Source: an optimization exercise on an open RTL-to-GDS flow (aim: small area and a short achievable clock period). Production flows keep margins and buffers that such runs may drop. RTL that was checked went through simulation tests only; none was proved equivalent to the original. The series may have gaps, and a smaller design here may also do less where the tests do not look. Only the layout flow was run in runs 2 to 7 and 11; the RTL was not checked for function there.

### Wiring by layer, run 1

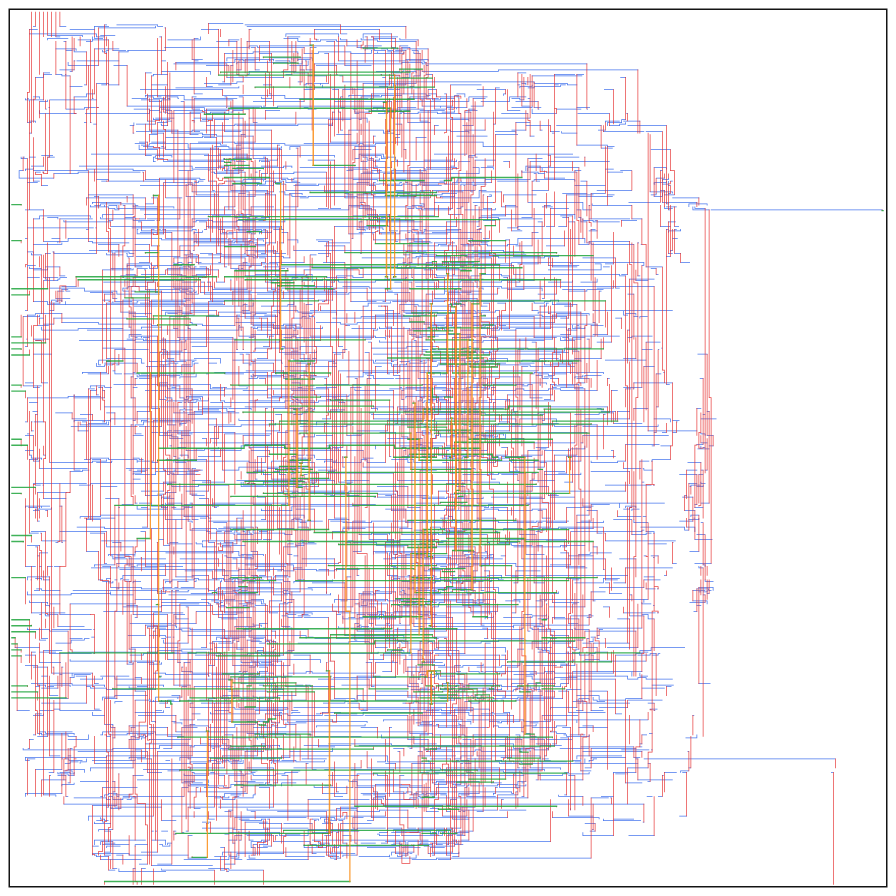
### Hierarchy map of the flops, run 1

Other cells in grey.
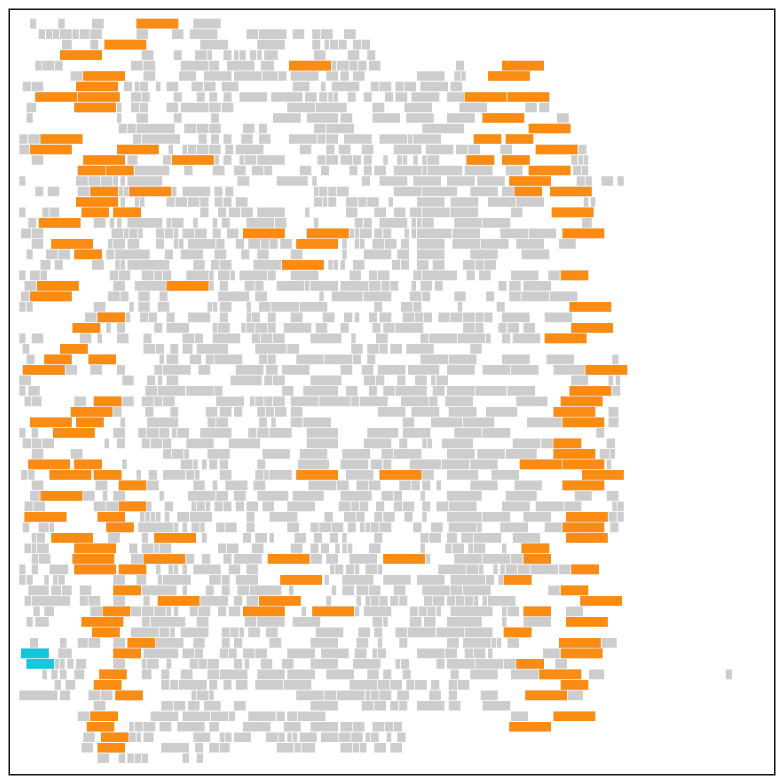
### Routing congestion, run 1

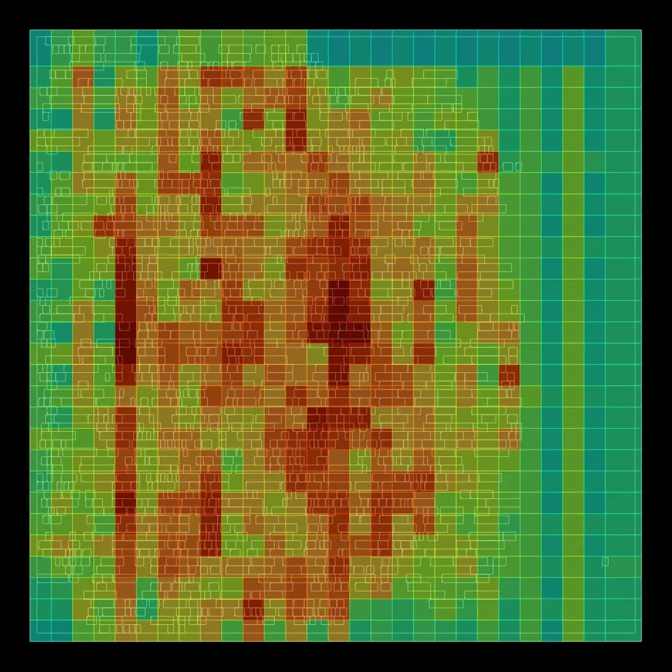
--- flow/design.v: outline only ---
// module rdy_gate: 3 lines
// module perceptron_ctrl: 31 lines
// module perceptron_dp: 1114 lines
// module booth_enc: 5 lines
// module ao22m: 3 lines
// module invm: 3 lines
// module oai22m: 3 lines
// module nor2m: 3 lines
// module or2m: 3 lines
// module xor2m: 3 lines
// module xnor2m: 3 lines
// module fa: 4 lines
// module ha: 4 lines
// module perceptron_top: 44 lines
module perceptron_top #(
    parameter WIDTH = 16
  ) (
    input clk,
    input reset,
    input      val_i,
    output     rdy_o,
    output     val_o,
    input      rdy_i,
    input  [1:0] W1W0b_en_i,
    input        b_i,
    input        W0_i,
    input        W1_i,
    input signed [WIDTH-1:0] X0_i,
    input signed [WIDTH-1:0] X1_i,
    output     Y_o
);
  // ...
==> flow/flow/run.sh <==
#!/bin/bash
# The standard layout (standard.sh: unchanged synthesis and steps), with
#  - the port buffers made of a plain buffer cell instead of the delay buffer
#    that buffer_ports picks by default, and
#  - setup repair limited to resizing gates and swapping pins (no buffer
#    insertion or gate cloning).
# ORFS keeps each step's full log under orfs/logs/; make's own output goes to
# make.log here.
set -euo pipefail
bash standard.sh BUFFER_PORTS_ARGS="-buffer_cell sky130_fd_sc_hd__buf_2" \
  SETUP_MOVE_SEQUENCE="unbuffer,sizeup,swap" finish > make.log 2>&1
==> flow/standard.sh <==
#!/bin/bash
# synth_recipe.tcl (not shown) runs the flow's synth.tcl, then flattens the netlist and writes it again
# the make line also repeats each setting of config.mk as NAME=value (left out here)
make -C /OpenROAD-flow-scripts/flow DESIGN_CONFIG=/design/flow/config.mk WORK_HOME=/design/flow/orfs CLKGATE_MAP_FILE= SYNTH_SCRIPT=/design/flow/synth_recipe.tcl "${@:-finish}"
==> flow/config.mk <==
export PLATFORM = sky130hd
export DESIGN_NAME = perceptron_top
export DESIGN_NICKNAME = perceptron_top
export VERILOG_FILES = /design/flow/design.v
export SDC_FILE = /design/flow/constraint.sdc
export NUM_CORES = 4
export LEC_CHECK = 0
export CAP_MARGIN = 20
export CORE_MARGIN = 2
export CORE_UTILIZATION = 40
export SETUP_SLACK_MARGIN = 4.6
export SLEW_MARGIN = 20
export SYNTH_HIERARCHICAL = 1
export SYNTH_MINIMUM_KEEP_SIZE = 0
==> flow/constraint.sdc <==
create_clock -name core_clock -period 9.0 [get_ports {clk}]
set_input_delay 1.8000 -clock core_clock [delete_from_list [all_inputs] [get_ports {clk}]]
set_output_delay 1.8000 -clock core_clock [all_outputs]
set_load 0.01 [all_outputs]
==> summary.md, run 1 <==
| Metric | Value |
|---|---|
| Reg2Reg Depth | `8` |
| Most area-consuming cells after synthesis | `fa_1 32%, edfxtp_1 17%, xnor2_1 15%` |
| CP endpoint kind | `flip-flop` |
| Maximum clock frequency | `227 MHz` |
| Multi-input logic area | `11000 sq um` |
| Final Critical Period | `4410 ps` |
| DRT met1 WL | `19200 um` |
| Placed cell areas | `15900 sq um` |
| Clock network area share | `3.60%` |
| Post-synthesis sequential area ratio | `23.6%` |
| Synth warnings | `8` |
| Worst-Skew Late Latency | `430 ps` |
| Number of flip-flops and latches | `135` |
| Leading area contributor after synthesis | `fa_1` |
| Placed Cells | `1887` |
| Most numerous cell on the critical path | `fa_1` |
| Non-clk invs | `166` |
| Final #Nets | `1699` |
| Status | `timing/DRC/antenna clean` |
| Post-synth ARST share | `0%` |
| Simple-Gate Fraction of Synth Area | `3.13%` |
| Worst slew pin tran | `708 ps` |
| Post-CTS Resized | `26` |
| DR WL met2 | `19900 um` |
| Starting Density | `40.2%` |
| Count leader, synth | `xnor2_1` |
| Routed Antenna Nets | `0` |
| Max_slew headroom | `52.8%` |
| Critical path cell sequence | `clkinvlp_4 -> xnor2_1 -> fa_2 -> fa_1 -> fa_1 -> fa_1 -> fa_1 -> fa_2` |
| Slowest stage cell on the critical path | `fa_2` |
| Period utilization | `48.9%` |
| Critical Path Fanout Max | `8` |
| Max clock buf depth | `2` |
| CP required | `9180 ps` |
| # fillers | `3499` |
| CP Data Arrival Time | `4590 ps` |
| Buffers excl. clock | `50` |
| Layout Cells excl Fill | `1919` |
| Clock-pin slew on the worst setup and hold paths | `70 ps` |
| Multi-input gate count | `1025` |
| Crit path max-delay family | `adder cells` |
| Endpoints failing setup | `0` |
| Mux contribution to synthesized area | `0.0665%` |
| Die ar. | `39200 sq um` |
| Synthesized area | `15100 sq um` |
| Most frequent cells in the layout | `260 x o22ai_1, 252 x xnor2_1, 202 x fa_1, 160 x inv_1, 85 x edfxtp_1` |
| Adder-cell area share of the yosys netlist | `34.2%` |
| Final GP Congestion | `1.00` |
About 'Wiring by layer':
layer	colour	wire length
met3	green	4280 um
met1	blue	19200 um
met4	orange	1210 um
met2	red	19900 um
wire per inst: 23.2 um
total number of vias: 10935
WL final: 44600 um

About 'Hierarchy map of the flops':
scope	colour	sequential cells
ctrl	cyan	2
dp	orange	133

About 'Routing congestion':
total track usage: 23.6%
met1 GRT Util: 33.1%
met2 Use GR: 36.4%

### Where the registers sit, run 1

Other sequential cells in the stronger grey, the rest of the logic in the fainter grey.
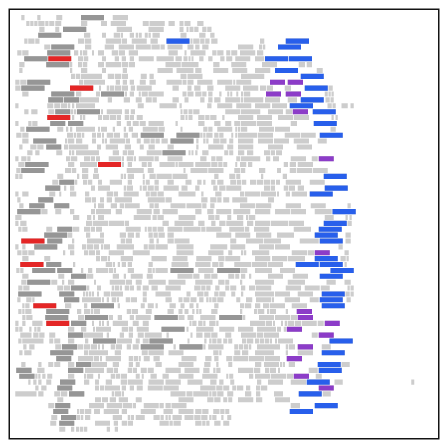

--- run 2 (diff from run 1) ---
--- a/flow/design.v
+++ b/flow/design.v
@@ -195,8 +195,8 @@
 wire G1129, g1130, q1131, G1132, P1133, g1134, q1135, g1136, q1137, G1138, P1139, g1140;
-wire q1141, g1142, q1143, g1144, q1145, g1146, q1147, g1148, q1149, g1150, q1151, g1152;
-wire q1153, g1154, q1155, g1156, q1157, g1158, q1159, g1160, q1161, g1162, q1163, g1164;
-wire q1165, g1166, q1167, g1168, q1169, g1170, q1171, G1172, P1173, G1174, G1175, P1176;
-wire G1177, P1178, G1179, P1180, G1181, P1182, G1183, P1184, G1185, P1186, G1187, P1188;
-wire G1189, P1190, G1191, G1192, P1193, G1194, P1195, G1196, P1197, G1198, G1199, P1200;
-wire G1201, G1202;
+wire q1141, G1142, g1143, q1144, g1145, q1146, G1147, P1148, g1149, q1150, g1151, q1152;
+wire g1153, q1154, g1155, q1156, g1157, q1158, g1159, q1160, g1161, q1162, g1163, q1164;
+wire g1165, q1166, g1167, q1168, g1169, q1170, g1171, q1172, g1173, q1174, G1175, G1176;
+wire P1177, G1178, P1179, G1180, P1181, G1182, P1183, G1184, P1185, G1186, P1187, G1188;
+wire P1189, G1190, P1191, G1192, G1193, P1194, G1195, P1196, G1197, P1198, G1199, G1200;
+wire P1201, G1202;
 nor2m u_sel1 (.a(wn0a[0]), .b(onen0a[0]), .y(sel1));
@@ -1077,3 +1077,12 @@
 assign P1139 = q1137 & q1135;
-reg [36:0] cs;
+assign g1140 = s662 & s664;
+assign q1141 = s662 | s664;
+assign G1142 = g1140 | (q1141 & G1129);
+assign g1143 = c665 & s688;
+assign q1144 = c665 | s688;
+assign g1145 = c689 & s712;
+assign q1146 = c689 | s712;
+assign G1147 = g1145 | (q1146 & g1143);
+assign P1148 = q1146 & q1144;
+reg [32:0] cs;
 always @ (posedge clk)
@@ -1081,67 +1090,58 @@
   if (en_egress == 1)
-    cs <= {P1133, G1132, P1139, G1138, s1040, c1025, s1024, c1009, s1008, c989, s988, c969, s968, c945, s944, c921, s920, c893, s892, c865, s864, c833, s832, c801, s800, s798, s768, c741, s740, c713, s712, c689, s688, c665, s664, s662, G1129};
+    cs <= {P1133, G1132, P1139, G1138, s1040, c1025, s1024, c1009, s1008, c989, s988, c969, s968, c945, s944, c921, s920, c893, s892, c865, s864, c833, s832, c801, s800, s798, s768, c741, s740, c713, P1148, G1147, G1142};
 end
-assign g1140 = cs[1] & cs[2];
-assign q1141 = cs[1] | cs[2];
-assign g1142 = cs[3] & cs[4];
-assign q1143 = cs[3] | cs[4];
-assign g1144 = cs[5] & cs[6];
-assign q1145 = cs[5] | cs[6];
-assign g1146 = cs[7] & cs[8];
-assign q1147 = cs[7] | cs[8];
-assign g1148 = cs[9] & cs[10];
-assign q1149 = cs[9] | cs[10];
-assign g1150 = cs[11] & cs[12];
-assign q1151 = cs[11] | cs[12];
-assign g1152 = cs[13] & cs[14];
-assign q1153 = cs[13] | cs[14];
-assign g1154 = cs[15] & cs[16];
-assign q1155 = cs[15] | cs[16];
-assign g1156 = cs[17] & cs[18];
-assign q1157 = cs[17] | cs[18];
-assign g1158 = cs[19] & cs[20];
-assign q1159 = cs[19] | cs[20];
-assign g1160 = cs[21] & cs[22];
-assign q1161 = cs[21] | cs[22];
-assign g1162 = cs[23] & cs[24];
-assign q1163 = cs[23] | cs[24];
-assign g1164 = cs[25] & cs[26];
-assign q1165 = cs[25] | cs[26];
-assign g1166 = cs[27] & cs[28];
-assign q1167 = cs[27] | cs[28];
-assign g1168 = cs[29] & cs[30];
-assign q1169 = cs[29] | cs[30];
-assign g1170 = cs[31] & cs[32];
-assign q1171 = cs[31] | cs[32];
-assign G1172 = cs[35] | (cs[36] & cs[33]);
-assign P1173 = cs[36] & cs[34];
-assign G1174 = g1140 | (q1141 & cs[0]);
-assign G1175 = g1144 | (q1145 & g1142);
-assign P1176 = q1145 & q1143;
-assign G1177 = g1148 | (q1149 & g1146);
-assign P1178 = q1149 & q1147;
-assign G1179 = g1152 | (q1153 & g1150);
-assign P1180 = q1153 & q1151;
-assign G1181 = g1156 | (q1157 & g1154);
-assign P1182 = q1157 & q1155;
-assign G1183 = g1160 | (q1161 & g1158);
-assign P1184 = q1161 & q1159;
-assign G1185 = g1164 | (q1165 & g1162);
-assign P1186 = q1165 & q1163;
-assign G1187 = g1168 | (q1169 & g1166);
-assign P1188 = q1169 & q1167;
-assign G1189 = G1172 | (P1173 & g1170);
-assign P1190 = P1173 & q1171;
-assign G1191 = G1175 | (P1176 & G1174);
-assign G1192 = G1179 | (P1180 & G1177);
-assign P1193 = P1180 & P1178;
-assign G1194 = G1183 | (P1184 & G1181);
-assign P1195 = P1184 & P1182;
-assign G1196 = G1187 | (P1188 & G1185);
-assign P1197 = P1188 & P1186;
-assign G1198 = G1192 | (P1193 & G1191);
-assign G1199 = G1196 | (P1197 & G1194);
-assign P1200 = P1197 & P1195;
-assign G1201 = G1199 | (P1200 & G1198);
-assign G1202 = G1189 | (P1190 & G1201);
+assign g1149 = cs[3] & cs[4];
+assign q1150 = cs[3] | cs[4];
+assign g1151 = cs[5] & cs[6];
+assign q1152 = cs[5] | cs[6];
+assign g1153 = cs[7] & cs[8];
+assign q1154 = cs[7] | cs[8];
+assign g1155 = cs[9] & cs[10];
+assign q1156 = cs[9] | cs[10];
+assign g1157 = cs[11] & cs[12];
+assign q1158 = cs[11] | cs[12];
+assign g1159 = cs[13] & cs[14];
+assign q1160 = cs[13] | cs[14];
+assign g1161 = cs[15] & cs[16];
+assign q1162 = cs[15] | cs[16];
+assign g1163 = cs[17] & cs[18];
+assign q1164 = cs[17] | cs[18];
+assign g1165 = cs[19] & cs[20];
+assign q1166 = cs[19] | cs[20];
+assign g1167 = cs[21] & cs[22];
+assign q1168 = cs[21] | cs[22];
+assign g1169 = cs[23] & cs[24];
+assign q1170 = cs[23] | cs[24];
+assign g1171 = cs[25] & cs[26];
+assign q1172 = cs[25] | cs[26];
+assign g1173 = cs[27] & cs[28];
+assign q1174 = cs[27] | cs[28];
+assign G1175 = cs[1] | (cs[2] & cs[0]);
+assign G1176 = cs[31] | (cs[32] & cs[29]);
+assign P1177 = cs[32] & cs[30];
+assign G1178 = g1151 | (q1152 & g1149);
+assign P1179 = q1152 & q1150;
+assign G1180 = g1155 | (q1156 & g1153);
+assign P1181 = q1156 & q1154;
+assign G1182 = g1159 | (q1160 & g1157);
+assign P1183 = q1160 & q1158;
+assign G1184 = g1163 | (q1164 & g1161);
+assign P1185 = q1164 & q1162;
+assign G1186 = g1167 | (q1168 & g1165);
+assign P1187 = q1168 & q1166;
+assign G1188 = g1171 | (q1172 & g1169);
+assign P1189 = q1172 & q1170;
+assign G1190 = G1176 | (P1177 & g1173);
+assign P1191 = P1177 & q1174;
+assign G1192 = G1178 | (P1179 & G1175);
+assign G1193 = G1182 | (P1183 & G1180);
+assign P1194 = P1183 & P1181;
+assign G1195 = G1186 | (P1187 & G1184);
+assign P1196 = P1187 & P1185;
+assign G1197 = G1190 | (P1191 & G1188);
+assign P1198 = P1191 & P1189;
+assign G1199 = G1193 | (P1194 & G1192);
+assign G1200 = G1197 | (P1198 & G1195);
+assign P1201 = P1198 & P1196;
+assign G1202 = G1200 | (P1201 & G1199);
 assign Y_o = ~(1'b1 ^ G1202);
--- a/flow/flow/run.sh
+++ b/flow/flow/run.sh
@@ -9,3 +9,3 @@
 set -euo pipefail
-bash standard.sh BUFFER_PORTS_ARGS="-buffer_cell sky130_fd_sc_hd__buf_2" \
+bash standard.sh BUFFER_PORTS_ARGS="-buffer_cell sky130_fd_sc_hd__buf_1" \
   SETUP_MOVE_SEQUENCE="unbuffer,sizeup,swap" finish > make.log 2>&1
--- a/flow/config.mk
+++ b/flow/config.mk
@@ -9,3 +9,4 @@
 export CORE_MARGIN = 2
-export CORE_UTILIZATION = 40
+export CORE_UTILIZATION = 55
+export CTS_BUF_LIST = sky130_fd_sc_hd__clkbuf_8
 export SETUP_SLACK_MARGIN = 4.6
### Where the registers sit, run 2

Other sequential cells in the stronger grey, the rest of the logic in the fainter grey.
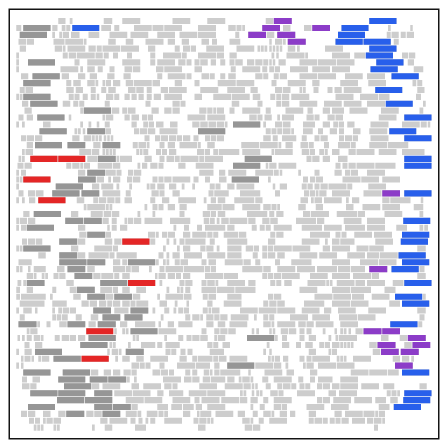
signal	colour	sequential cells
dp.w1	purple	16
dp.cs	blue	33
dp.neg0	red	8
not coloured	74
Core Util, Final: 60.4%
flip-flop and latch area: 3430 sq um

### Hierarchy map of the flops, run 2

Other cells in grey.
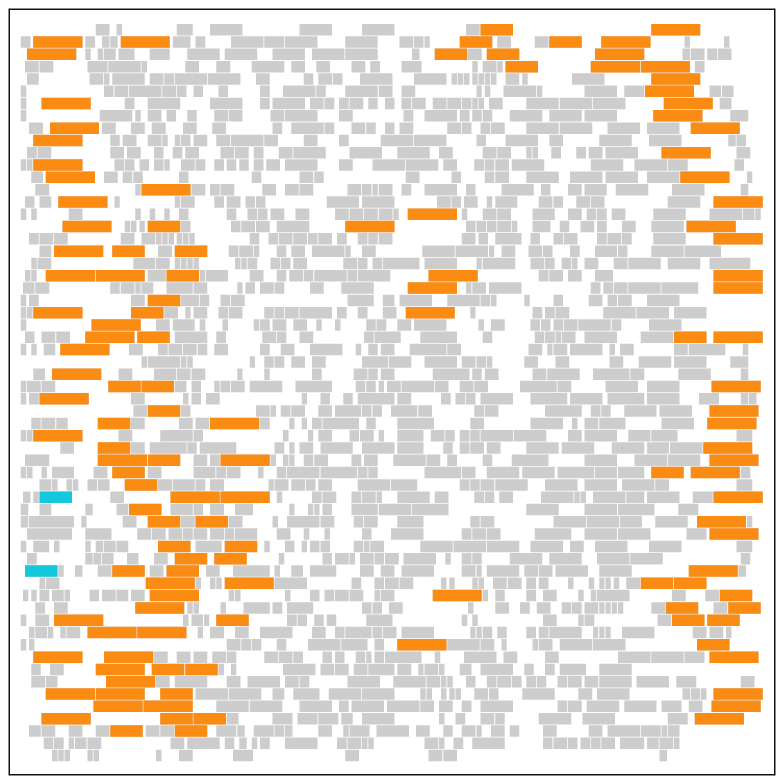
scope	colour	sequential cells
ctrl	cyan	2
dp	orange	129
Die ar.: 28500 sq um
Layout Cells excl Fill: 1747

==> summary.md, run 2 <==
| Metric | Value |
|---|---|
| Status | `timing/DRC/antenna clean` |
| Most numerous cell on the critical path | `fa_1` |
| Placed Cells | `1715 (-9.1%)` |
| Reg2Reg Depth | `8 (unchanged)` |
| Period utilization | `49.7% (+0.77 points)` |
| Post-synthesis sequential area ratio | `22.9% (-0.66 points)` |
| Multi-input logic area | `11100 sq um (+0.39%)` |
| Post-CTS Resized | `28 (+7.7%)` |
| DRT met1 WL | `19000 um (-0.83%)` |
| Max_slew headroom | `33.1% (-20 points)` |
| Post-synth ARST share | `0% (unchanged)` |
| Worst slew pin tran | `1000 ps (+292 ps)` |
| Multi-input gate count | `1028 (+0.29%)` |
| Placed cell areas | `15500 sq um (-2.3%)` |
| DR WL met2 | `18000 um (-9.3%)` |
| CP Data Arrival Time | `4670 ps (+80 ps)` |
| Mux contribution to synthesized area | `0.0669% (+0.00041 points)` |
| Clock-pin slew on the worst setup and hold paths | `100 ps (+30 ps)` |
| Crit path max-delay family | `adder cells` |
| Most frequent cells in the layout | `259 x o22ai_1, 245 x xnor2_1, 213 x fa_1, 155 x inv_1, 81 x edfxtp_1` |
| # fillers | `2259 (-35%)` |
| CP endpoint kind | `flip-flop` |
| Synth warnings | `8 (unchanged)` |
| Non-clk invs | `166 (unchanged)` |
| Starting Density | `55.8% (+16 points)` |
| Critical Path Fanout Max | `9 (+1)` |
| Leading area contributor after synthesis | `fa_1` |
| Buffers excl. clock | `49 (-2.0%)` |
| Final Critical Period | `4480 ps (+69.7 ps)` |
| Count leader, synth | `xnor2_1` |
| Slowest stage cell on the critical path | `fa_1` |
| Critical path cell sequence | `clkinvlp_4 -> xnor2_1 -> fa_1 -> fa_1 -> fa_1 -> fa_1 -> fa_1 -> fa_1` |
| Most area-consuming cells after synthesis | `fa_1 32%, edfxtp_1 16%, xnor2_1 16%` |
| Clock network area share | `2.58% (-1.0 points)` |
| Max clock buf depth | `2 (unchanged)` |
| Simple-Gate Fraction of Synth Area | `3.17% (+0.036 points)` |
| Worst-Skew Late Latency | `490 ps (+60 ps)` |
### Routing congestion, run 2

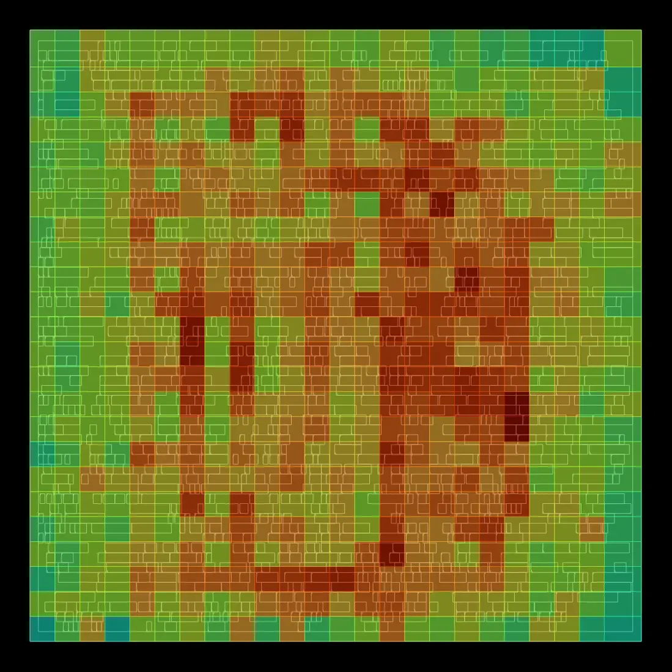
wire per inst: 24.4 um
total track usage: 31.0%
met1 GRT Util: 46.4%

### Wiring by layer, run 2

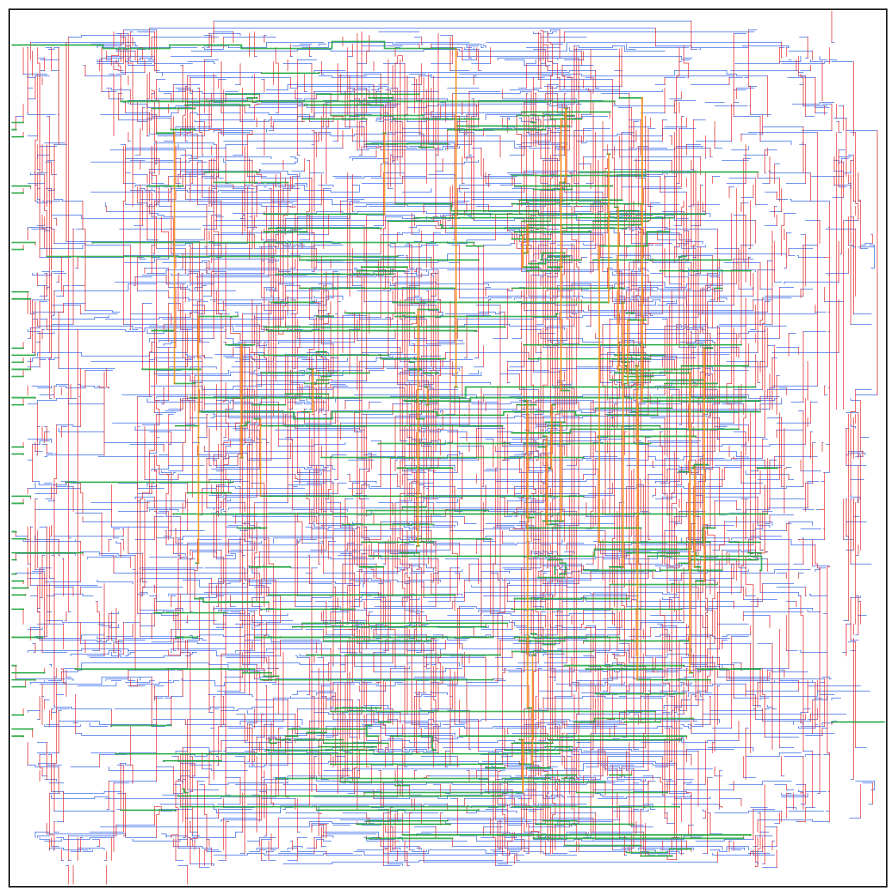
layer	colour	wire length
met1	blue	19000 um
met4	orange	909 um
met3	green	4580 um
met2	red	18000 um
WL final: 42600 um
total number of vias: 10906

### Cell classes on the final placement, run 2

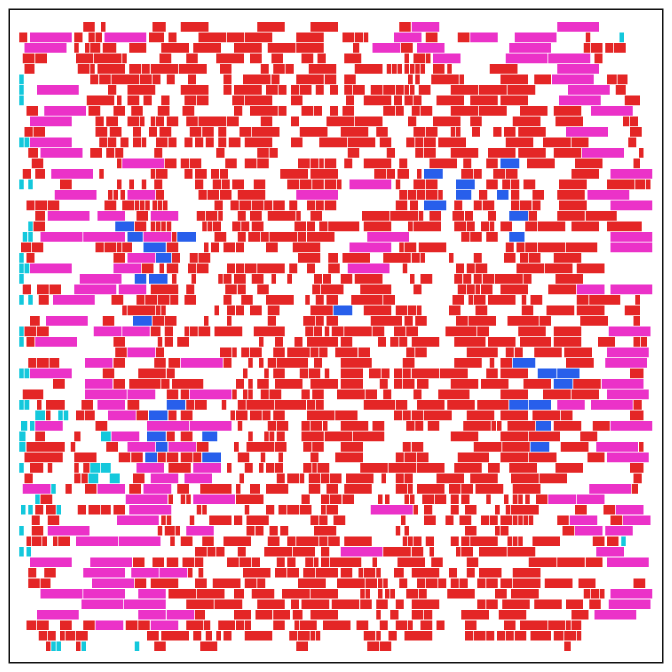

==> run 3: too many edits to list; what changed since run 2 <==
flow/design.v: 1226 -> 1216 lines; modules unchanged: 12
  perceptron_dp: edited, 1114 -> 1102 lines
  booth_enc: edited, 5 -> 4 lines
  ao221m: new, 3 lines
==> module booth_enc as of run 3 <==
module booth_enc (input xh, input xm, input xl, output one, output two);
  assign one = xm ^ xl;
  assign two = (xh ^ xm) & ~(xm ^ xl);
endmodule
==> module ao221m as of run 3 <==
module ao221m (input a, input b, input c, input d, input e, output y);
  assign y = (a & b) | (c & d) | e;
endmodule
### Cell classes on the final placement, run 3

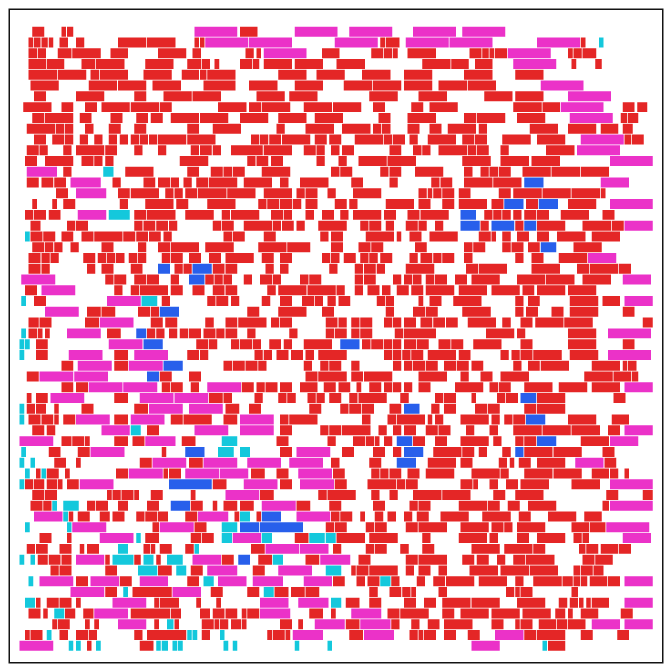
class	colour	cells	share of their area
other buffers and delay cells	cyan	70	2.8%
flip-flops	magenta	125	19%
all other logic	red	1121	75%
clock drivers and dummy loads	blue	32	2.8%

### Routing congestion, run 3

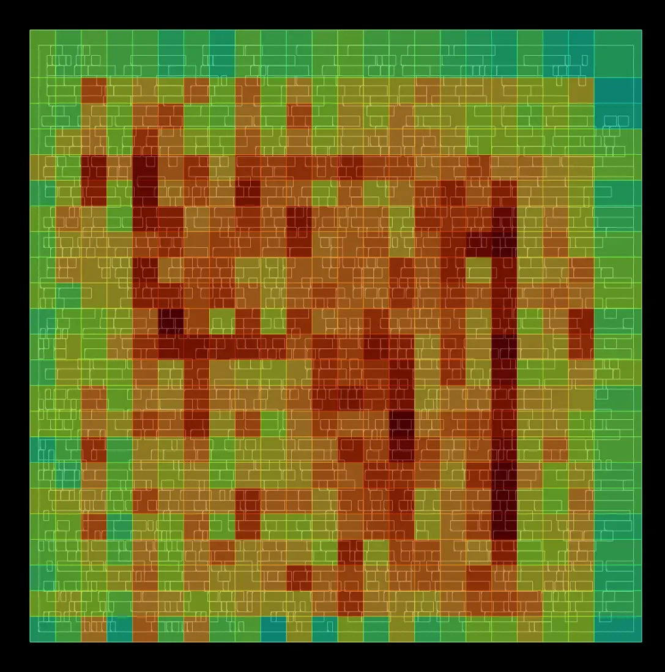
wire per inst: 26.0 um
met2 Use GR: 52.5%
total track usage: 34.3%
Core Util, Final: 62.3%

==> summary.md, run 3 <==
| Metric | Value |
|---|---|
| Status | `timing/DRC/antenna clean` |
| CP endpoint kind | `flip-flop` |
| Most area-consuming cells after synthesis | `fa_1 34%, xor2_1 17%, dfxtp_1 14%` |
| Layout Cells excl Fill | `1678 (-3.9%)` |
| Multi-input gate count | `1079 (+5.0%)` |
| Reg2Reg Depth | `8 (unchanged)` |
| Multi-input logic area | `11300 sq um (+2.5%)` |
| Critical path cell sequence | `o22ai_1 -> xor2_1 -> fa_1 -> fa_1 -> fa_1 -> fa_1 -> fa_1 -> fa_1` |
| Count leader, synth | `xor2_1` |
| Max_slew headroom | `33.3% (+0.21 points)` |
| Met1 GRT Util | `48.9% (+2.5 points)` |
| Most frequent cells in the layout | `271 x xor2_1, 261 x o22ai_1, 237 x fa_1, 64 x a22o_1, 52 x dfxtp_4` |
| Crit path max-delay family | `adder cells` |
| Critical Path Fanout Max | `18 (+9)` |
| Placed cell areas | `15000 sq um (-3.3%)` |
| Starting Density | `56.2% (+0.35 points)` |
| Slowest stage cell on the critical path | `dfxtp_2` |
| # fillers | `2102 (-6.9%)` |
| DRT met1 WL | `18200 um (-4.6%)` |
| Simple-Gate Fraction of Synth Area | `3.29% (+0.12 points)` |
| Leading area contributor after synthesis | `fa_1` |
| Buffers excl. clock | `70 (+43%)` |
| Total number of vias | `11454 (+5.0%)` |
| Most numerous cell on the critical path | `fa_1` |
| Post-synthesis sequential area ratio | `19.5% (-3.4 points)` |
| Worst slew pin tran | `1000 ps (+0.149 ps)` |
| Max clock buf depth | `2 (unchanged)` |
| CP Data Arrival Time | `4510 ps (-160 ps)` |
| Placed Cells | `1646 (-4.0%)` |
| Worst-Skew Late Latency | `480 ps (about the same)` |
| WL final | `43600 um (+2.6%)` |
| Clock-pin slew on the worst setup and hold paths | `110 ps (about the same)` |
### Hierarchy map of the flops, run 3

Other cells in grey.
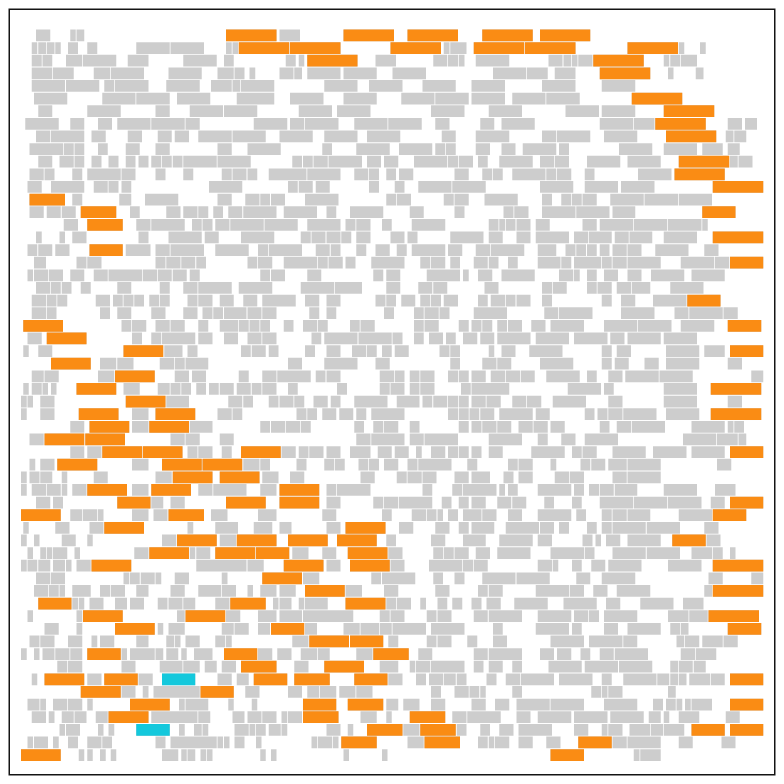
scope	colour	sequential cells
ctrl	cyan	2
dp	orange	123

### Wiring by layer, run 3

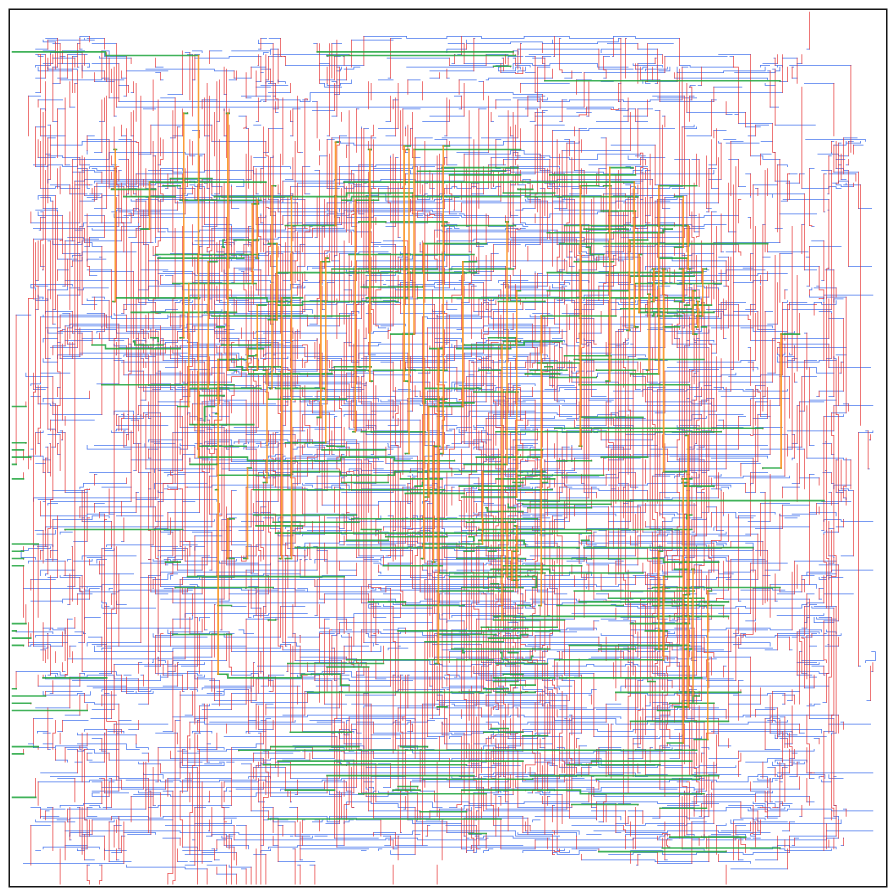
layer	colour	wire length
met2	red	19700 um
met3	green	3950 um
met1	blue	18200 um
met4	orange	1840 um

### Where the registers sit, run 3

Other sequential cells in the stronger grey, the rest of the logic in the fainter grey.
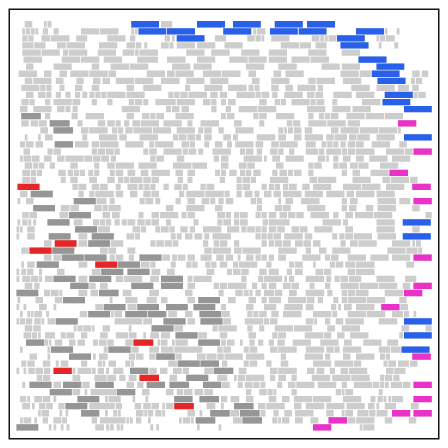

--- run 4 (diff from run 3) ---
--- a/flow/config.mk
+++ b/flow/config.mk
@@ -11,3 +11,3 @@
 export CTS_BUF_LIST = sky130_fd_sc_hd__clkbuf_8
-export SETUP_SLACK_MARGIN = 4.6
+export SETUP_SLACK_MARGIN = 4.9
 export SLEW_MARGIN = 20
### Where the registers sit, run 4

Other sequential cells in the stronger grey, the rest of the logic in the fainter grey.
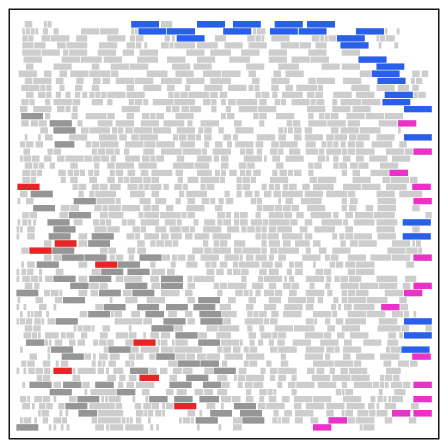
signal	colour	sequential cells
dp.neg0	red	8
dp.b	magenta	16
dp.cs	blue	27

### Hierarchy map of the flops, run 4

Other cells in grey.
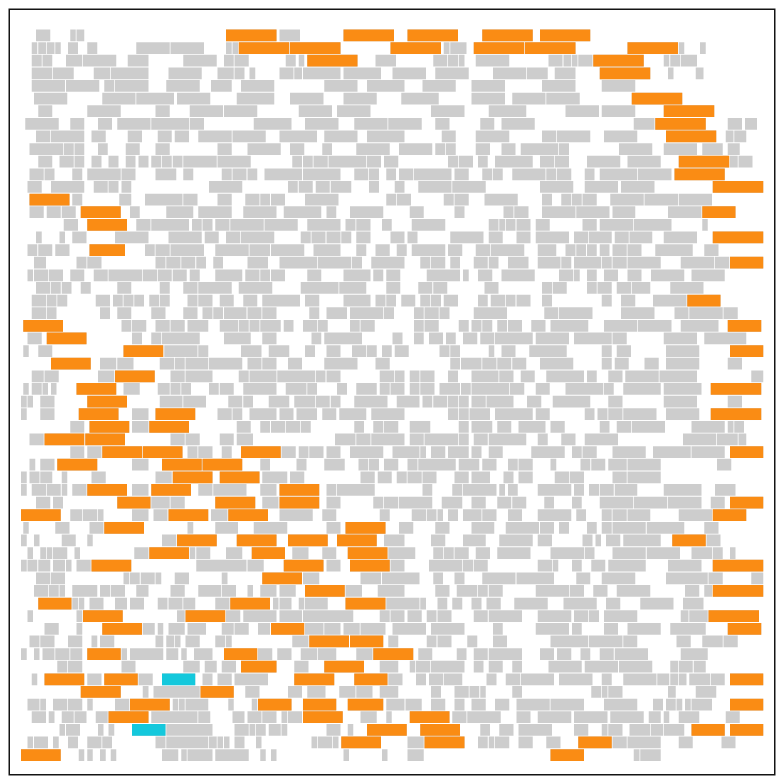
scope	colour	sequential cells
ctrl	cyan	2
dp	orange	123
Layout Cells excl Fill: 1678
Die ar.: 27100 sq um
Core Util, Final: 65.2%

### Wiring by layer, run 4

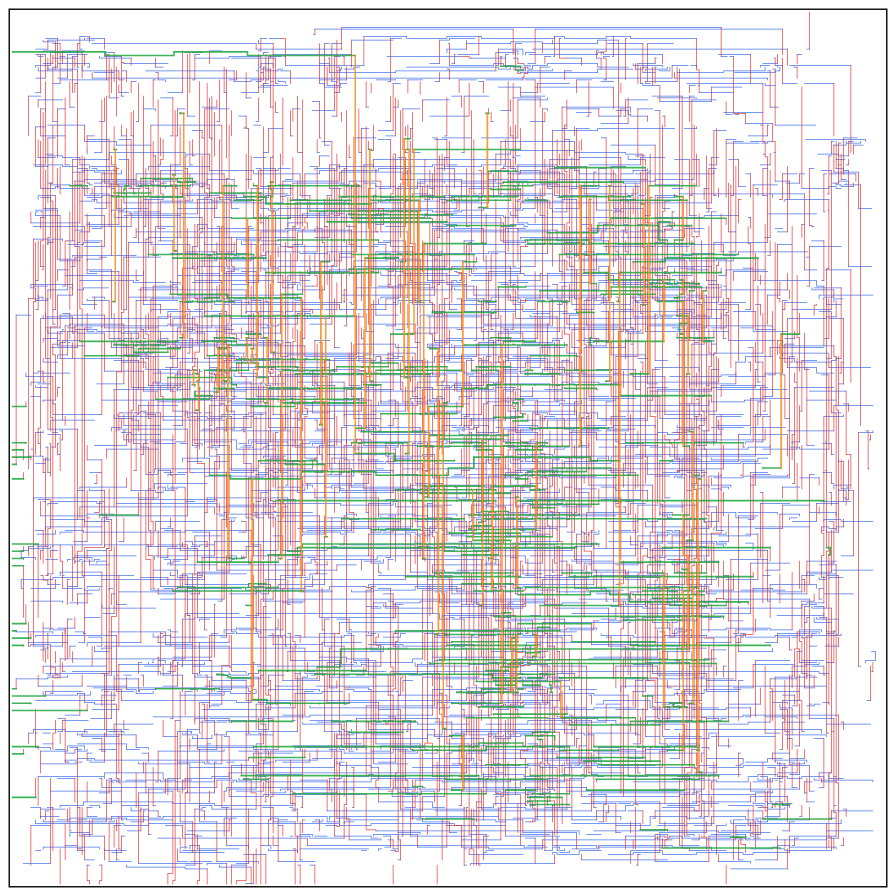
layer	colour	wire length
met4	orange	1750 um
met2	red	20.4 mm
met1	blue	18500 um
met3	green	3830 um
WL final: 44500 um
total track usage: 34.5%

### Routing congestion, run 4

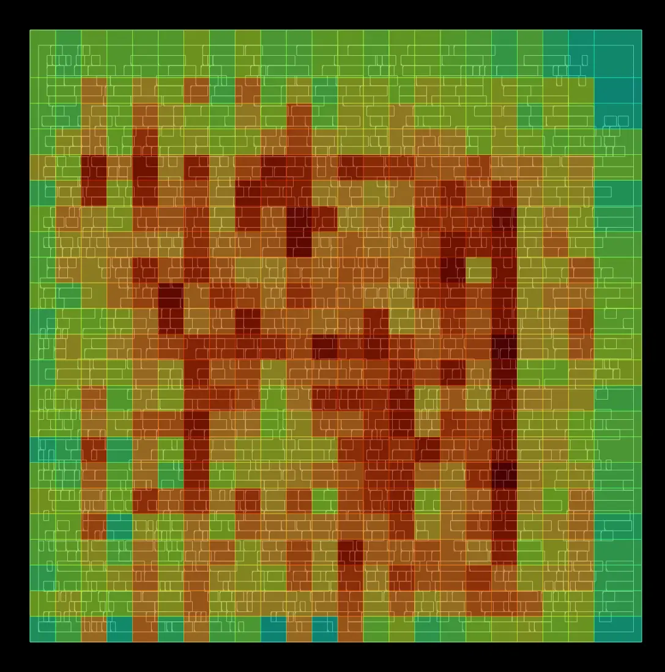
met3 Track Usage GR: 6.20%
wire per inst: 26.5 um
met1 GRT Util: 48.9%
layer with the highest usage: met2

==> summary.md, run 4 <==
| Metric | Value |
|---|---|
| Multi-input logic area | `11900 sq um (+4.9%)` |
| Met2 Use GR | `53.2% (+0.67 points)` |
| R2r setup slk | `4820 ps` |
| Starting Density | `56.2% (unchanged)` |
| Largest net degree at the start of global routing | `50` |
| Count leader, synth | `xor2_1` |
| Top class by area | `multi-input combinational cells` |
| Clock-pin slew on the worst setup and hold paths | `90 ps (-20 ps)` |
| Synth Area in Compound Gates | `21.5%` |
| Final hold viol count | `0` |
| Non-clock buffer share | `3.43%` |
| Worst slew pin tran | `1040 ps (+37.5 ps)` |
| Slowest stage cell on the critical path | `a2111oi_4` |
| CP endpoint kind | `output port` |
| Num CTS Buffers | `17` |
| Worst-Skew Late Latency | `480 ps (about the same)` |
| Synthesized area | `14200 sq um` |
| Buffers excl. clock | `70 (unchanged)` |
| Status | `timing/DRC/antenna clean` |
| Slew Limit Fails | `0` |
| Critical path cell sequence | `buf_8 -> inv_4 -> a2111oi_4 -> buf_2` |
| Max clock buf depth | `2 (unchanged)` |
| # DRC | `0` |
| Multi-input gate count | `1079 (unchanged)` |
| # fillers | `2009 (-4.4%)` |
| DRT met1 WL | `18500 um (+2.1%)` |
| Most area-consuming cells after synthesis | `fa_1 34%, xor2_1 17%, dfxtp_1 14%` |
| Most frequent cells in the layout | `259 x xor2_1, 228 x o22ai_1, 186 x fa_1, 65 x dfxtp_4, 64 x a22o_1` |
| Largest family of logic cells by synthesized area | `adder cells` |
| Simple-Gate Fraction of Synth Area | `3.29% (unchanged)` |
| Critical Path Fanout Max | `3 (-15)` |
| Max_slew headroom | `30.8% (-2.5 points)` |
| CP required | `7200 ps` |
| Crit path max-delay family | `compound AO/OA/AOI/OAI gates` |
| Skew final | `18.1 ps` |
| CP Data Arrival Time | `2410 ps (-2100 ps)` |
| Placed cell areas | `15000 sq um (unchanged)` |
| H-Tree Depth | `4` |
| Total number of vias | `11559 (+0.92%)` |
| Leading area contributor after synthesis | `fa_1` |
| Post-DR vias/cell | `6.89` |
| Reg2Reg Depth | `9 (+1)` |
| Main synth FF type | `dfxtp_1` |
| Post-synthesis sequential area ratio | `19.5% (unchanged)` |
### Cell classes on the final placement, run 4

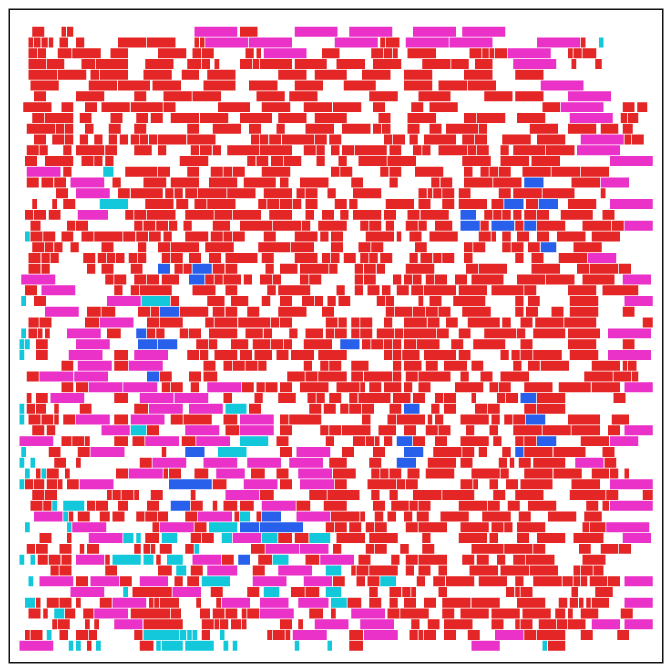

--- run 5 (diff from run 4) ---
--- a/flow/design.v
+++ b/flow/design.v
@@ -48,12 +48,12 @@
 reg [15:0] wn0, wn1, b;
-wire sh_w1 = ~reset & (W1W0b_en_i == 2'b11);
-wire sh_w0 = ~reset & (W1W0b_en_i == 2'b10);
-wire sh_b  = ~reset & (W1W0b_en_i == 2'b01);
-wire ho_w1 = ~reset & ~(W1W0b_en_i == 2'b11);
-wire ho_w0 = ~reset & ~(W1W0b_en_i == 2'b10);
-wire ho_b  = ~reset & ~(W1W0b_en_i == 2'b01);
+wire shn_w1 = ~(~reset & (W1W0b_en_i == 2'b11));
+wire shn_w0 = ~(~reset & (W1W0b_en_i == 2'b10));
+wire hon_w1 = reset | (W1W0b_en_i == 2'b11);
+wire hon_w0 = reset | (W1W0b_en_i == 2'b10);
+wire sh_b   = ~reset & (W1W0b_en_i == 2'b01);
+wire ho_b   = ~reset & ~(W1W0b_en_i == 2'b01);
 wire [15:0] wn1_d, wn0_d, b_d;
-ao221m u_w1d [15:0] (.a({wn1[14:0], ~W1_i}), .b(sh_w1), .c(wn1), .d(ho_w1), .e(reset), .y(wn1_d));
-ao221m u_w0d [15:0] (.a({wn0[14:0], ~W0_i}), .b(sh_w0), .c(wn0), .d(ho_w0), .e(reset), .y(wn0_d));
-ao22m  u_bd  [15:0] (.a({b[14:0],  b_i}),  .b(sh_b),  .c(b),  .d(ho_b),  .y(b_d));
+oa22m u_w1d [15:0] (.a({wn1[14:0], ~W1_i}), .b(shn_w1), .c(wn1), .d(hon_w1), .y(wn1_d));
+oa22m u_w0d [15:0] (.a({wn0[14:0], ~W0_i}), .b(shn_w0), .c(wn0), .d(hon_w0), .y(wn0_d));
+ao22m u_bd  [15:0] (.a({b[14:0],  b_i}),   .b(sh_b),   .c(b),   .d(ho_b),   .y(b_d));
 always @ (posedge clk)
@@ -1143,4 +1143,4 @@
 endmodule
-module ao221m (input a, input b, input c, input d, input e, output y);
-  assign y = (a & b) | (c & d) | e;
+module oa22m (input a, input b, input c, input d, output y);
+  assign y = (a | b) & (c | d);
 endmodule
--- a/flow/config.mk
+++ b/flow/config.mk
@@ -11,3 +11,3 @@
 export CTS_BUF_LIST = sky130_fd_sc_hd__clkbuf_8
-export SETUP_SLACK_MARGIN = 4.9
+export SETUP_SLACK_MARGIN = 4.6
 export SLEW_MARGIN = 20
### Cell classes on the final placement, run 5

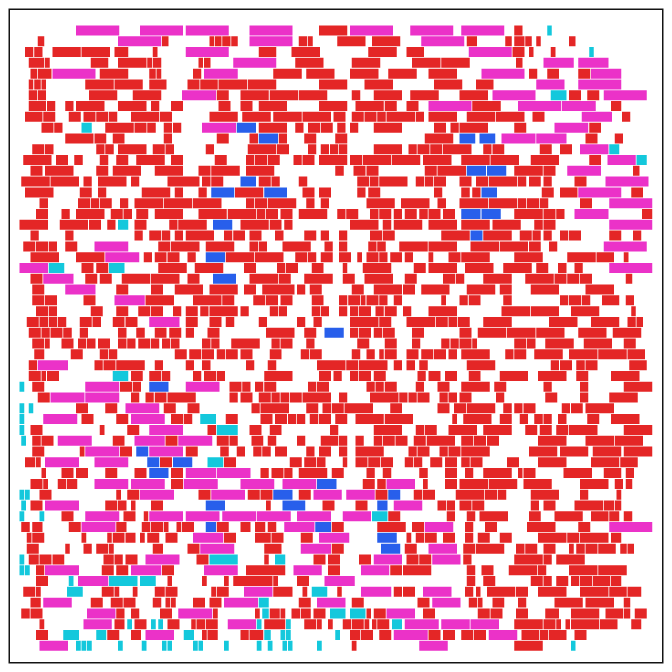
class	colour	cells	share of their area
flip-flops	magenta	125	20%
clock drivers and dummy loads	blue	32	2.7%
all other logic	red	1119	75%
other buffers and delay cells	cyan	68	2.8%
sequential share of cell area: 19.0%
Core Util, Final: 62.1%

### Wiring by layer, run 5

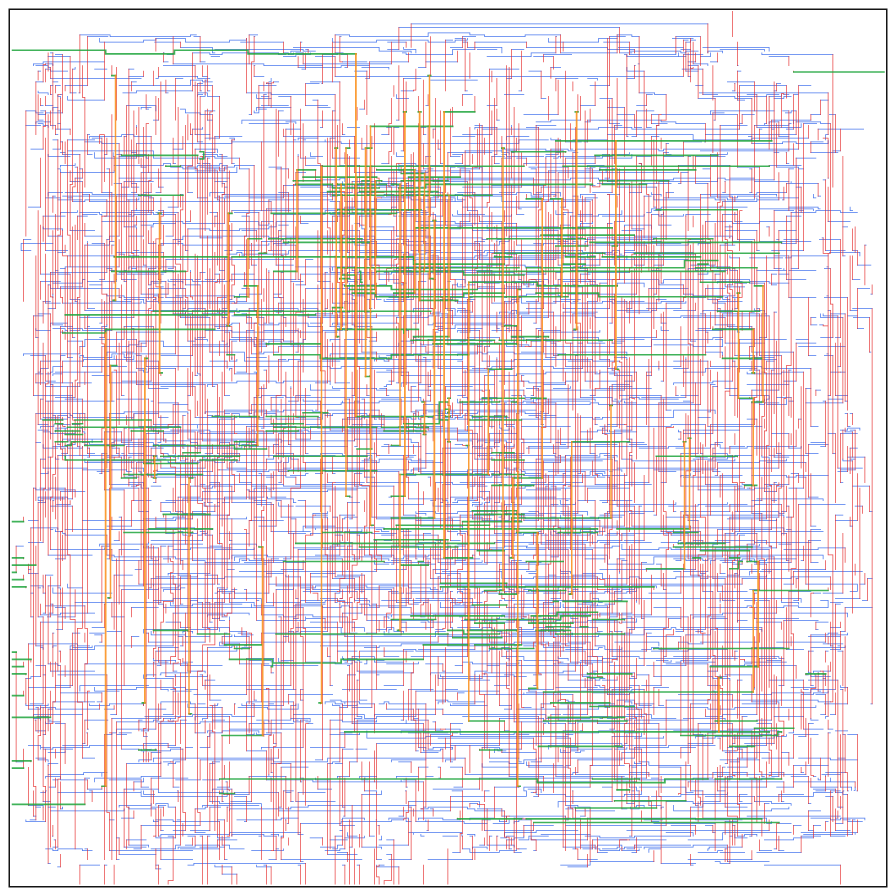
layer	colour	wire length
met1	blue	17500 um
met2	red	20.7 mm
met3	green	3280 um
met4	orange	1990 um

==> summary.md, run 5 <==
| Metric | Value |
|---|---|
| Status | `timing/DRC/antenna clean` |
| CP Data Arrival Time | `4550 ps (+2140 ps)` |
| Largest family of logic cells by synthesized area | `adder cells` |
| Buffers excl. clock | `68 (-2.9%)` |
| Count leader, synth | `xor2_1` |
| Max_slew headroom | `28.9% (-2.0 points)` |
| Main synth FF type | `dfxtp_1` |
| DRT met1 WL | `17500 um (-5.5%)` |
| Num CTS Buffers | `17 (unchanged)` |
| Reg2Reg Depth | `11 (+2)` |
| Multi-input gate count | `1079 (unchanged)` |
| Layout Cells excl Fill | `1674 (-0.24%)` |
| Starting Density | `56.1% (-0.062 points)` |
| Non-clock buffer share | `2.77% (-0.67 points)` |
| Multi-input logic area | `11300 sq um (-5.3%)` |
| Most area-consuming cells after synthesis | `fa_1 34%, xor2_1 17%, dfxtp_1 14%` |
| Total number of vias | `11173 (-3.3%)` |
| Slowest stage cell on the critical path | `dfxtp_2` |
| Wire per inst | `26.0 um (-2.2%)` |
| R2r setup slk | `4670 ps (-150 ps)` |
| Skew final | `21.9 ps (+3.87 ps)` |
| Post-DR vias/cell | `6.67 (-3.1%)` |
| Max clock buf depth | `2 (unchanged)` |
| Placed cell areas | `14900 sq um (-0.51%)` |
| Clock-pin slew on the worst setup and hold paths | `90 ps (about the same)` |
| Simple-Gate Fraction of Synth Area | `3.57% (+0.28 points)` |
| Synthesized area | `14100 sq um (-0.40%)` |
| Worst slew pin tran | `1060 ps (+24.7 ps)` |
| # DRC | `0 (unchanged)` |
| Final hold viol count | `0 (unchanged)` |
| Slew Limit Fails | `0 (unchanged)` |
| Post-synthesis sequential area ratio | `19.6% (+0.078 points)` |
| Synth Area in Compound Gates | `21.0% (-0.53 points)` |
| H-Tree Depth | `4 (unchanged)` |
### Hierarchy map of the flops, run 5

Other cells in grey.
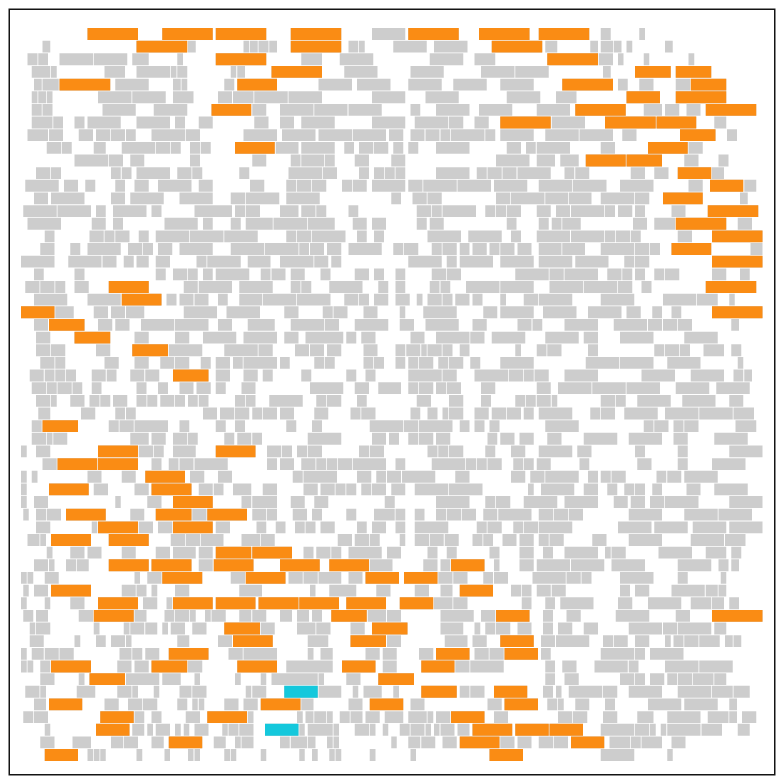
scope	colour	sequential cells
ctrl	cyan	2
dp	orange	123

### Routing congestion, run 5

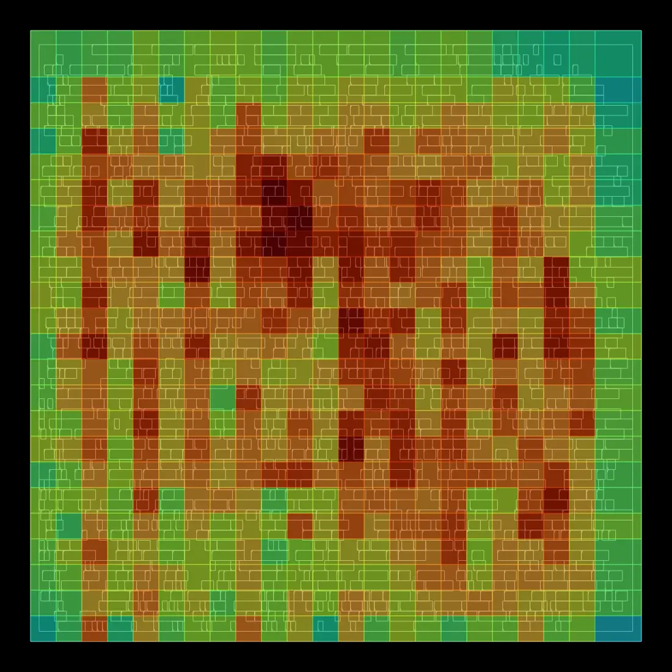
met3 Track Usage GR: 5.03%
met1 GRT Util: 44.8%
met2 Use GR: 54.8%
total track usage: 33.6%

### Where the registers sit, run 5

Other sequential cells in the stronger grey, the rest of the logic in the fainter grey.
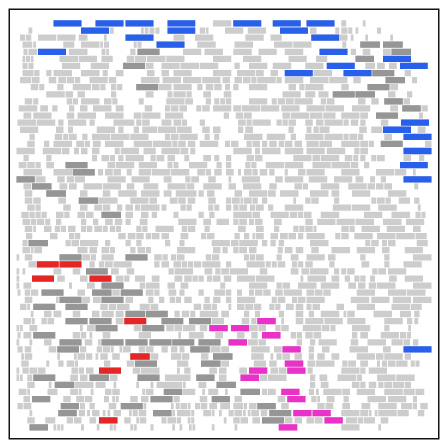

--- run 6 (diff from run 5) ---
--- a/flow/design.v
+++ b/flow/design.v
@@ -1091,7 +1091,8 @@
 reg [26:0] cs;
+wire [26:0] cs_new = {P1133, G1132, P1146, G1145, P1158, G1157, s988, c969, s968, c945, s944, c921, s920, c893, s892, c865, s864, c833, s832, c801, s800, c769, P1164, G1163, P1152, G1151, G1142};
+wire [26:0] cs_d;
+wire eg_hold = ~en_egress;
+ao22m u_hcs [26:0] (.a(cs_new), .b(en_egress), .c(cs), .d(eg_hold), .y(cs_d));
 always @ (posedge clk)
-begin
-  if (en_egress == 1)
-    cs <= {P1133, G1132, P1146, G1145, P1158, G1157, s988, c969, s968, c945, s944, c921, s920, c893, s892, c865, s864, c833, s832, c801, s800, c769, P1164, G1163, P1152, G1151, G1142};
-end
+  cs <= cs_d;
 assign g1165 = cs[5] & cs[6];
### Where the registers sit, run 6

Other sequential cells in the stronger grey, the rest of the logic in the fainter grey.
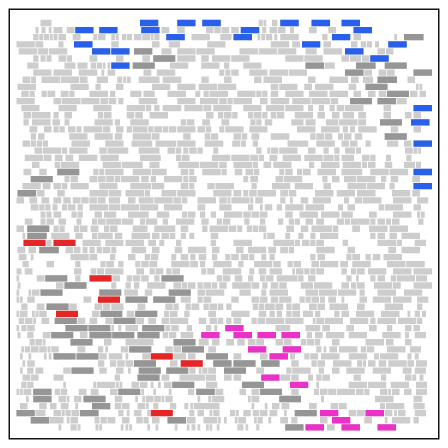
signal	colour	sequential cells
dp.neg0	red	8
dp.b	magenta	16
dp.cs	blue	27
sequential share of cell area: 17.2%
flip-flop and latch area: 2730 sq um
Core Util, Final: 63.0%

### Hierarchy map of the flops, run 6

Other cells in grey.
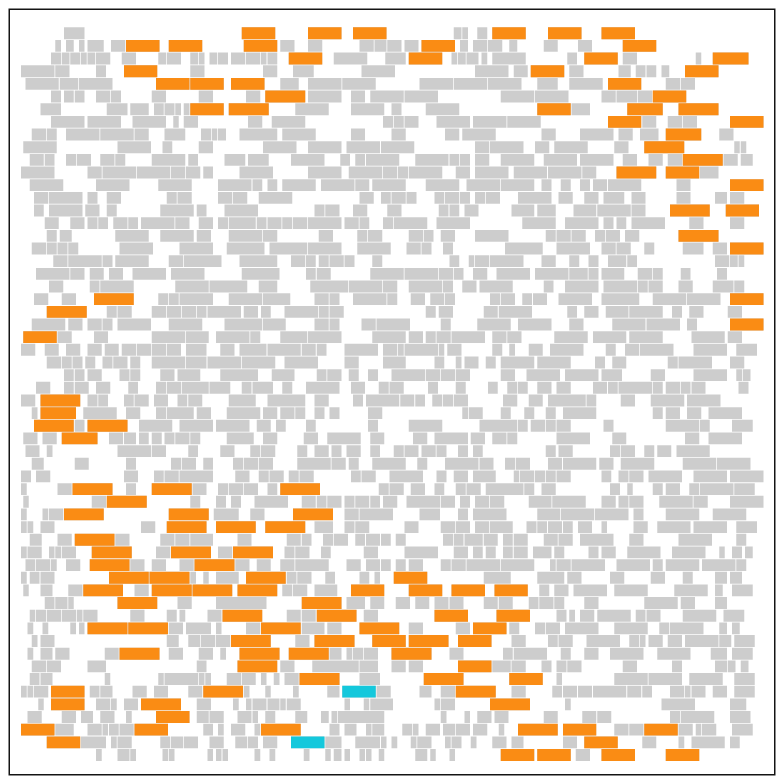
scope	colour	sequential cells
dp	orange	123
ctrl	cyan	2

### Wiring by layer, run 6

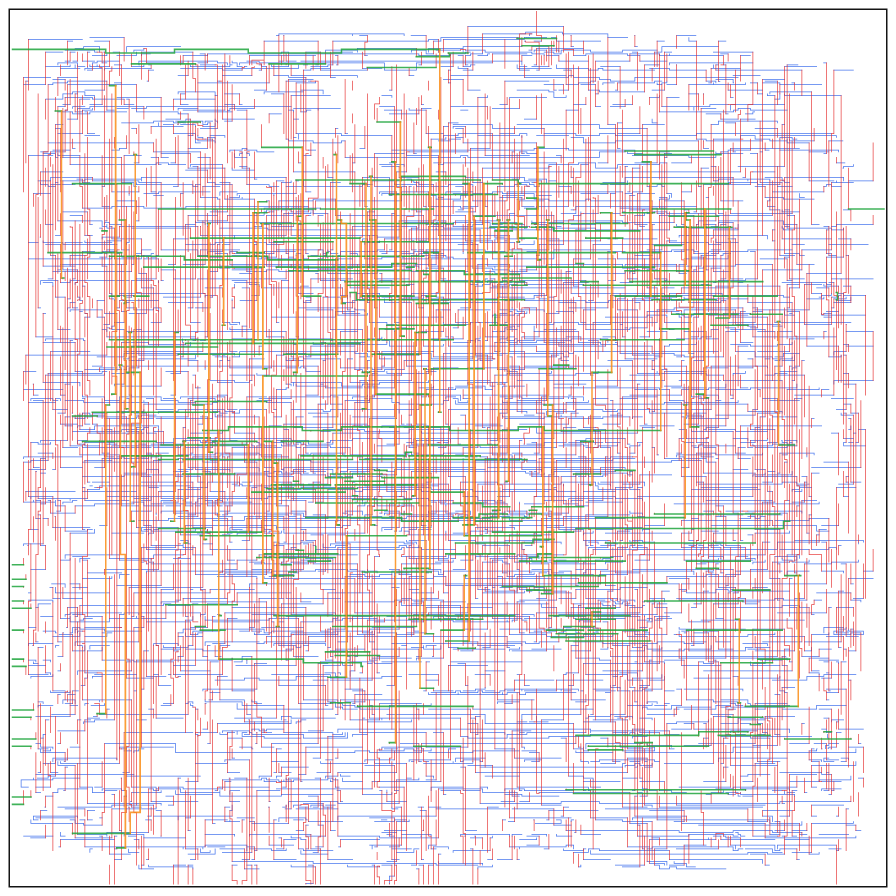
layer	colour	wire length
met1	blue	17700 um
met2	red	21.2 mm
met3	green	2900 um
met4	orange	2330 um
total track usage: 34.4%
total number of vias: 11409
WL final: 44100 um
wire per inst: 25.9 um

### Cell classes on the final placement, run 6

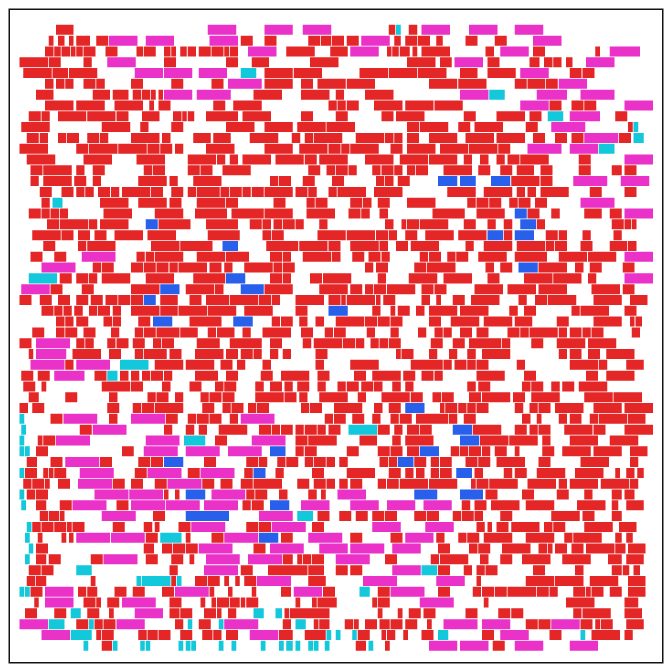
class	colour	cells	share of their area
clock drivers and dummy loads	blue	32	2.8%
other buffers and delay cells	cyan	66	2.8%
all other logic	red	1147	77%
flip-flops	magenta	125	18%
Rows: 58
Core ar.: 25200 sq um
Final Instance Area: 15900 sq um

==> summary.md, run 6 <==
| Metric | Value |
|---|---|
| Final Critical Period | `4310 ps` |
| Count leader, synth | `xor2_1` |
| Synth Area in Compound Gates | `22.7% (+1.7 points)` |
| Final hold viol count | `0 (unchanged)` |
| Met3 Track Usage GR | `4.42% (-0.61 points)` |
| Synthesized area | `14100 sq um (-0.21%)` |
| Multi-input logic area | `11700 sq um (+3.9%)` |
| Status | `timing/DRC/antenna clean` |
| Met1 GRT Util | `45.5% (+0.68 points)` |
| Most area-consuming cells after synthesis | `fa_1 34%, dfxtp_1 18%, xor2_1 17%` |
| Max reg flops | `27` |
| Starting Density | `56.0% (-0.12 points)` |
| Max_slew headroom | `35.0% (+6.1 points)` |
| Clock-pin slew on the worst setup and hold paths | `100 ps (about the same)` |
| Slowest stage cell on the critical path | `a2111oi_2` |
| Max clock buf depth | `2 (unchanged)` |
| Place WS | `4060 ps` |
| Layout Cells excl Fill | `1700 (+1.6%)` |
| Critical Path Fanout Max | `10` |
| R2r setup slk | `4720 ps (+50 ps)` |
| Placed cell areas | `14900 sq um (-0.28%)` |
| Simple-Gate Fraction of Synth Area | `3.58% (+0.0076 points)` |
| CP Data Arrival Time | `2510 ps (-2040 ps)` |
| Met2 Use GR | `56.0% (+1.2 points)` |
| Post-synthesis sequential area ratio | `17.7% (-1.9 points)` |
| Non-clock buffer share | `2.77% (about the same)` |
| Slew Limit Fails | `0 (unchanged)` |
| First DRT Iteration DRCs | `1199` |
| Main synth FF type | `dfxtp_1` |
| Multi-input gate count | `1106 (+2.5%)` |
| Reg2Reg Depth | `10 (-1)` |
| Post-DR vias/cell | `6.71 (+0.55%)` |
| Largest family of logic cells by synthesized area | `adder cells` |
### Routing congestion, run 6

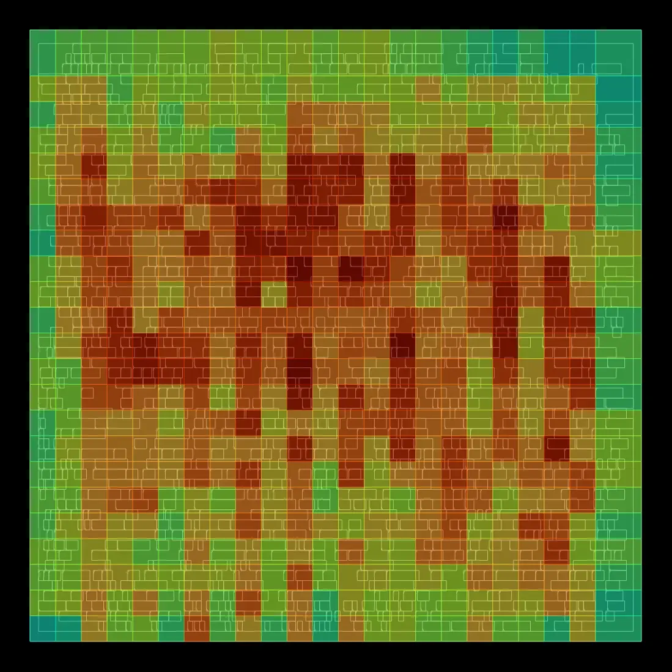

--- run 7 (diff from run 6) ---
--- a/flow/design.v
+++ b/flow/design.v
@@ -3,2 +3,8 @@
 endmodule
+module nor3m (input a, input b, input c, output y);
+  assign y = ~(a | b | c);
+endmodule
+module ao_en (input a, input b, input c, output y);
+  assign y = (a | ~b) & c;
+endmodule
 module perceptron_ctrl (
@@ -15,6 +21,8 @@
 reg  val_o_reg;
-wire reset_internal = reset | (|W1W0b_en_i);
 wire busy = val_o & val_o_reg;
 rdy_gate u_rdy_port (.rdy_i(rdy_i), .busy(busy), .reset(reset), .en(W1W0b_en_i), .rdy(rdy_o));
-rdy_gate u_rdy_int  (.rdy_i(rdy_i), .busy(busy), .reset(reset), .en(W1W0b_en_i), .rdy(en_ingress));
+wire go;    
+nor3m u_go (.a(reset), .b(W1W0b_en_i[1]), .c(W1W0b_en_i[0]), .y(go));
+ao_en u_en_in (.a(rdy_i), .b(busy), .c(go), .y(en_ingress));
+wire reset_internal = ~go;
 assign en_egress = rdy_i | ~val_o;
### Routing congestion, run 7

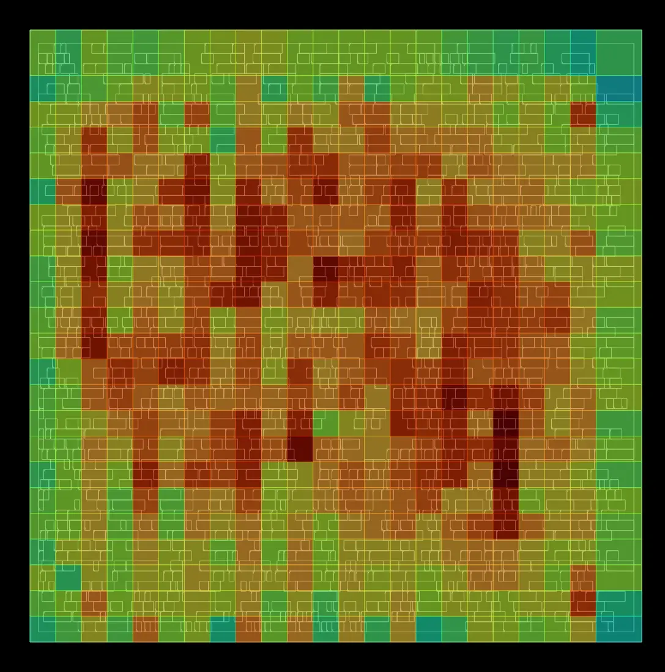
total track usage: 34.5%
Core Util, Final: 61.9%
met2 Use GR: 56.9%
met1 GRT Util: 46.1%
wire per inst: 26.1 um

### Cell classes on the final placement, run 7

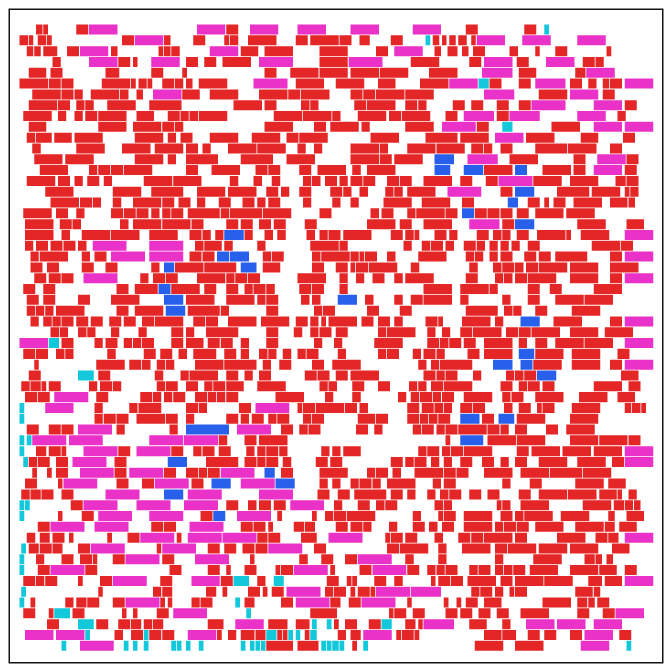
class	colour	cells	share of their area
flip-flops	magenta	125	18%
all other logic	red	1148	78%
other buffers and delay cells	cyan	53	1.7%
clock drivers and dummy loads	blue	32	2.6%
sequential share of cell area: 17.7%
Final Instance Area: 15600 sq um

### Where the registers sit, run 7

Other sequential cells in the stronger grey, the rest of the logic in the fainter grey.
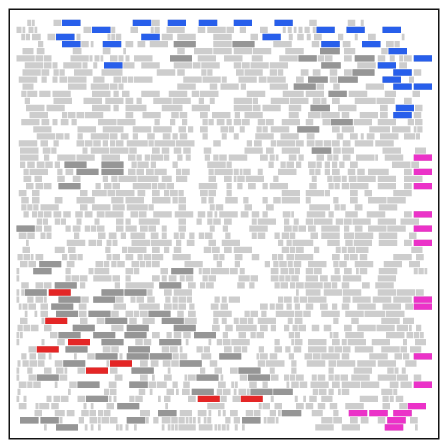
signal	colour	sequential cells
dp.neg0	red	8
dp.b	magenta	16
dp.cs	blue	27

### Wiring by layer, run 7

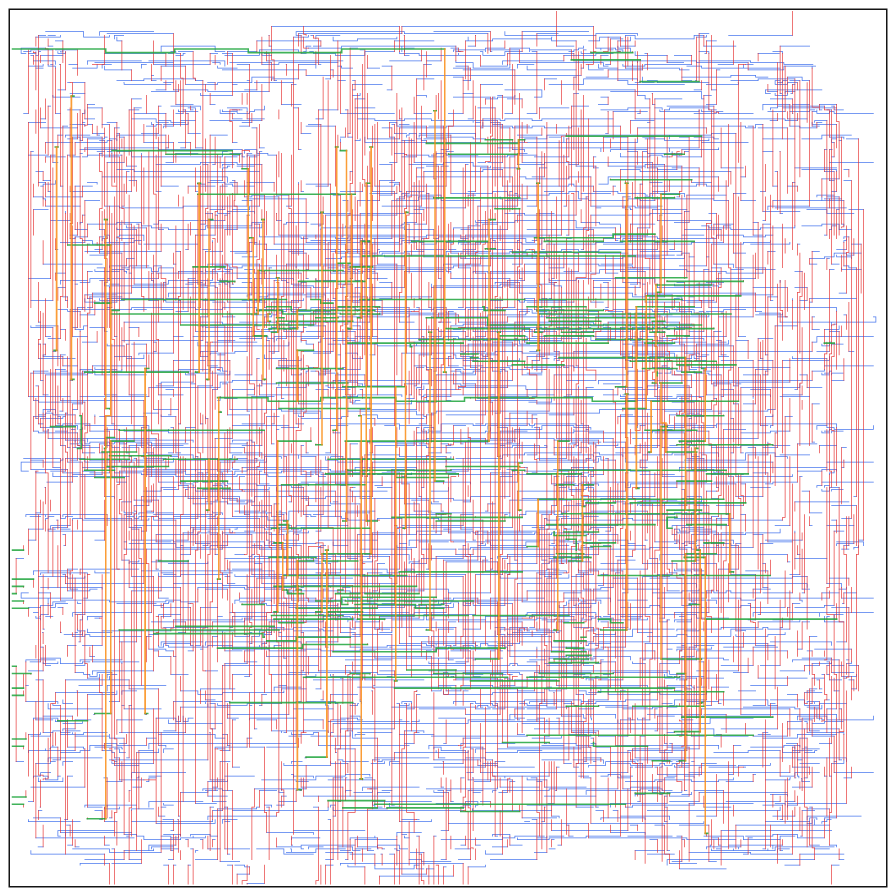
layer	colour	wire length
met1	blue	17900 um
met2	red	21.0 mm
met4	orange	2070 um
met3	green	3060 um

==> summary.md, run 7 <==
| Metric | Value |
|---|---|
| Status | `timing/DRC/antenna clean` |
| WL final | `44000 um (-0.13%)` |
| Count leader, synth | `xor2_1` |
| Placed cell areas | `14800 sq um (-0.64%)` |
| Flip-flop and latch area | `2750 sq um (+0.60%)` |
| Synthesized area | `14100 sq um (about the same)` |
| Largest family of logic cells by synthesized area | `adder cells` |
| Synth Area in Compound Gates | `22.6% (-0.15 points)` |
| Met3 Track Usage GR | `4.55% (+0.13 points)` |
| Final Critical Period | `4310 ps (+5.02 ps)` |
| Main synth FF type | `dfxtp_1` |
| Reg2Reg Depth | `12 (+2)` |
| Layout Cells excl Fill | `1688 (-0.71%)` |
| Post-DR vias/cell | `6.69 (-0.38%)` |
| Critical Path Fanout Max | `25 (+15)` |
| Most area-consuming cells after synthesis | `fa_1 34%, dfxtp_1 18%, xor2_1 17%` |
| Multi-input logic area | `11600 sq um (-0.83%)` |
| Rows | `58 (unchanged)` |
| Slowest stage cell on the critical path | `dfxtp_4` |
| Total number of vias | `11285 (-1.1%)` |
| First DRT Iteration DRCs | `1227 (+2.3%)` |
| Clock-pin slew on the worst setup and hold paths | `100 ps (about the same)` |
| Max reg flops | `27 (unchanged)` |
| R2r setup slk | `4690 ps (-30 ps)` |
| Simple-Gate Fraction of Synth Area | `3.65% (+0.075 points)` |
### Hierarchy map of the flops, run 7

Other cells in grey.
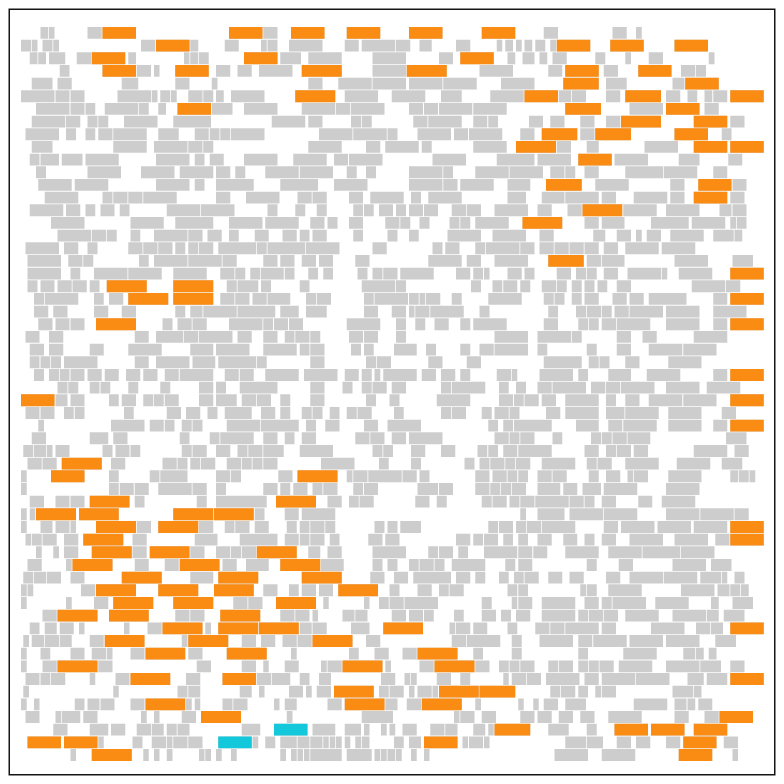

--- run 8 (diff from run 7) ---
--- a/flow/design.v
+++ b/flow/design.v
@@ -72,3 +72,3 @@
 end
-wire [7:0] neg0_d, one0_d, two0_d, neg1_d, one1_d, two1_d;
+wire [7:0] neg0_d, onen0_d, twon0_d, neg1_d, onen1_d, twon1_d;
 genvar gi;
@@ -76,6 +76,6 @@
   booth_enc u_e0 (.xh(X0_i[2*gi+1]), .xm(X0_i[2*gi]), .xl(gi == 0 ? 1'b0 : X0_i[(gi == 0 ? 0 : 2*gi-1)]),
-                  .one(one0_d[gi]), .two(two0_d[gi]));
+                  .onen(onen0_d[gi]), .twon(twon0_d[gi]));
   assign neg0_d[gi] = X0_i[2*gi+1];
   booth_enc u_e1 (.xh(X1_i[2*gi+1]), .xm(X1_i[2*gi]), .xl(gi == 0 ? 1'b0 : X1_i[(gi == 0 ? 0 : 2*gi-1)]),
-                  .one(one1_d[gi]), .two(two1_d[gi]));
+                  .onen(onen1_d[gi]), .twon(twon1_d[gi]));
   assign neg1_d[gi] = X1_i[2*gi+1];
@@ -86,7 +86,7 @@
 ao22m u_hneg0 [7:0] (.a(neg0_d), .b(en_ingress), .c(neg0), .d(en_hold), .y(neg0_n));
-ao22m u_honen0 [7:0] (.a(~one0_d), .b(en_ingress), .c(onen0), .d(en_hold), .y(onen0_n));
-ao22m u_htwon0 [7:0] (.a(~two0_d), .b(en_ingress), .c(twon0), .d(en_hold), .y(twon0_n));
+ao22m u_honen0 [7:0] (.a(onen0_d), .b(en_ingress), .c(onen0), .d(en_hold), .y(onen0_n));
+ao22m u_htwon0 [7:0] (.a(twon0_d), .b(en_ingress), .c(twon0), .d(en_hold), .y(twon0_n));
 ao22m u_hneg1 [7:0] (.a(neg1_d), .b(en_ingress), .c(neg1), .d(en_hold), .y(neg1_n));
-ao22m u_honen1 [7:0] (.a(~one1_d), .b(en_ingress), .c(onen1), .d(en_hold), .y(onen1_n));
-ao22m u_htwon1 [7:0] (.a(~two1_d), .b(en_ingress), .c(twon1), .d(en_hold), .y(twon1_n));
+ao22m u_honen1 [7:0] (.a(onen1_d), .b(en_ingress), .c(onen1), .d(en_hold), .y(onen1_n));
+ao22m u_htwon1 [7:0] (.a(twon1_d), .b(en_ingress), .c(twon1), .d(en_hold), .y(twon1_n));
 always @ (posedge clk)
@@ -1145,5 +1145,5 @@
 endmodule
-module booth_enc (input xh, input xm, input xl, output one, output two);
-  assign one = xm ^ xl;
-  assign two = (xh ^ xm) & ~(xm ^ xl);
+module booth_enc (input xh, input xm, input xl, output onen, output twon);
+  assign onen = ~(xm ^ xl);
+  assign twon = ~((xh ^ xm) & ~(xm ^ xl));
 endmodule
--- a/flow/config.mk
+++ b/flow/config.mk
@@ -9,3 +9,3 @@
 export CORE_MARGIN = 2
-export CORE_UTILIZATION = 55
+export CORE_UTILIZATION = 68
 export CTS_BUF_LIST = sky130_fd_sc_hd__clkbuf_8
### Hierarchy map of the flops, run 8

Other cells in grey.
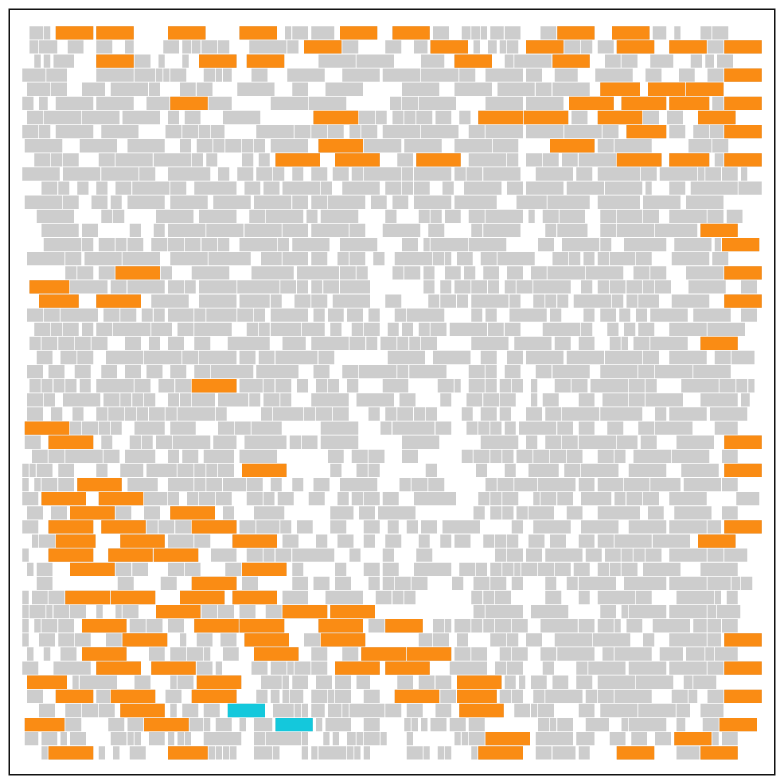
scope	colour	sequential cells
dp	orange	123
ctrl	cyan	2

### Where the registers sit, run 8

Other sequential cells in the stronger grey, the rest of the logic in the fainter grey.
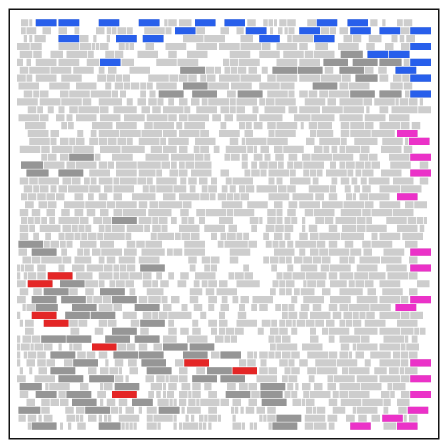
signal	colour	sequential cells
dp.neg0	red	8
dp.cs	blue	27
dp.b	magenta	16
not coloured	74

### Routing congestion, run 8

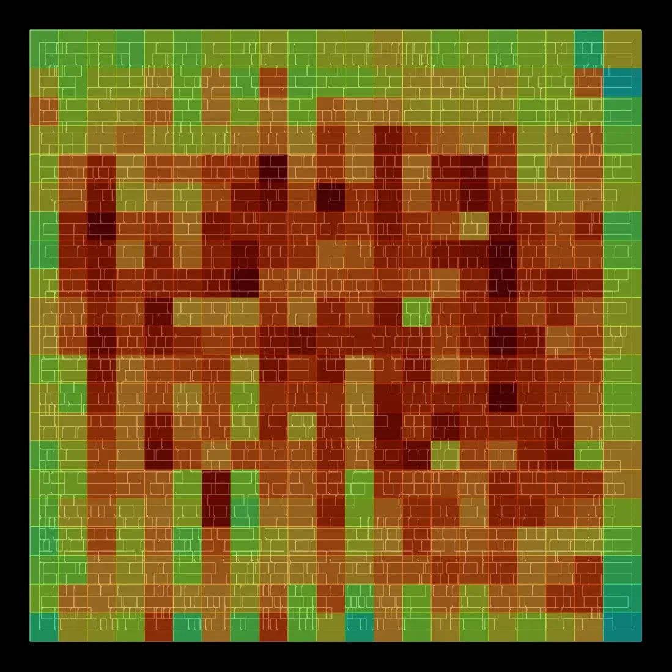
wire per inst: 27.2 um
met2 Use GR: 66.0%
met3 Track Usage GR: 7.27%
total track usage: 41.4%

### Cell classes on the final placement, run 8

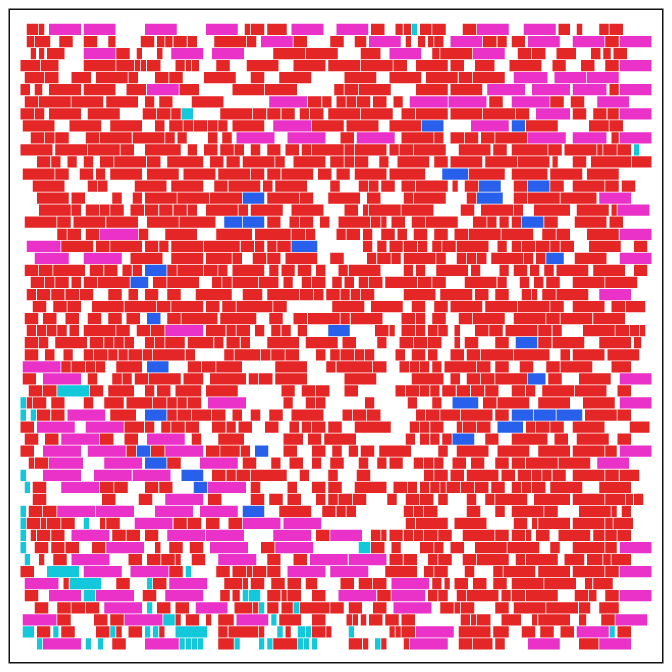
class	colour	cells	share of their area
clock drivers and dummy loads	blue	32	2.8%
flip-flops	magenta	125	18%
other buffers and delay cells	cyan	53	1.9%
all other logic	red	1114	77%
sequential share of cell area: 17.7%
Final Instance Area: 15600 sq um
Core Util, Final: 77.4%

==> summary.md, run 8 <==
| Metric | Value |
|---|---|
| Final Critical Period | `4350 ps (+37.8 ps)` |
| Max reg flops | `27 (unchanged)` |
| Post-synthesis sequential area ratio | `17.9%` |
| Hold Path Stages | `2` |
| Starting Density | `69.1%` |
| Place WS | `4080 ps` |
| Multi-input logic area | `11800 sq um (+1.4%)` |
| Most area-consuming cells after synthesis | `fa_1 34%, dfxtp_1 18%, xor2_1 16%` |
| Main synth FF type | `dfxtp_1` |
| Die Wd | `147 um` |
| Placed cell areas | `14600 sq um (-1.5%)` |
| CTS root buffer | `clkbuf_8` |
| Layout Cells excl Fill | `1594 (-5.6%)` |
| Total number of vias | `11677 (+3.5%)` |
| Count leader, synth | `o22ai_1` |
| Critical Path Fanout Max | `19 (-24%)` |
| R2r setup slk | `4650 ps (-40 ps)` |
| CP Data Arrival Time | `4720 ps` |
| Synthesized area | `13900 sq um (-1.0%)` |
| Status | `timing/DRC/antenna clean` |
| Met1 GRT Util | `53.2% (+7.2 points)` |
| Setup CP Type | `reg2reg` |
| Synth Area in Compound Gates | `22.7% (+0.19 points)` |
| Top-area cell type share of the netlist area | `34.5%` |
| Flip-flop and latch area | `2770 sq um (+0.64%)` |
| Clock-pin slew on the worst setup and hold paths | `110 ps (about the same)` |
| WL final | `43400 um (-1.4%)` |
| Rows | `52 (-10%)` |
| First DRT Iteration DRCs | `1589 (+30%)` |
| Largest family of logic cells by synthesized area | `adder cells` |
| Slowest stage cell on the critical path | `dfxtp_4` |
| Simple-Gate Fraction of Synth Area | `3.56% (-0.088 points)` |
| # DRC | `0` |
### Wiring by layer, run 8

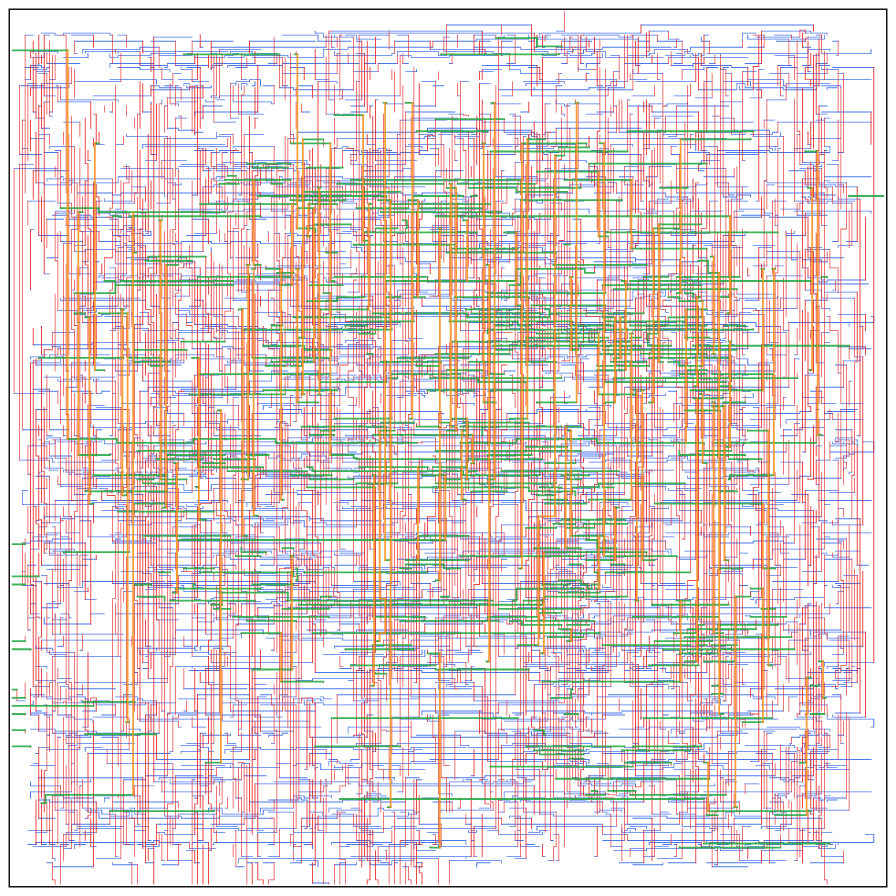

--- run 9 (diff from run 8) ---
--- a/flow/config.mk
+++ b/flow/config.mk
@@ -9,3 +9,3 @@
 export CORE_MARGIN = 2
-export CORE_UTILIZATION = 68
+export CORE_UTILIZATION = 55
 export CTS_BUF_LIST = sky130_fd_sc_hd__clkbuf_8
### Wiring by layer, run 9

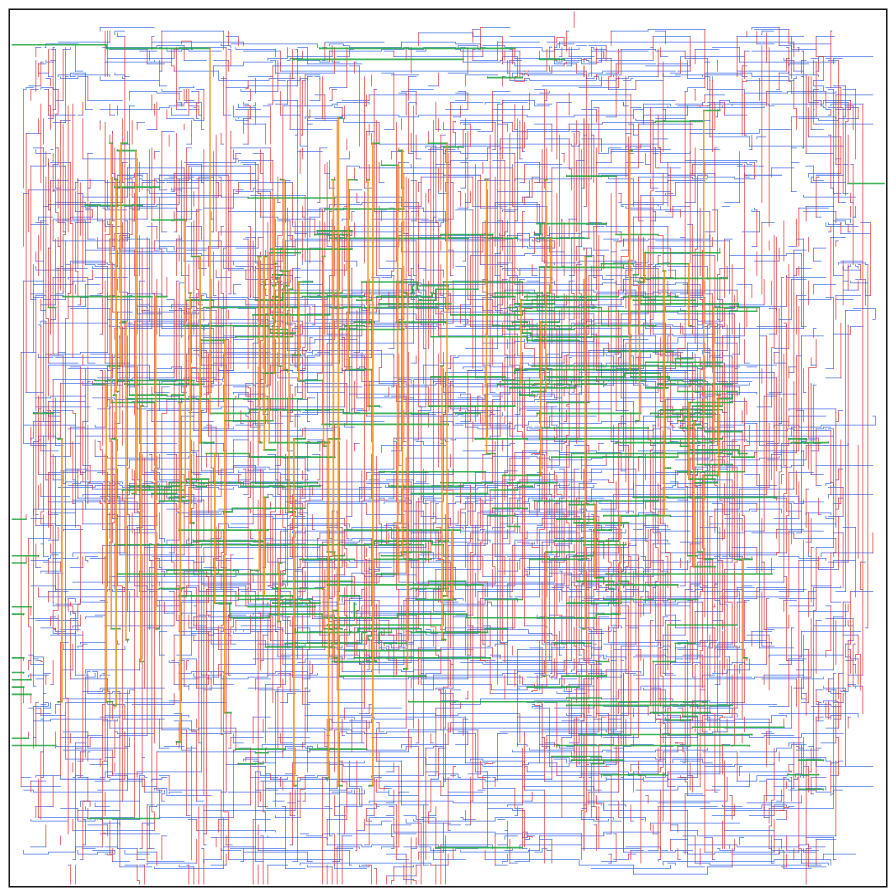
layer	colour	wire length
met2	red	21.2 mm
met3	green	3130 um
met4	orange	2730 um
met1	blue	17200 um

### Routing congestion, run 9

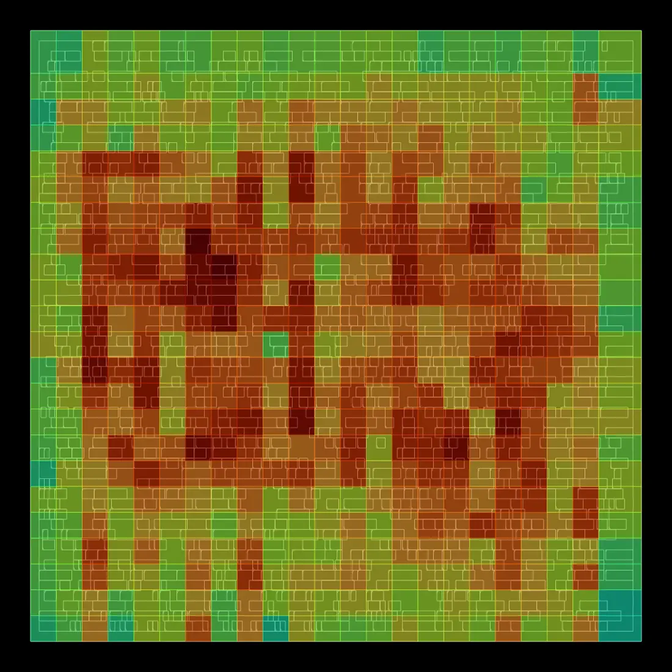
met2 Use GR: 57.5%
met3 Track Usage GR: 4.98%

==> summary.md, run 9 <==
| Metric | Value |
|---|---|
| Top-area cell type share of the netlist area | `34.5% (unchanged)` |
| Count leader, synth | `o22ai_1` |
| Hold WS | `476 ps` |
| Synthesized area | `13900 sq um (unchanged)` |
| Hold Path Stages | `2 (unchanged)` |
| Largest family of logic cells by synthesized area | `adder cells` |
| Simple-Gate Fraction of Synth Area | `3.56% (unchanged)` |
| Flip-flop and latch area | `2760 sq um (-0.18%)` |
| Initial antenna violation count | `0` |
| # DRC | `0 (unchanged)` |
| CTS root buffer | `clkbuf_8` |
| Critical Path Fanout Max | `3 (-16)` |
| Met1 GRT Util | `45.2% (-8.0 points)` |
| Total number of vias | `11242 (-3.7%)` |
| Wire per inst | `26.8 um (-1.7%)` |
| Setup CP Type | `in2out` |
| Post-synthesis sequential area ratio | `17.9% (unchanged)` |
| Status | `timing/DRC/antenna clean` |
| Layout Cells excl Fill | `1657 (+4.0%)` |
| Rows | `58 (+12%)` |
| Place WS | `4020 ps (-60.3 ps)` |
| First DRT Iteration DRCs | `1260 (-21%)` |
| Flops & latches, synth | `125` |
| Starting Density | `55.7% (-13 points)` |
| R2r setup slk | `4670 ps (+20 ps)` |
| Final Critical Period | `4340 ps (-12.4 ps)` |
| Main synth FF type | `dfxtp_1` |
| Max reg flops | `27 (unchanged)` |
| Placed cell areas | `14700 sq um (+0.70%)` |
| Multi-input logic area | `11600 sq um (-1.7%)` |
| Reg2Reg Depth | `9` |
| Total track usage | `35.1% (-6.3 points)` |
| Clock-pin slew on the worst setup and hold paths | `100 ps (about the same)` |
| WL final | `44300 um (+2.2%)` |
| Worst-Skew Late Latency | `480 ps` |
| Slowest stage cell on the critical path | `a2111oi_4` |
### Cell classes on the final placement, run 9

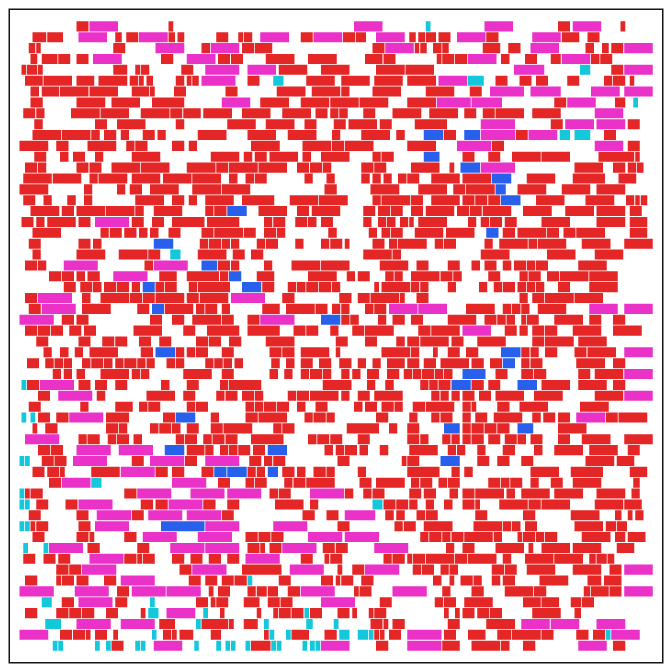
class	colour	cells	share of their area
other buffers and delay cells	cyan	56	1.8%
clock drivers and dummy loads	blue	32	2.7%
all other logic	red	1114	77%
flip-flops	magenta	125	18%
Core Util, Final: 61.7%
sequential share of cell area: 17.9%
Core ar.: 25000 sq um
Final Instance Area: 15400 sq um

### Hierarchy map of the flops, run 9

Other cells in grey.
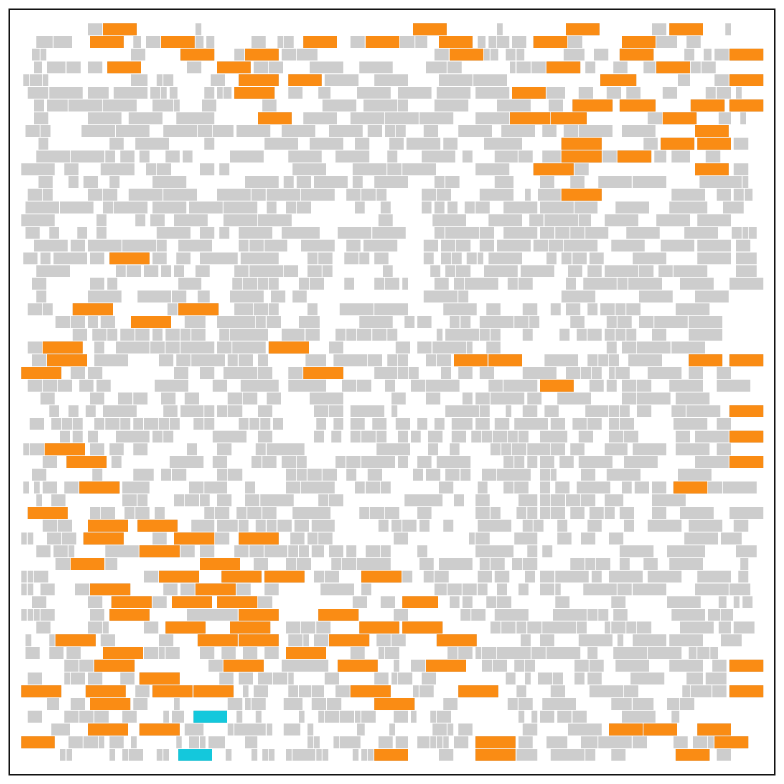
scope	colour	sequential cells
ctrl	cyan	2
dp	orange	123

### Where the registers sit, run 9

Other sequential cells in the stronger grey, the rest of the logic in the fainter grey.
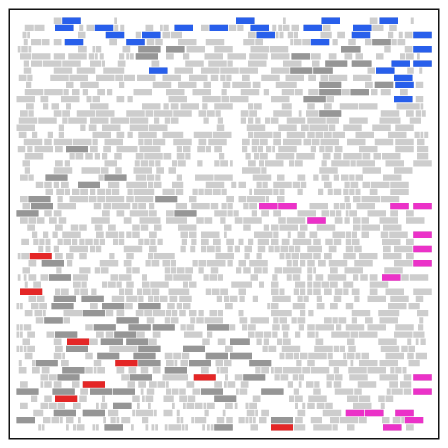

--- run 10 (diff from run 9) ---
--- a/flow/config.mk
+++ b/flow/config.mk
@@ -11,3 +11,3 @@
 export CTS_BUF_LIST = sky130_fd_sc_hd__clkbuf_8
-export SETUP_SLACK_MARGIN = 4.6
+export SETUP_SLACK_MARGIN = 4.3
 export SLEW_MARGIN = 20
### Where the registers sit, run 10

Other sequential cells in the stronger grey, the rest of the logic in the fainter grey.
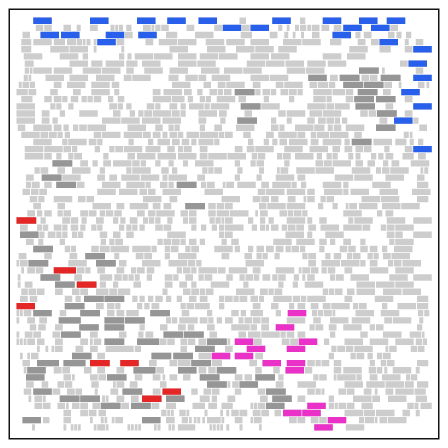
signal	colour	sequential cells
dp.neg0	red	8
dp.b	magenta	16
dp.cs	blue	27
not coloured	74
Core Util, Final: 60.9%
sequential share of cell area: 17.0%
flip-flop and latch area: 2600 sq um

### Routing congestion, run 10

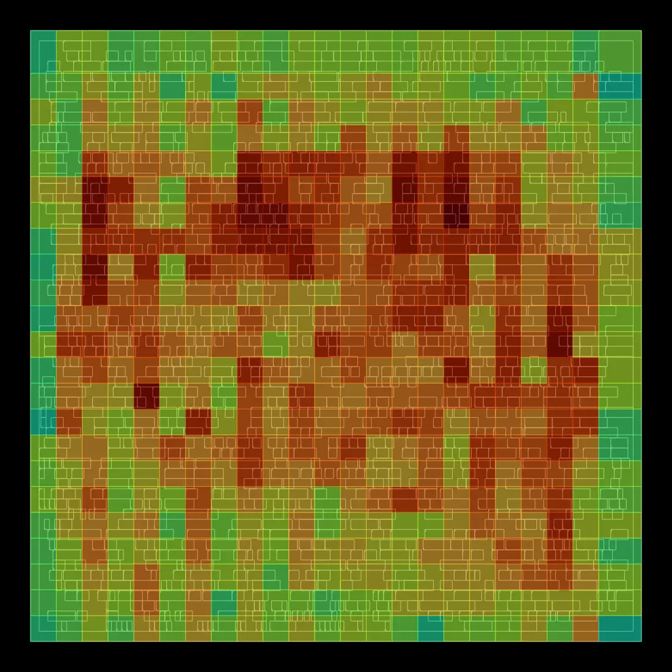
total track usage: 34.4%
met1 GRT Util: 45.8%

==> summary.md, run 10 <==
| Metric | Value |
|---|---|
| First DRT Iteration DRCs | `1086 (-14%)` |
| Hold WS | `471 ps (-4.45 ps)` |
| Largest family of logic cells by synthesized area | `adder cells` |
| Placed cell areas | `14700 sq um (+0.32%)` |
| Core ar. | `25000 sq um (unchanged)` |
| Simple-Gate Fraction of Synth Area | `3.56% (unchanged)` |
| Clock-pin slew on the worst setup and hold paths | `110 ps (about the same)` |
| Hold Path Stages | `2 (unchanged)` |
| Critical Path Fanout Max | `18 (+15)` |
| Starting Density | `55.7% (unchanged)` |
| Post-synthesis sequential area ratio | `17.9% (unchanged)` |
| Synthesized area | `13900 sq um (unchanged)` |
| CTS root buffer | `clkbuf_8` |
| WL final | `43700 um (-1.4%)` |
| Final Critical Period | `4610 ps (+273 ps)` |
| Multi-input logic area | `11400 sq um (-0.98%)` |
| Place WS | `4030 ps (+16.0 ps)` |
| Met2 Use GR | `55.1% (-2.4 points)` |
| Initial antenna violation count | `0 (unchanged)` |
| Status | `timing/DRC/antenna clean` |
| Main synth FF type | `dfxtp_1` |
| Wire per inst | `26.2 um (-2.0%)` |
| Setup CP Type | `reg2reg` |
| Count leader, synth | `o22ai_1` |
| Final Instance Area | `15300 sq um (-1.2%)` |
| Total number of vias | `11084 (-1.4%)` |
| Flops & latches, synth | `125 (unchanged)` |
| R2r setup slk | `4390 ps (-280 ps)` |
| Max reg flops | `27 (unchanged)` |
| Worst-Skew Late Latency | `480 ps (about the same)` |
### Hierarchy map of the flops, run 10

Other cells in grey.
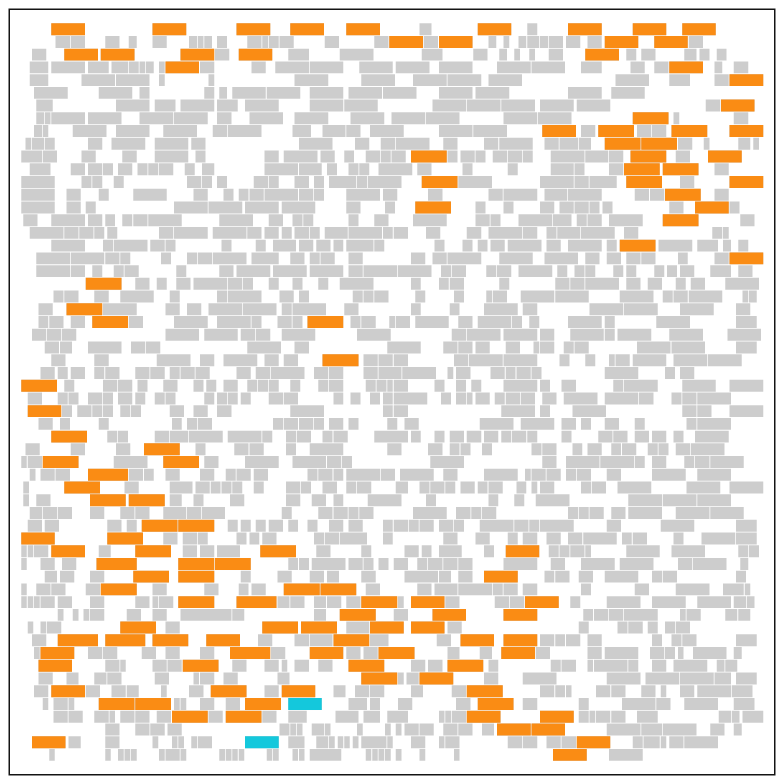
scope	colour	sequential cells
ctrl	cyan	2
dp	orange	123
Layout Cells excl Fill: 1666
Die ar.: 26600 sq um

### Wiring by layer, run 10

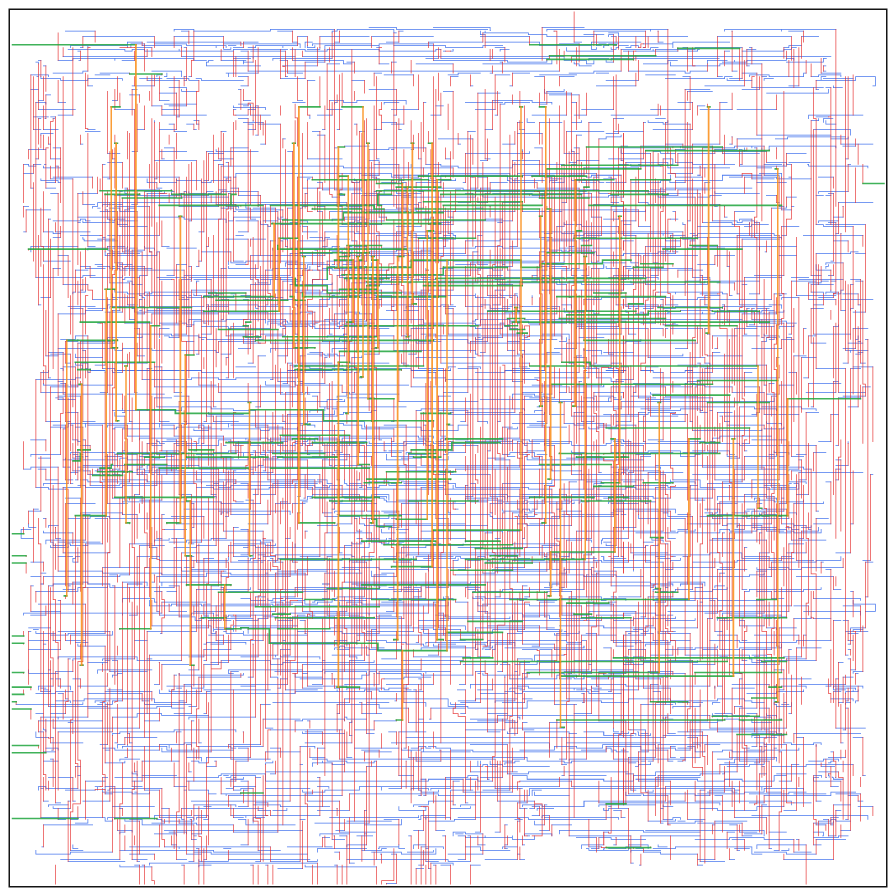
layer	colour	wire length
met4	orange	2320 um
met1	blue	17900 um
met3	green	3040 um
met2	red	20.5 mm

### Cell classes on the final placement, run 10

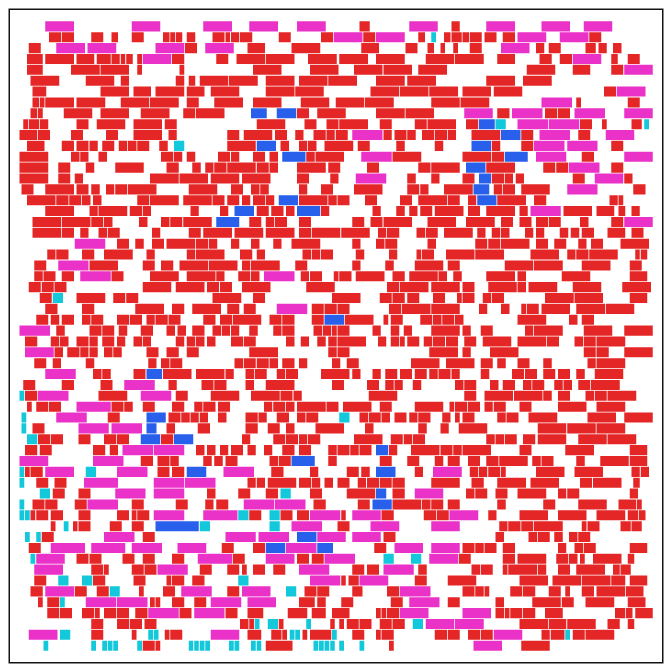

--- run 11 (diff from run 10) ---
--- a/flow/design.v
+++ b/flow/design.v
@@ -1,3 +1,15 @@
 module rdy_gate (input rdy_i, input busy, input reset, input [1:0] en, output rdy);
-  assign rdy = (rdy_i | ~busy) & ~(reset | en[1] | en[0]);
+  wire t1, t2;
+  nor2c  u_t1 (.a(reset), .b(en[1]), .y(t1));
+  rdy_t2 u_t2 (.a(en[0]), .b(busy), .c(rdy_i), .y(t2));
+  and2c  u_rd (.a(t1), .b(t2), .y(rdy));
+endmodule
+module nor2c (input a, input b, output y);
+  assign y = ~(a | b);
+endmodule
+module rdy_t2 (input a, input b, input c, output y);
+  assign y = ~(a | (b & ~c));
+endmodule
+module and2c (input a, input b, output y);
+  assign y = a & b;
 endmodule
--- a/flow/config.mk
+++ b/flow/config.mk
@@ -11,3 +11,3 @@
 export CTS_BUF_LIST = sky130_fd_sc_hd__clkbuf_8
-export SETUP_SLACK_MARGIN = 4.3
+export SETUP_SLACK_MARGIN = 4.6
 export SLEW_MARGIN = 20
### Cell classes on the final placement, run 11

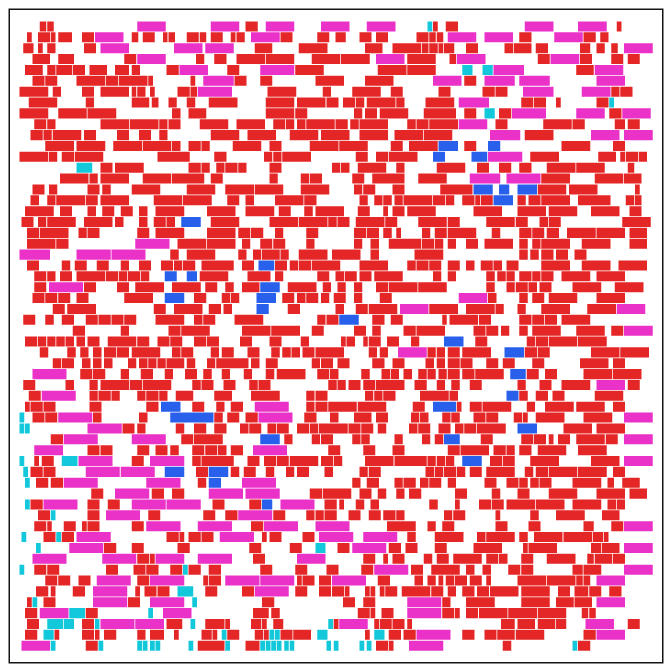
class	colour	cells	share of their area
other buffers and delay cells	cyan	56	1.9%
all other logic	red	1116	77%
clock drivers and dummy loads	blue	32	2.7%
flip-flops	magenta	125	18%

### Wiring by layer, run 11

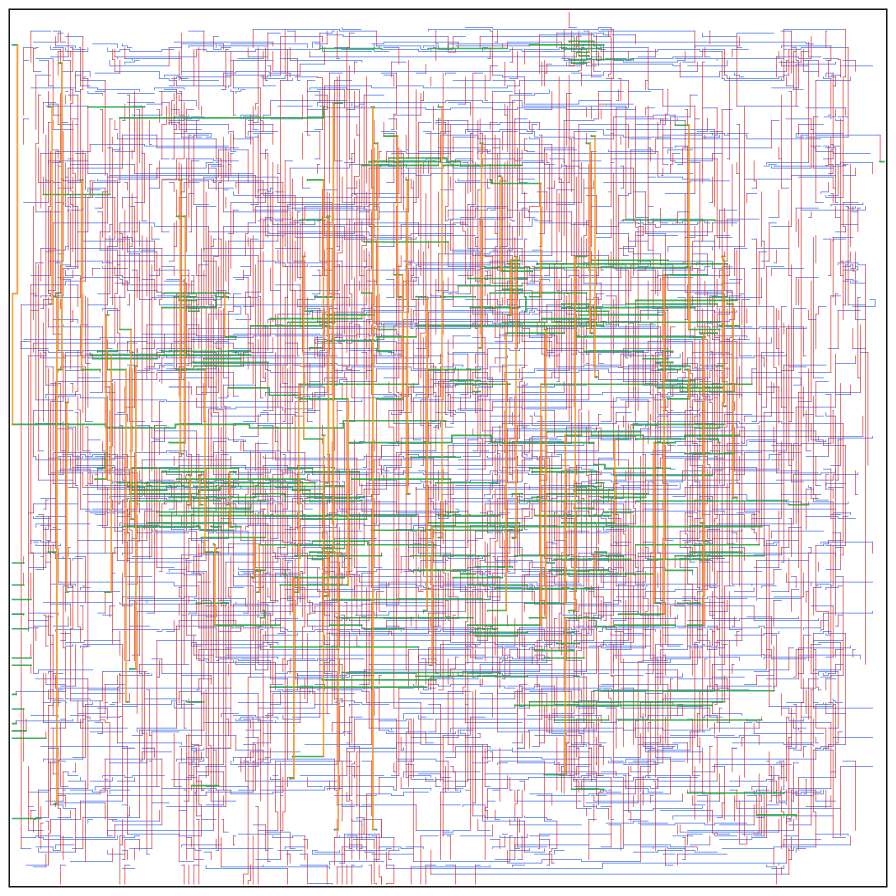
layer	colour	wire length
met3	green	2900 um
met4	orange	2390 um
met2	red	21.0 mm
met1	blue	17300 um

==> summary.md, run 11 <==
| Metric | Value |
|---|---|
| CTS root buffer | `clkbuf_8` |
| Largest family of logic cells by synthesized area | `adder cells` |
| DRT met1 WL | `17300 um` |
| Post-DR vias/cell | `6.80` |
| Number of flip-flops and latches | `125` |
| Status | `timing/DRC/antenna clean` |
| Hold WS | `469 ps (-2.03 ps)` |
| First DRT Iteration DRCs | `1184 (+9.0%)` |
| Layout cells sized above 1 | `12.3%` |
| Total number of vias | `11288 (+1.8%)` |
| Layout Cells excl Fill | `1659 (-0.42%)` |
| Hold Path Stages | `2 (unchanged)` |
| Simple-Gate Fraction of Synth Area | `3.63% (+0.071 points)` |
| Place WS | `4060 ps (+27.2 ps)` |
| Clock-pin slew on the worst setup and hold paths | `100 ps (about the same)` |
| CP endpoint kind | `flip-flop` |
| Core ar. | `25000 sq um (unchanged)` |
| Multi-input logic area | `11500 sq um (+0.72%)` |
| Largest net degree at the start of global routing | `49` |
| WL final | `43700 um (-0.11%)` |
| Max reg flops | `27 (unchanged)` |
| Starting Density | `55.7% (about the same)` |
| CP Data Arrival Time | `4710 ps` |
| Setup CP Type | `reg2reg` |
| Final Instance Area | `15400 sq um (+0.95%)` |
| Flops & latches, synth | `125 (unchanged)` |
| Placed cell areas | `14700 sq um (-0.27%)` |
| Die ar. | `26600 sq um (about the same)` |
| Number of cells on the critical path | `12` |
| Post-DP HPWL | `31300 um` |
| Die Wd | `163 um` |
| Final Critical Period | `4340 ps (-274 ps)` |
| Non-clock buffer share | `1.80%` |
| Number of library cell types mapped by synthesis | `47` |
| Count leader, synth | `o22ai_1` |
| Synthesized area | `13900 sq um (about the same)` |
| R2r setup slk | `4660 ps (+270 ps)` |
| Initial antenna violation count | `0 (unchanged)` |
| Final #Nets | `1620` |
| Post-synthesis sequential area ratio | `17.9% (about the same)` |
| Critical Path Fanout Max | `18 (unchanged)` |
| Post-CTS Resized | `82` |
| Main synth FF type | `dfxtp_1` |
| Worst-Skew Late Latency | `470 ps (about the same)` |
### Routing congestion, run 11

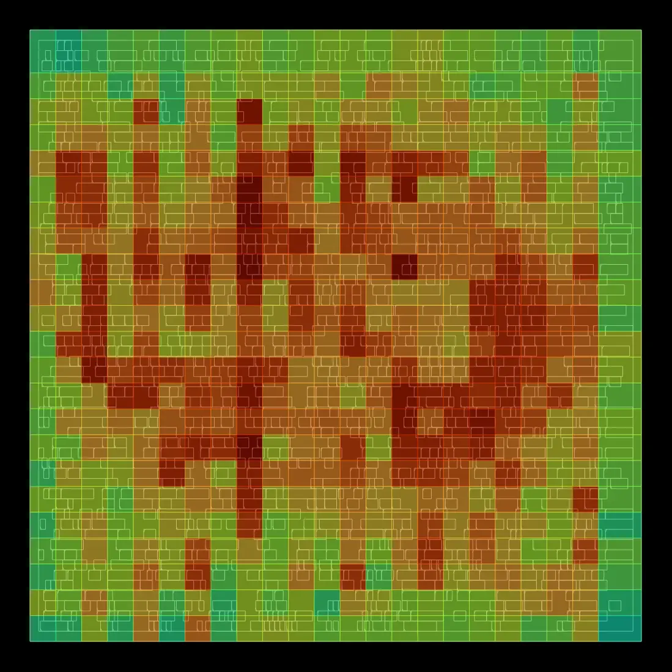
met2 Use GR: 56.3%
met1 GRT Util: 44.4%
total track usage: 34.2%
wire per inst: 26.3 um
met3 Track Usage GR: 4.75%

### Where the registers sit, run 11

Other sequential cells in the stronger grey, the rest of the logic in the fainter grey.
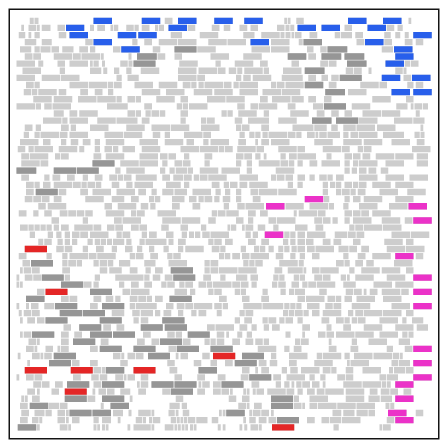
signal	colour	sequential cells
dp.b	magenta	16
dp.neg0	red	8
dp.cs	blue	27
not coloured	74
flip-flop and latch area: 2750 sq um
sequential share of cell area: 17.8%
Core Util, Final: 61.5%

-- re-timing with driven ports --
In the flow no input, the clock included, has a driving cell. The finished layouts below were timed again as built, in two steps. Step 1 sets driving cells, clkbuf_16 on the clock port and buf_2 on the other inputs (assumed; they add their load-dependent delay and slew). Step 2 moves the port delays by t, midway between the first and last clock arrival at a register: inputs arrive t later, outputs are due t later. That takes back most of the time a late clock gives input paths. Three values: ideal, step 1, step 2; two values: the first two.
| run | t, ns | setup WS [ns] | worst setup path after step 2 | worst slew at a driven data input, ns | cell pins on the clock port's net |
|---|---|---|---|---|---|
| run 1 | 0.474 | 4.595 / 4.595 / 4.595 | register to register | 0.04 | 1 |
| run 2 | 0.516 | 4.525 / 4.525 / 4.525 | register to register | 0.03 | 1 |
| run 3 | 0.516 | 4.705 / 4.690 / 4.690 | input to output | 0.05 | 1 |
| run 4 | 0.514 | 4.785 / 4.731 / 4.731 | input to output | 0.06 | 1 |
| run 5 | 0.506 | 4.673 / 4.672 / 4.672 | input to output | 0.04 | 1 |
| run 6 | 0.500 | 4.692 / 4.671 / 4.671 | input to output | 0.04 | 1 |
| run 7 | 0.504 | 4.687 / 4.667 / 4.667 | input to output | 0.04 | 1 |
| run 8 | 0.518 | 4.649 / 4.649 / 4.649 | register to register | 0.05 | 1 |
| run 9 | 0.518 | 4.662 / 4.638 / 4.638 | input to output | 0.04 | 1 |
| run 10 | 0.508 | 4.388 / 4.388 / 4.388 | register to register | 0.05 | 1 |
| run 11 | 0.505 | 4.663 / 4.663 / 4.663 | register to register | 0.04 | 1 |
After both steps every run listed still meets setup and hold. The setup slack of run 4, which loses most, moves by -0.054 ns with the drivers and by -0.054 ns with both steps.
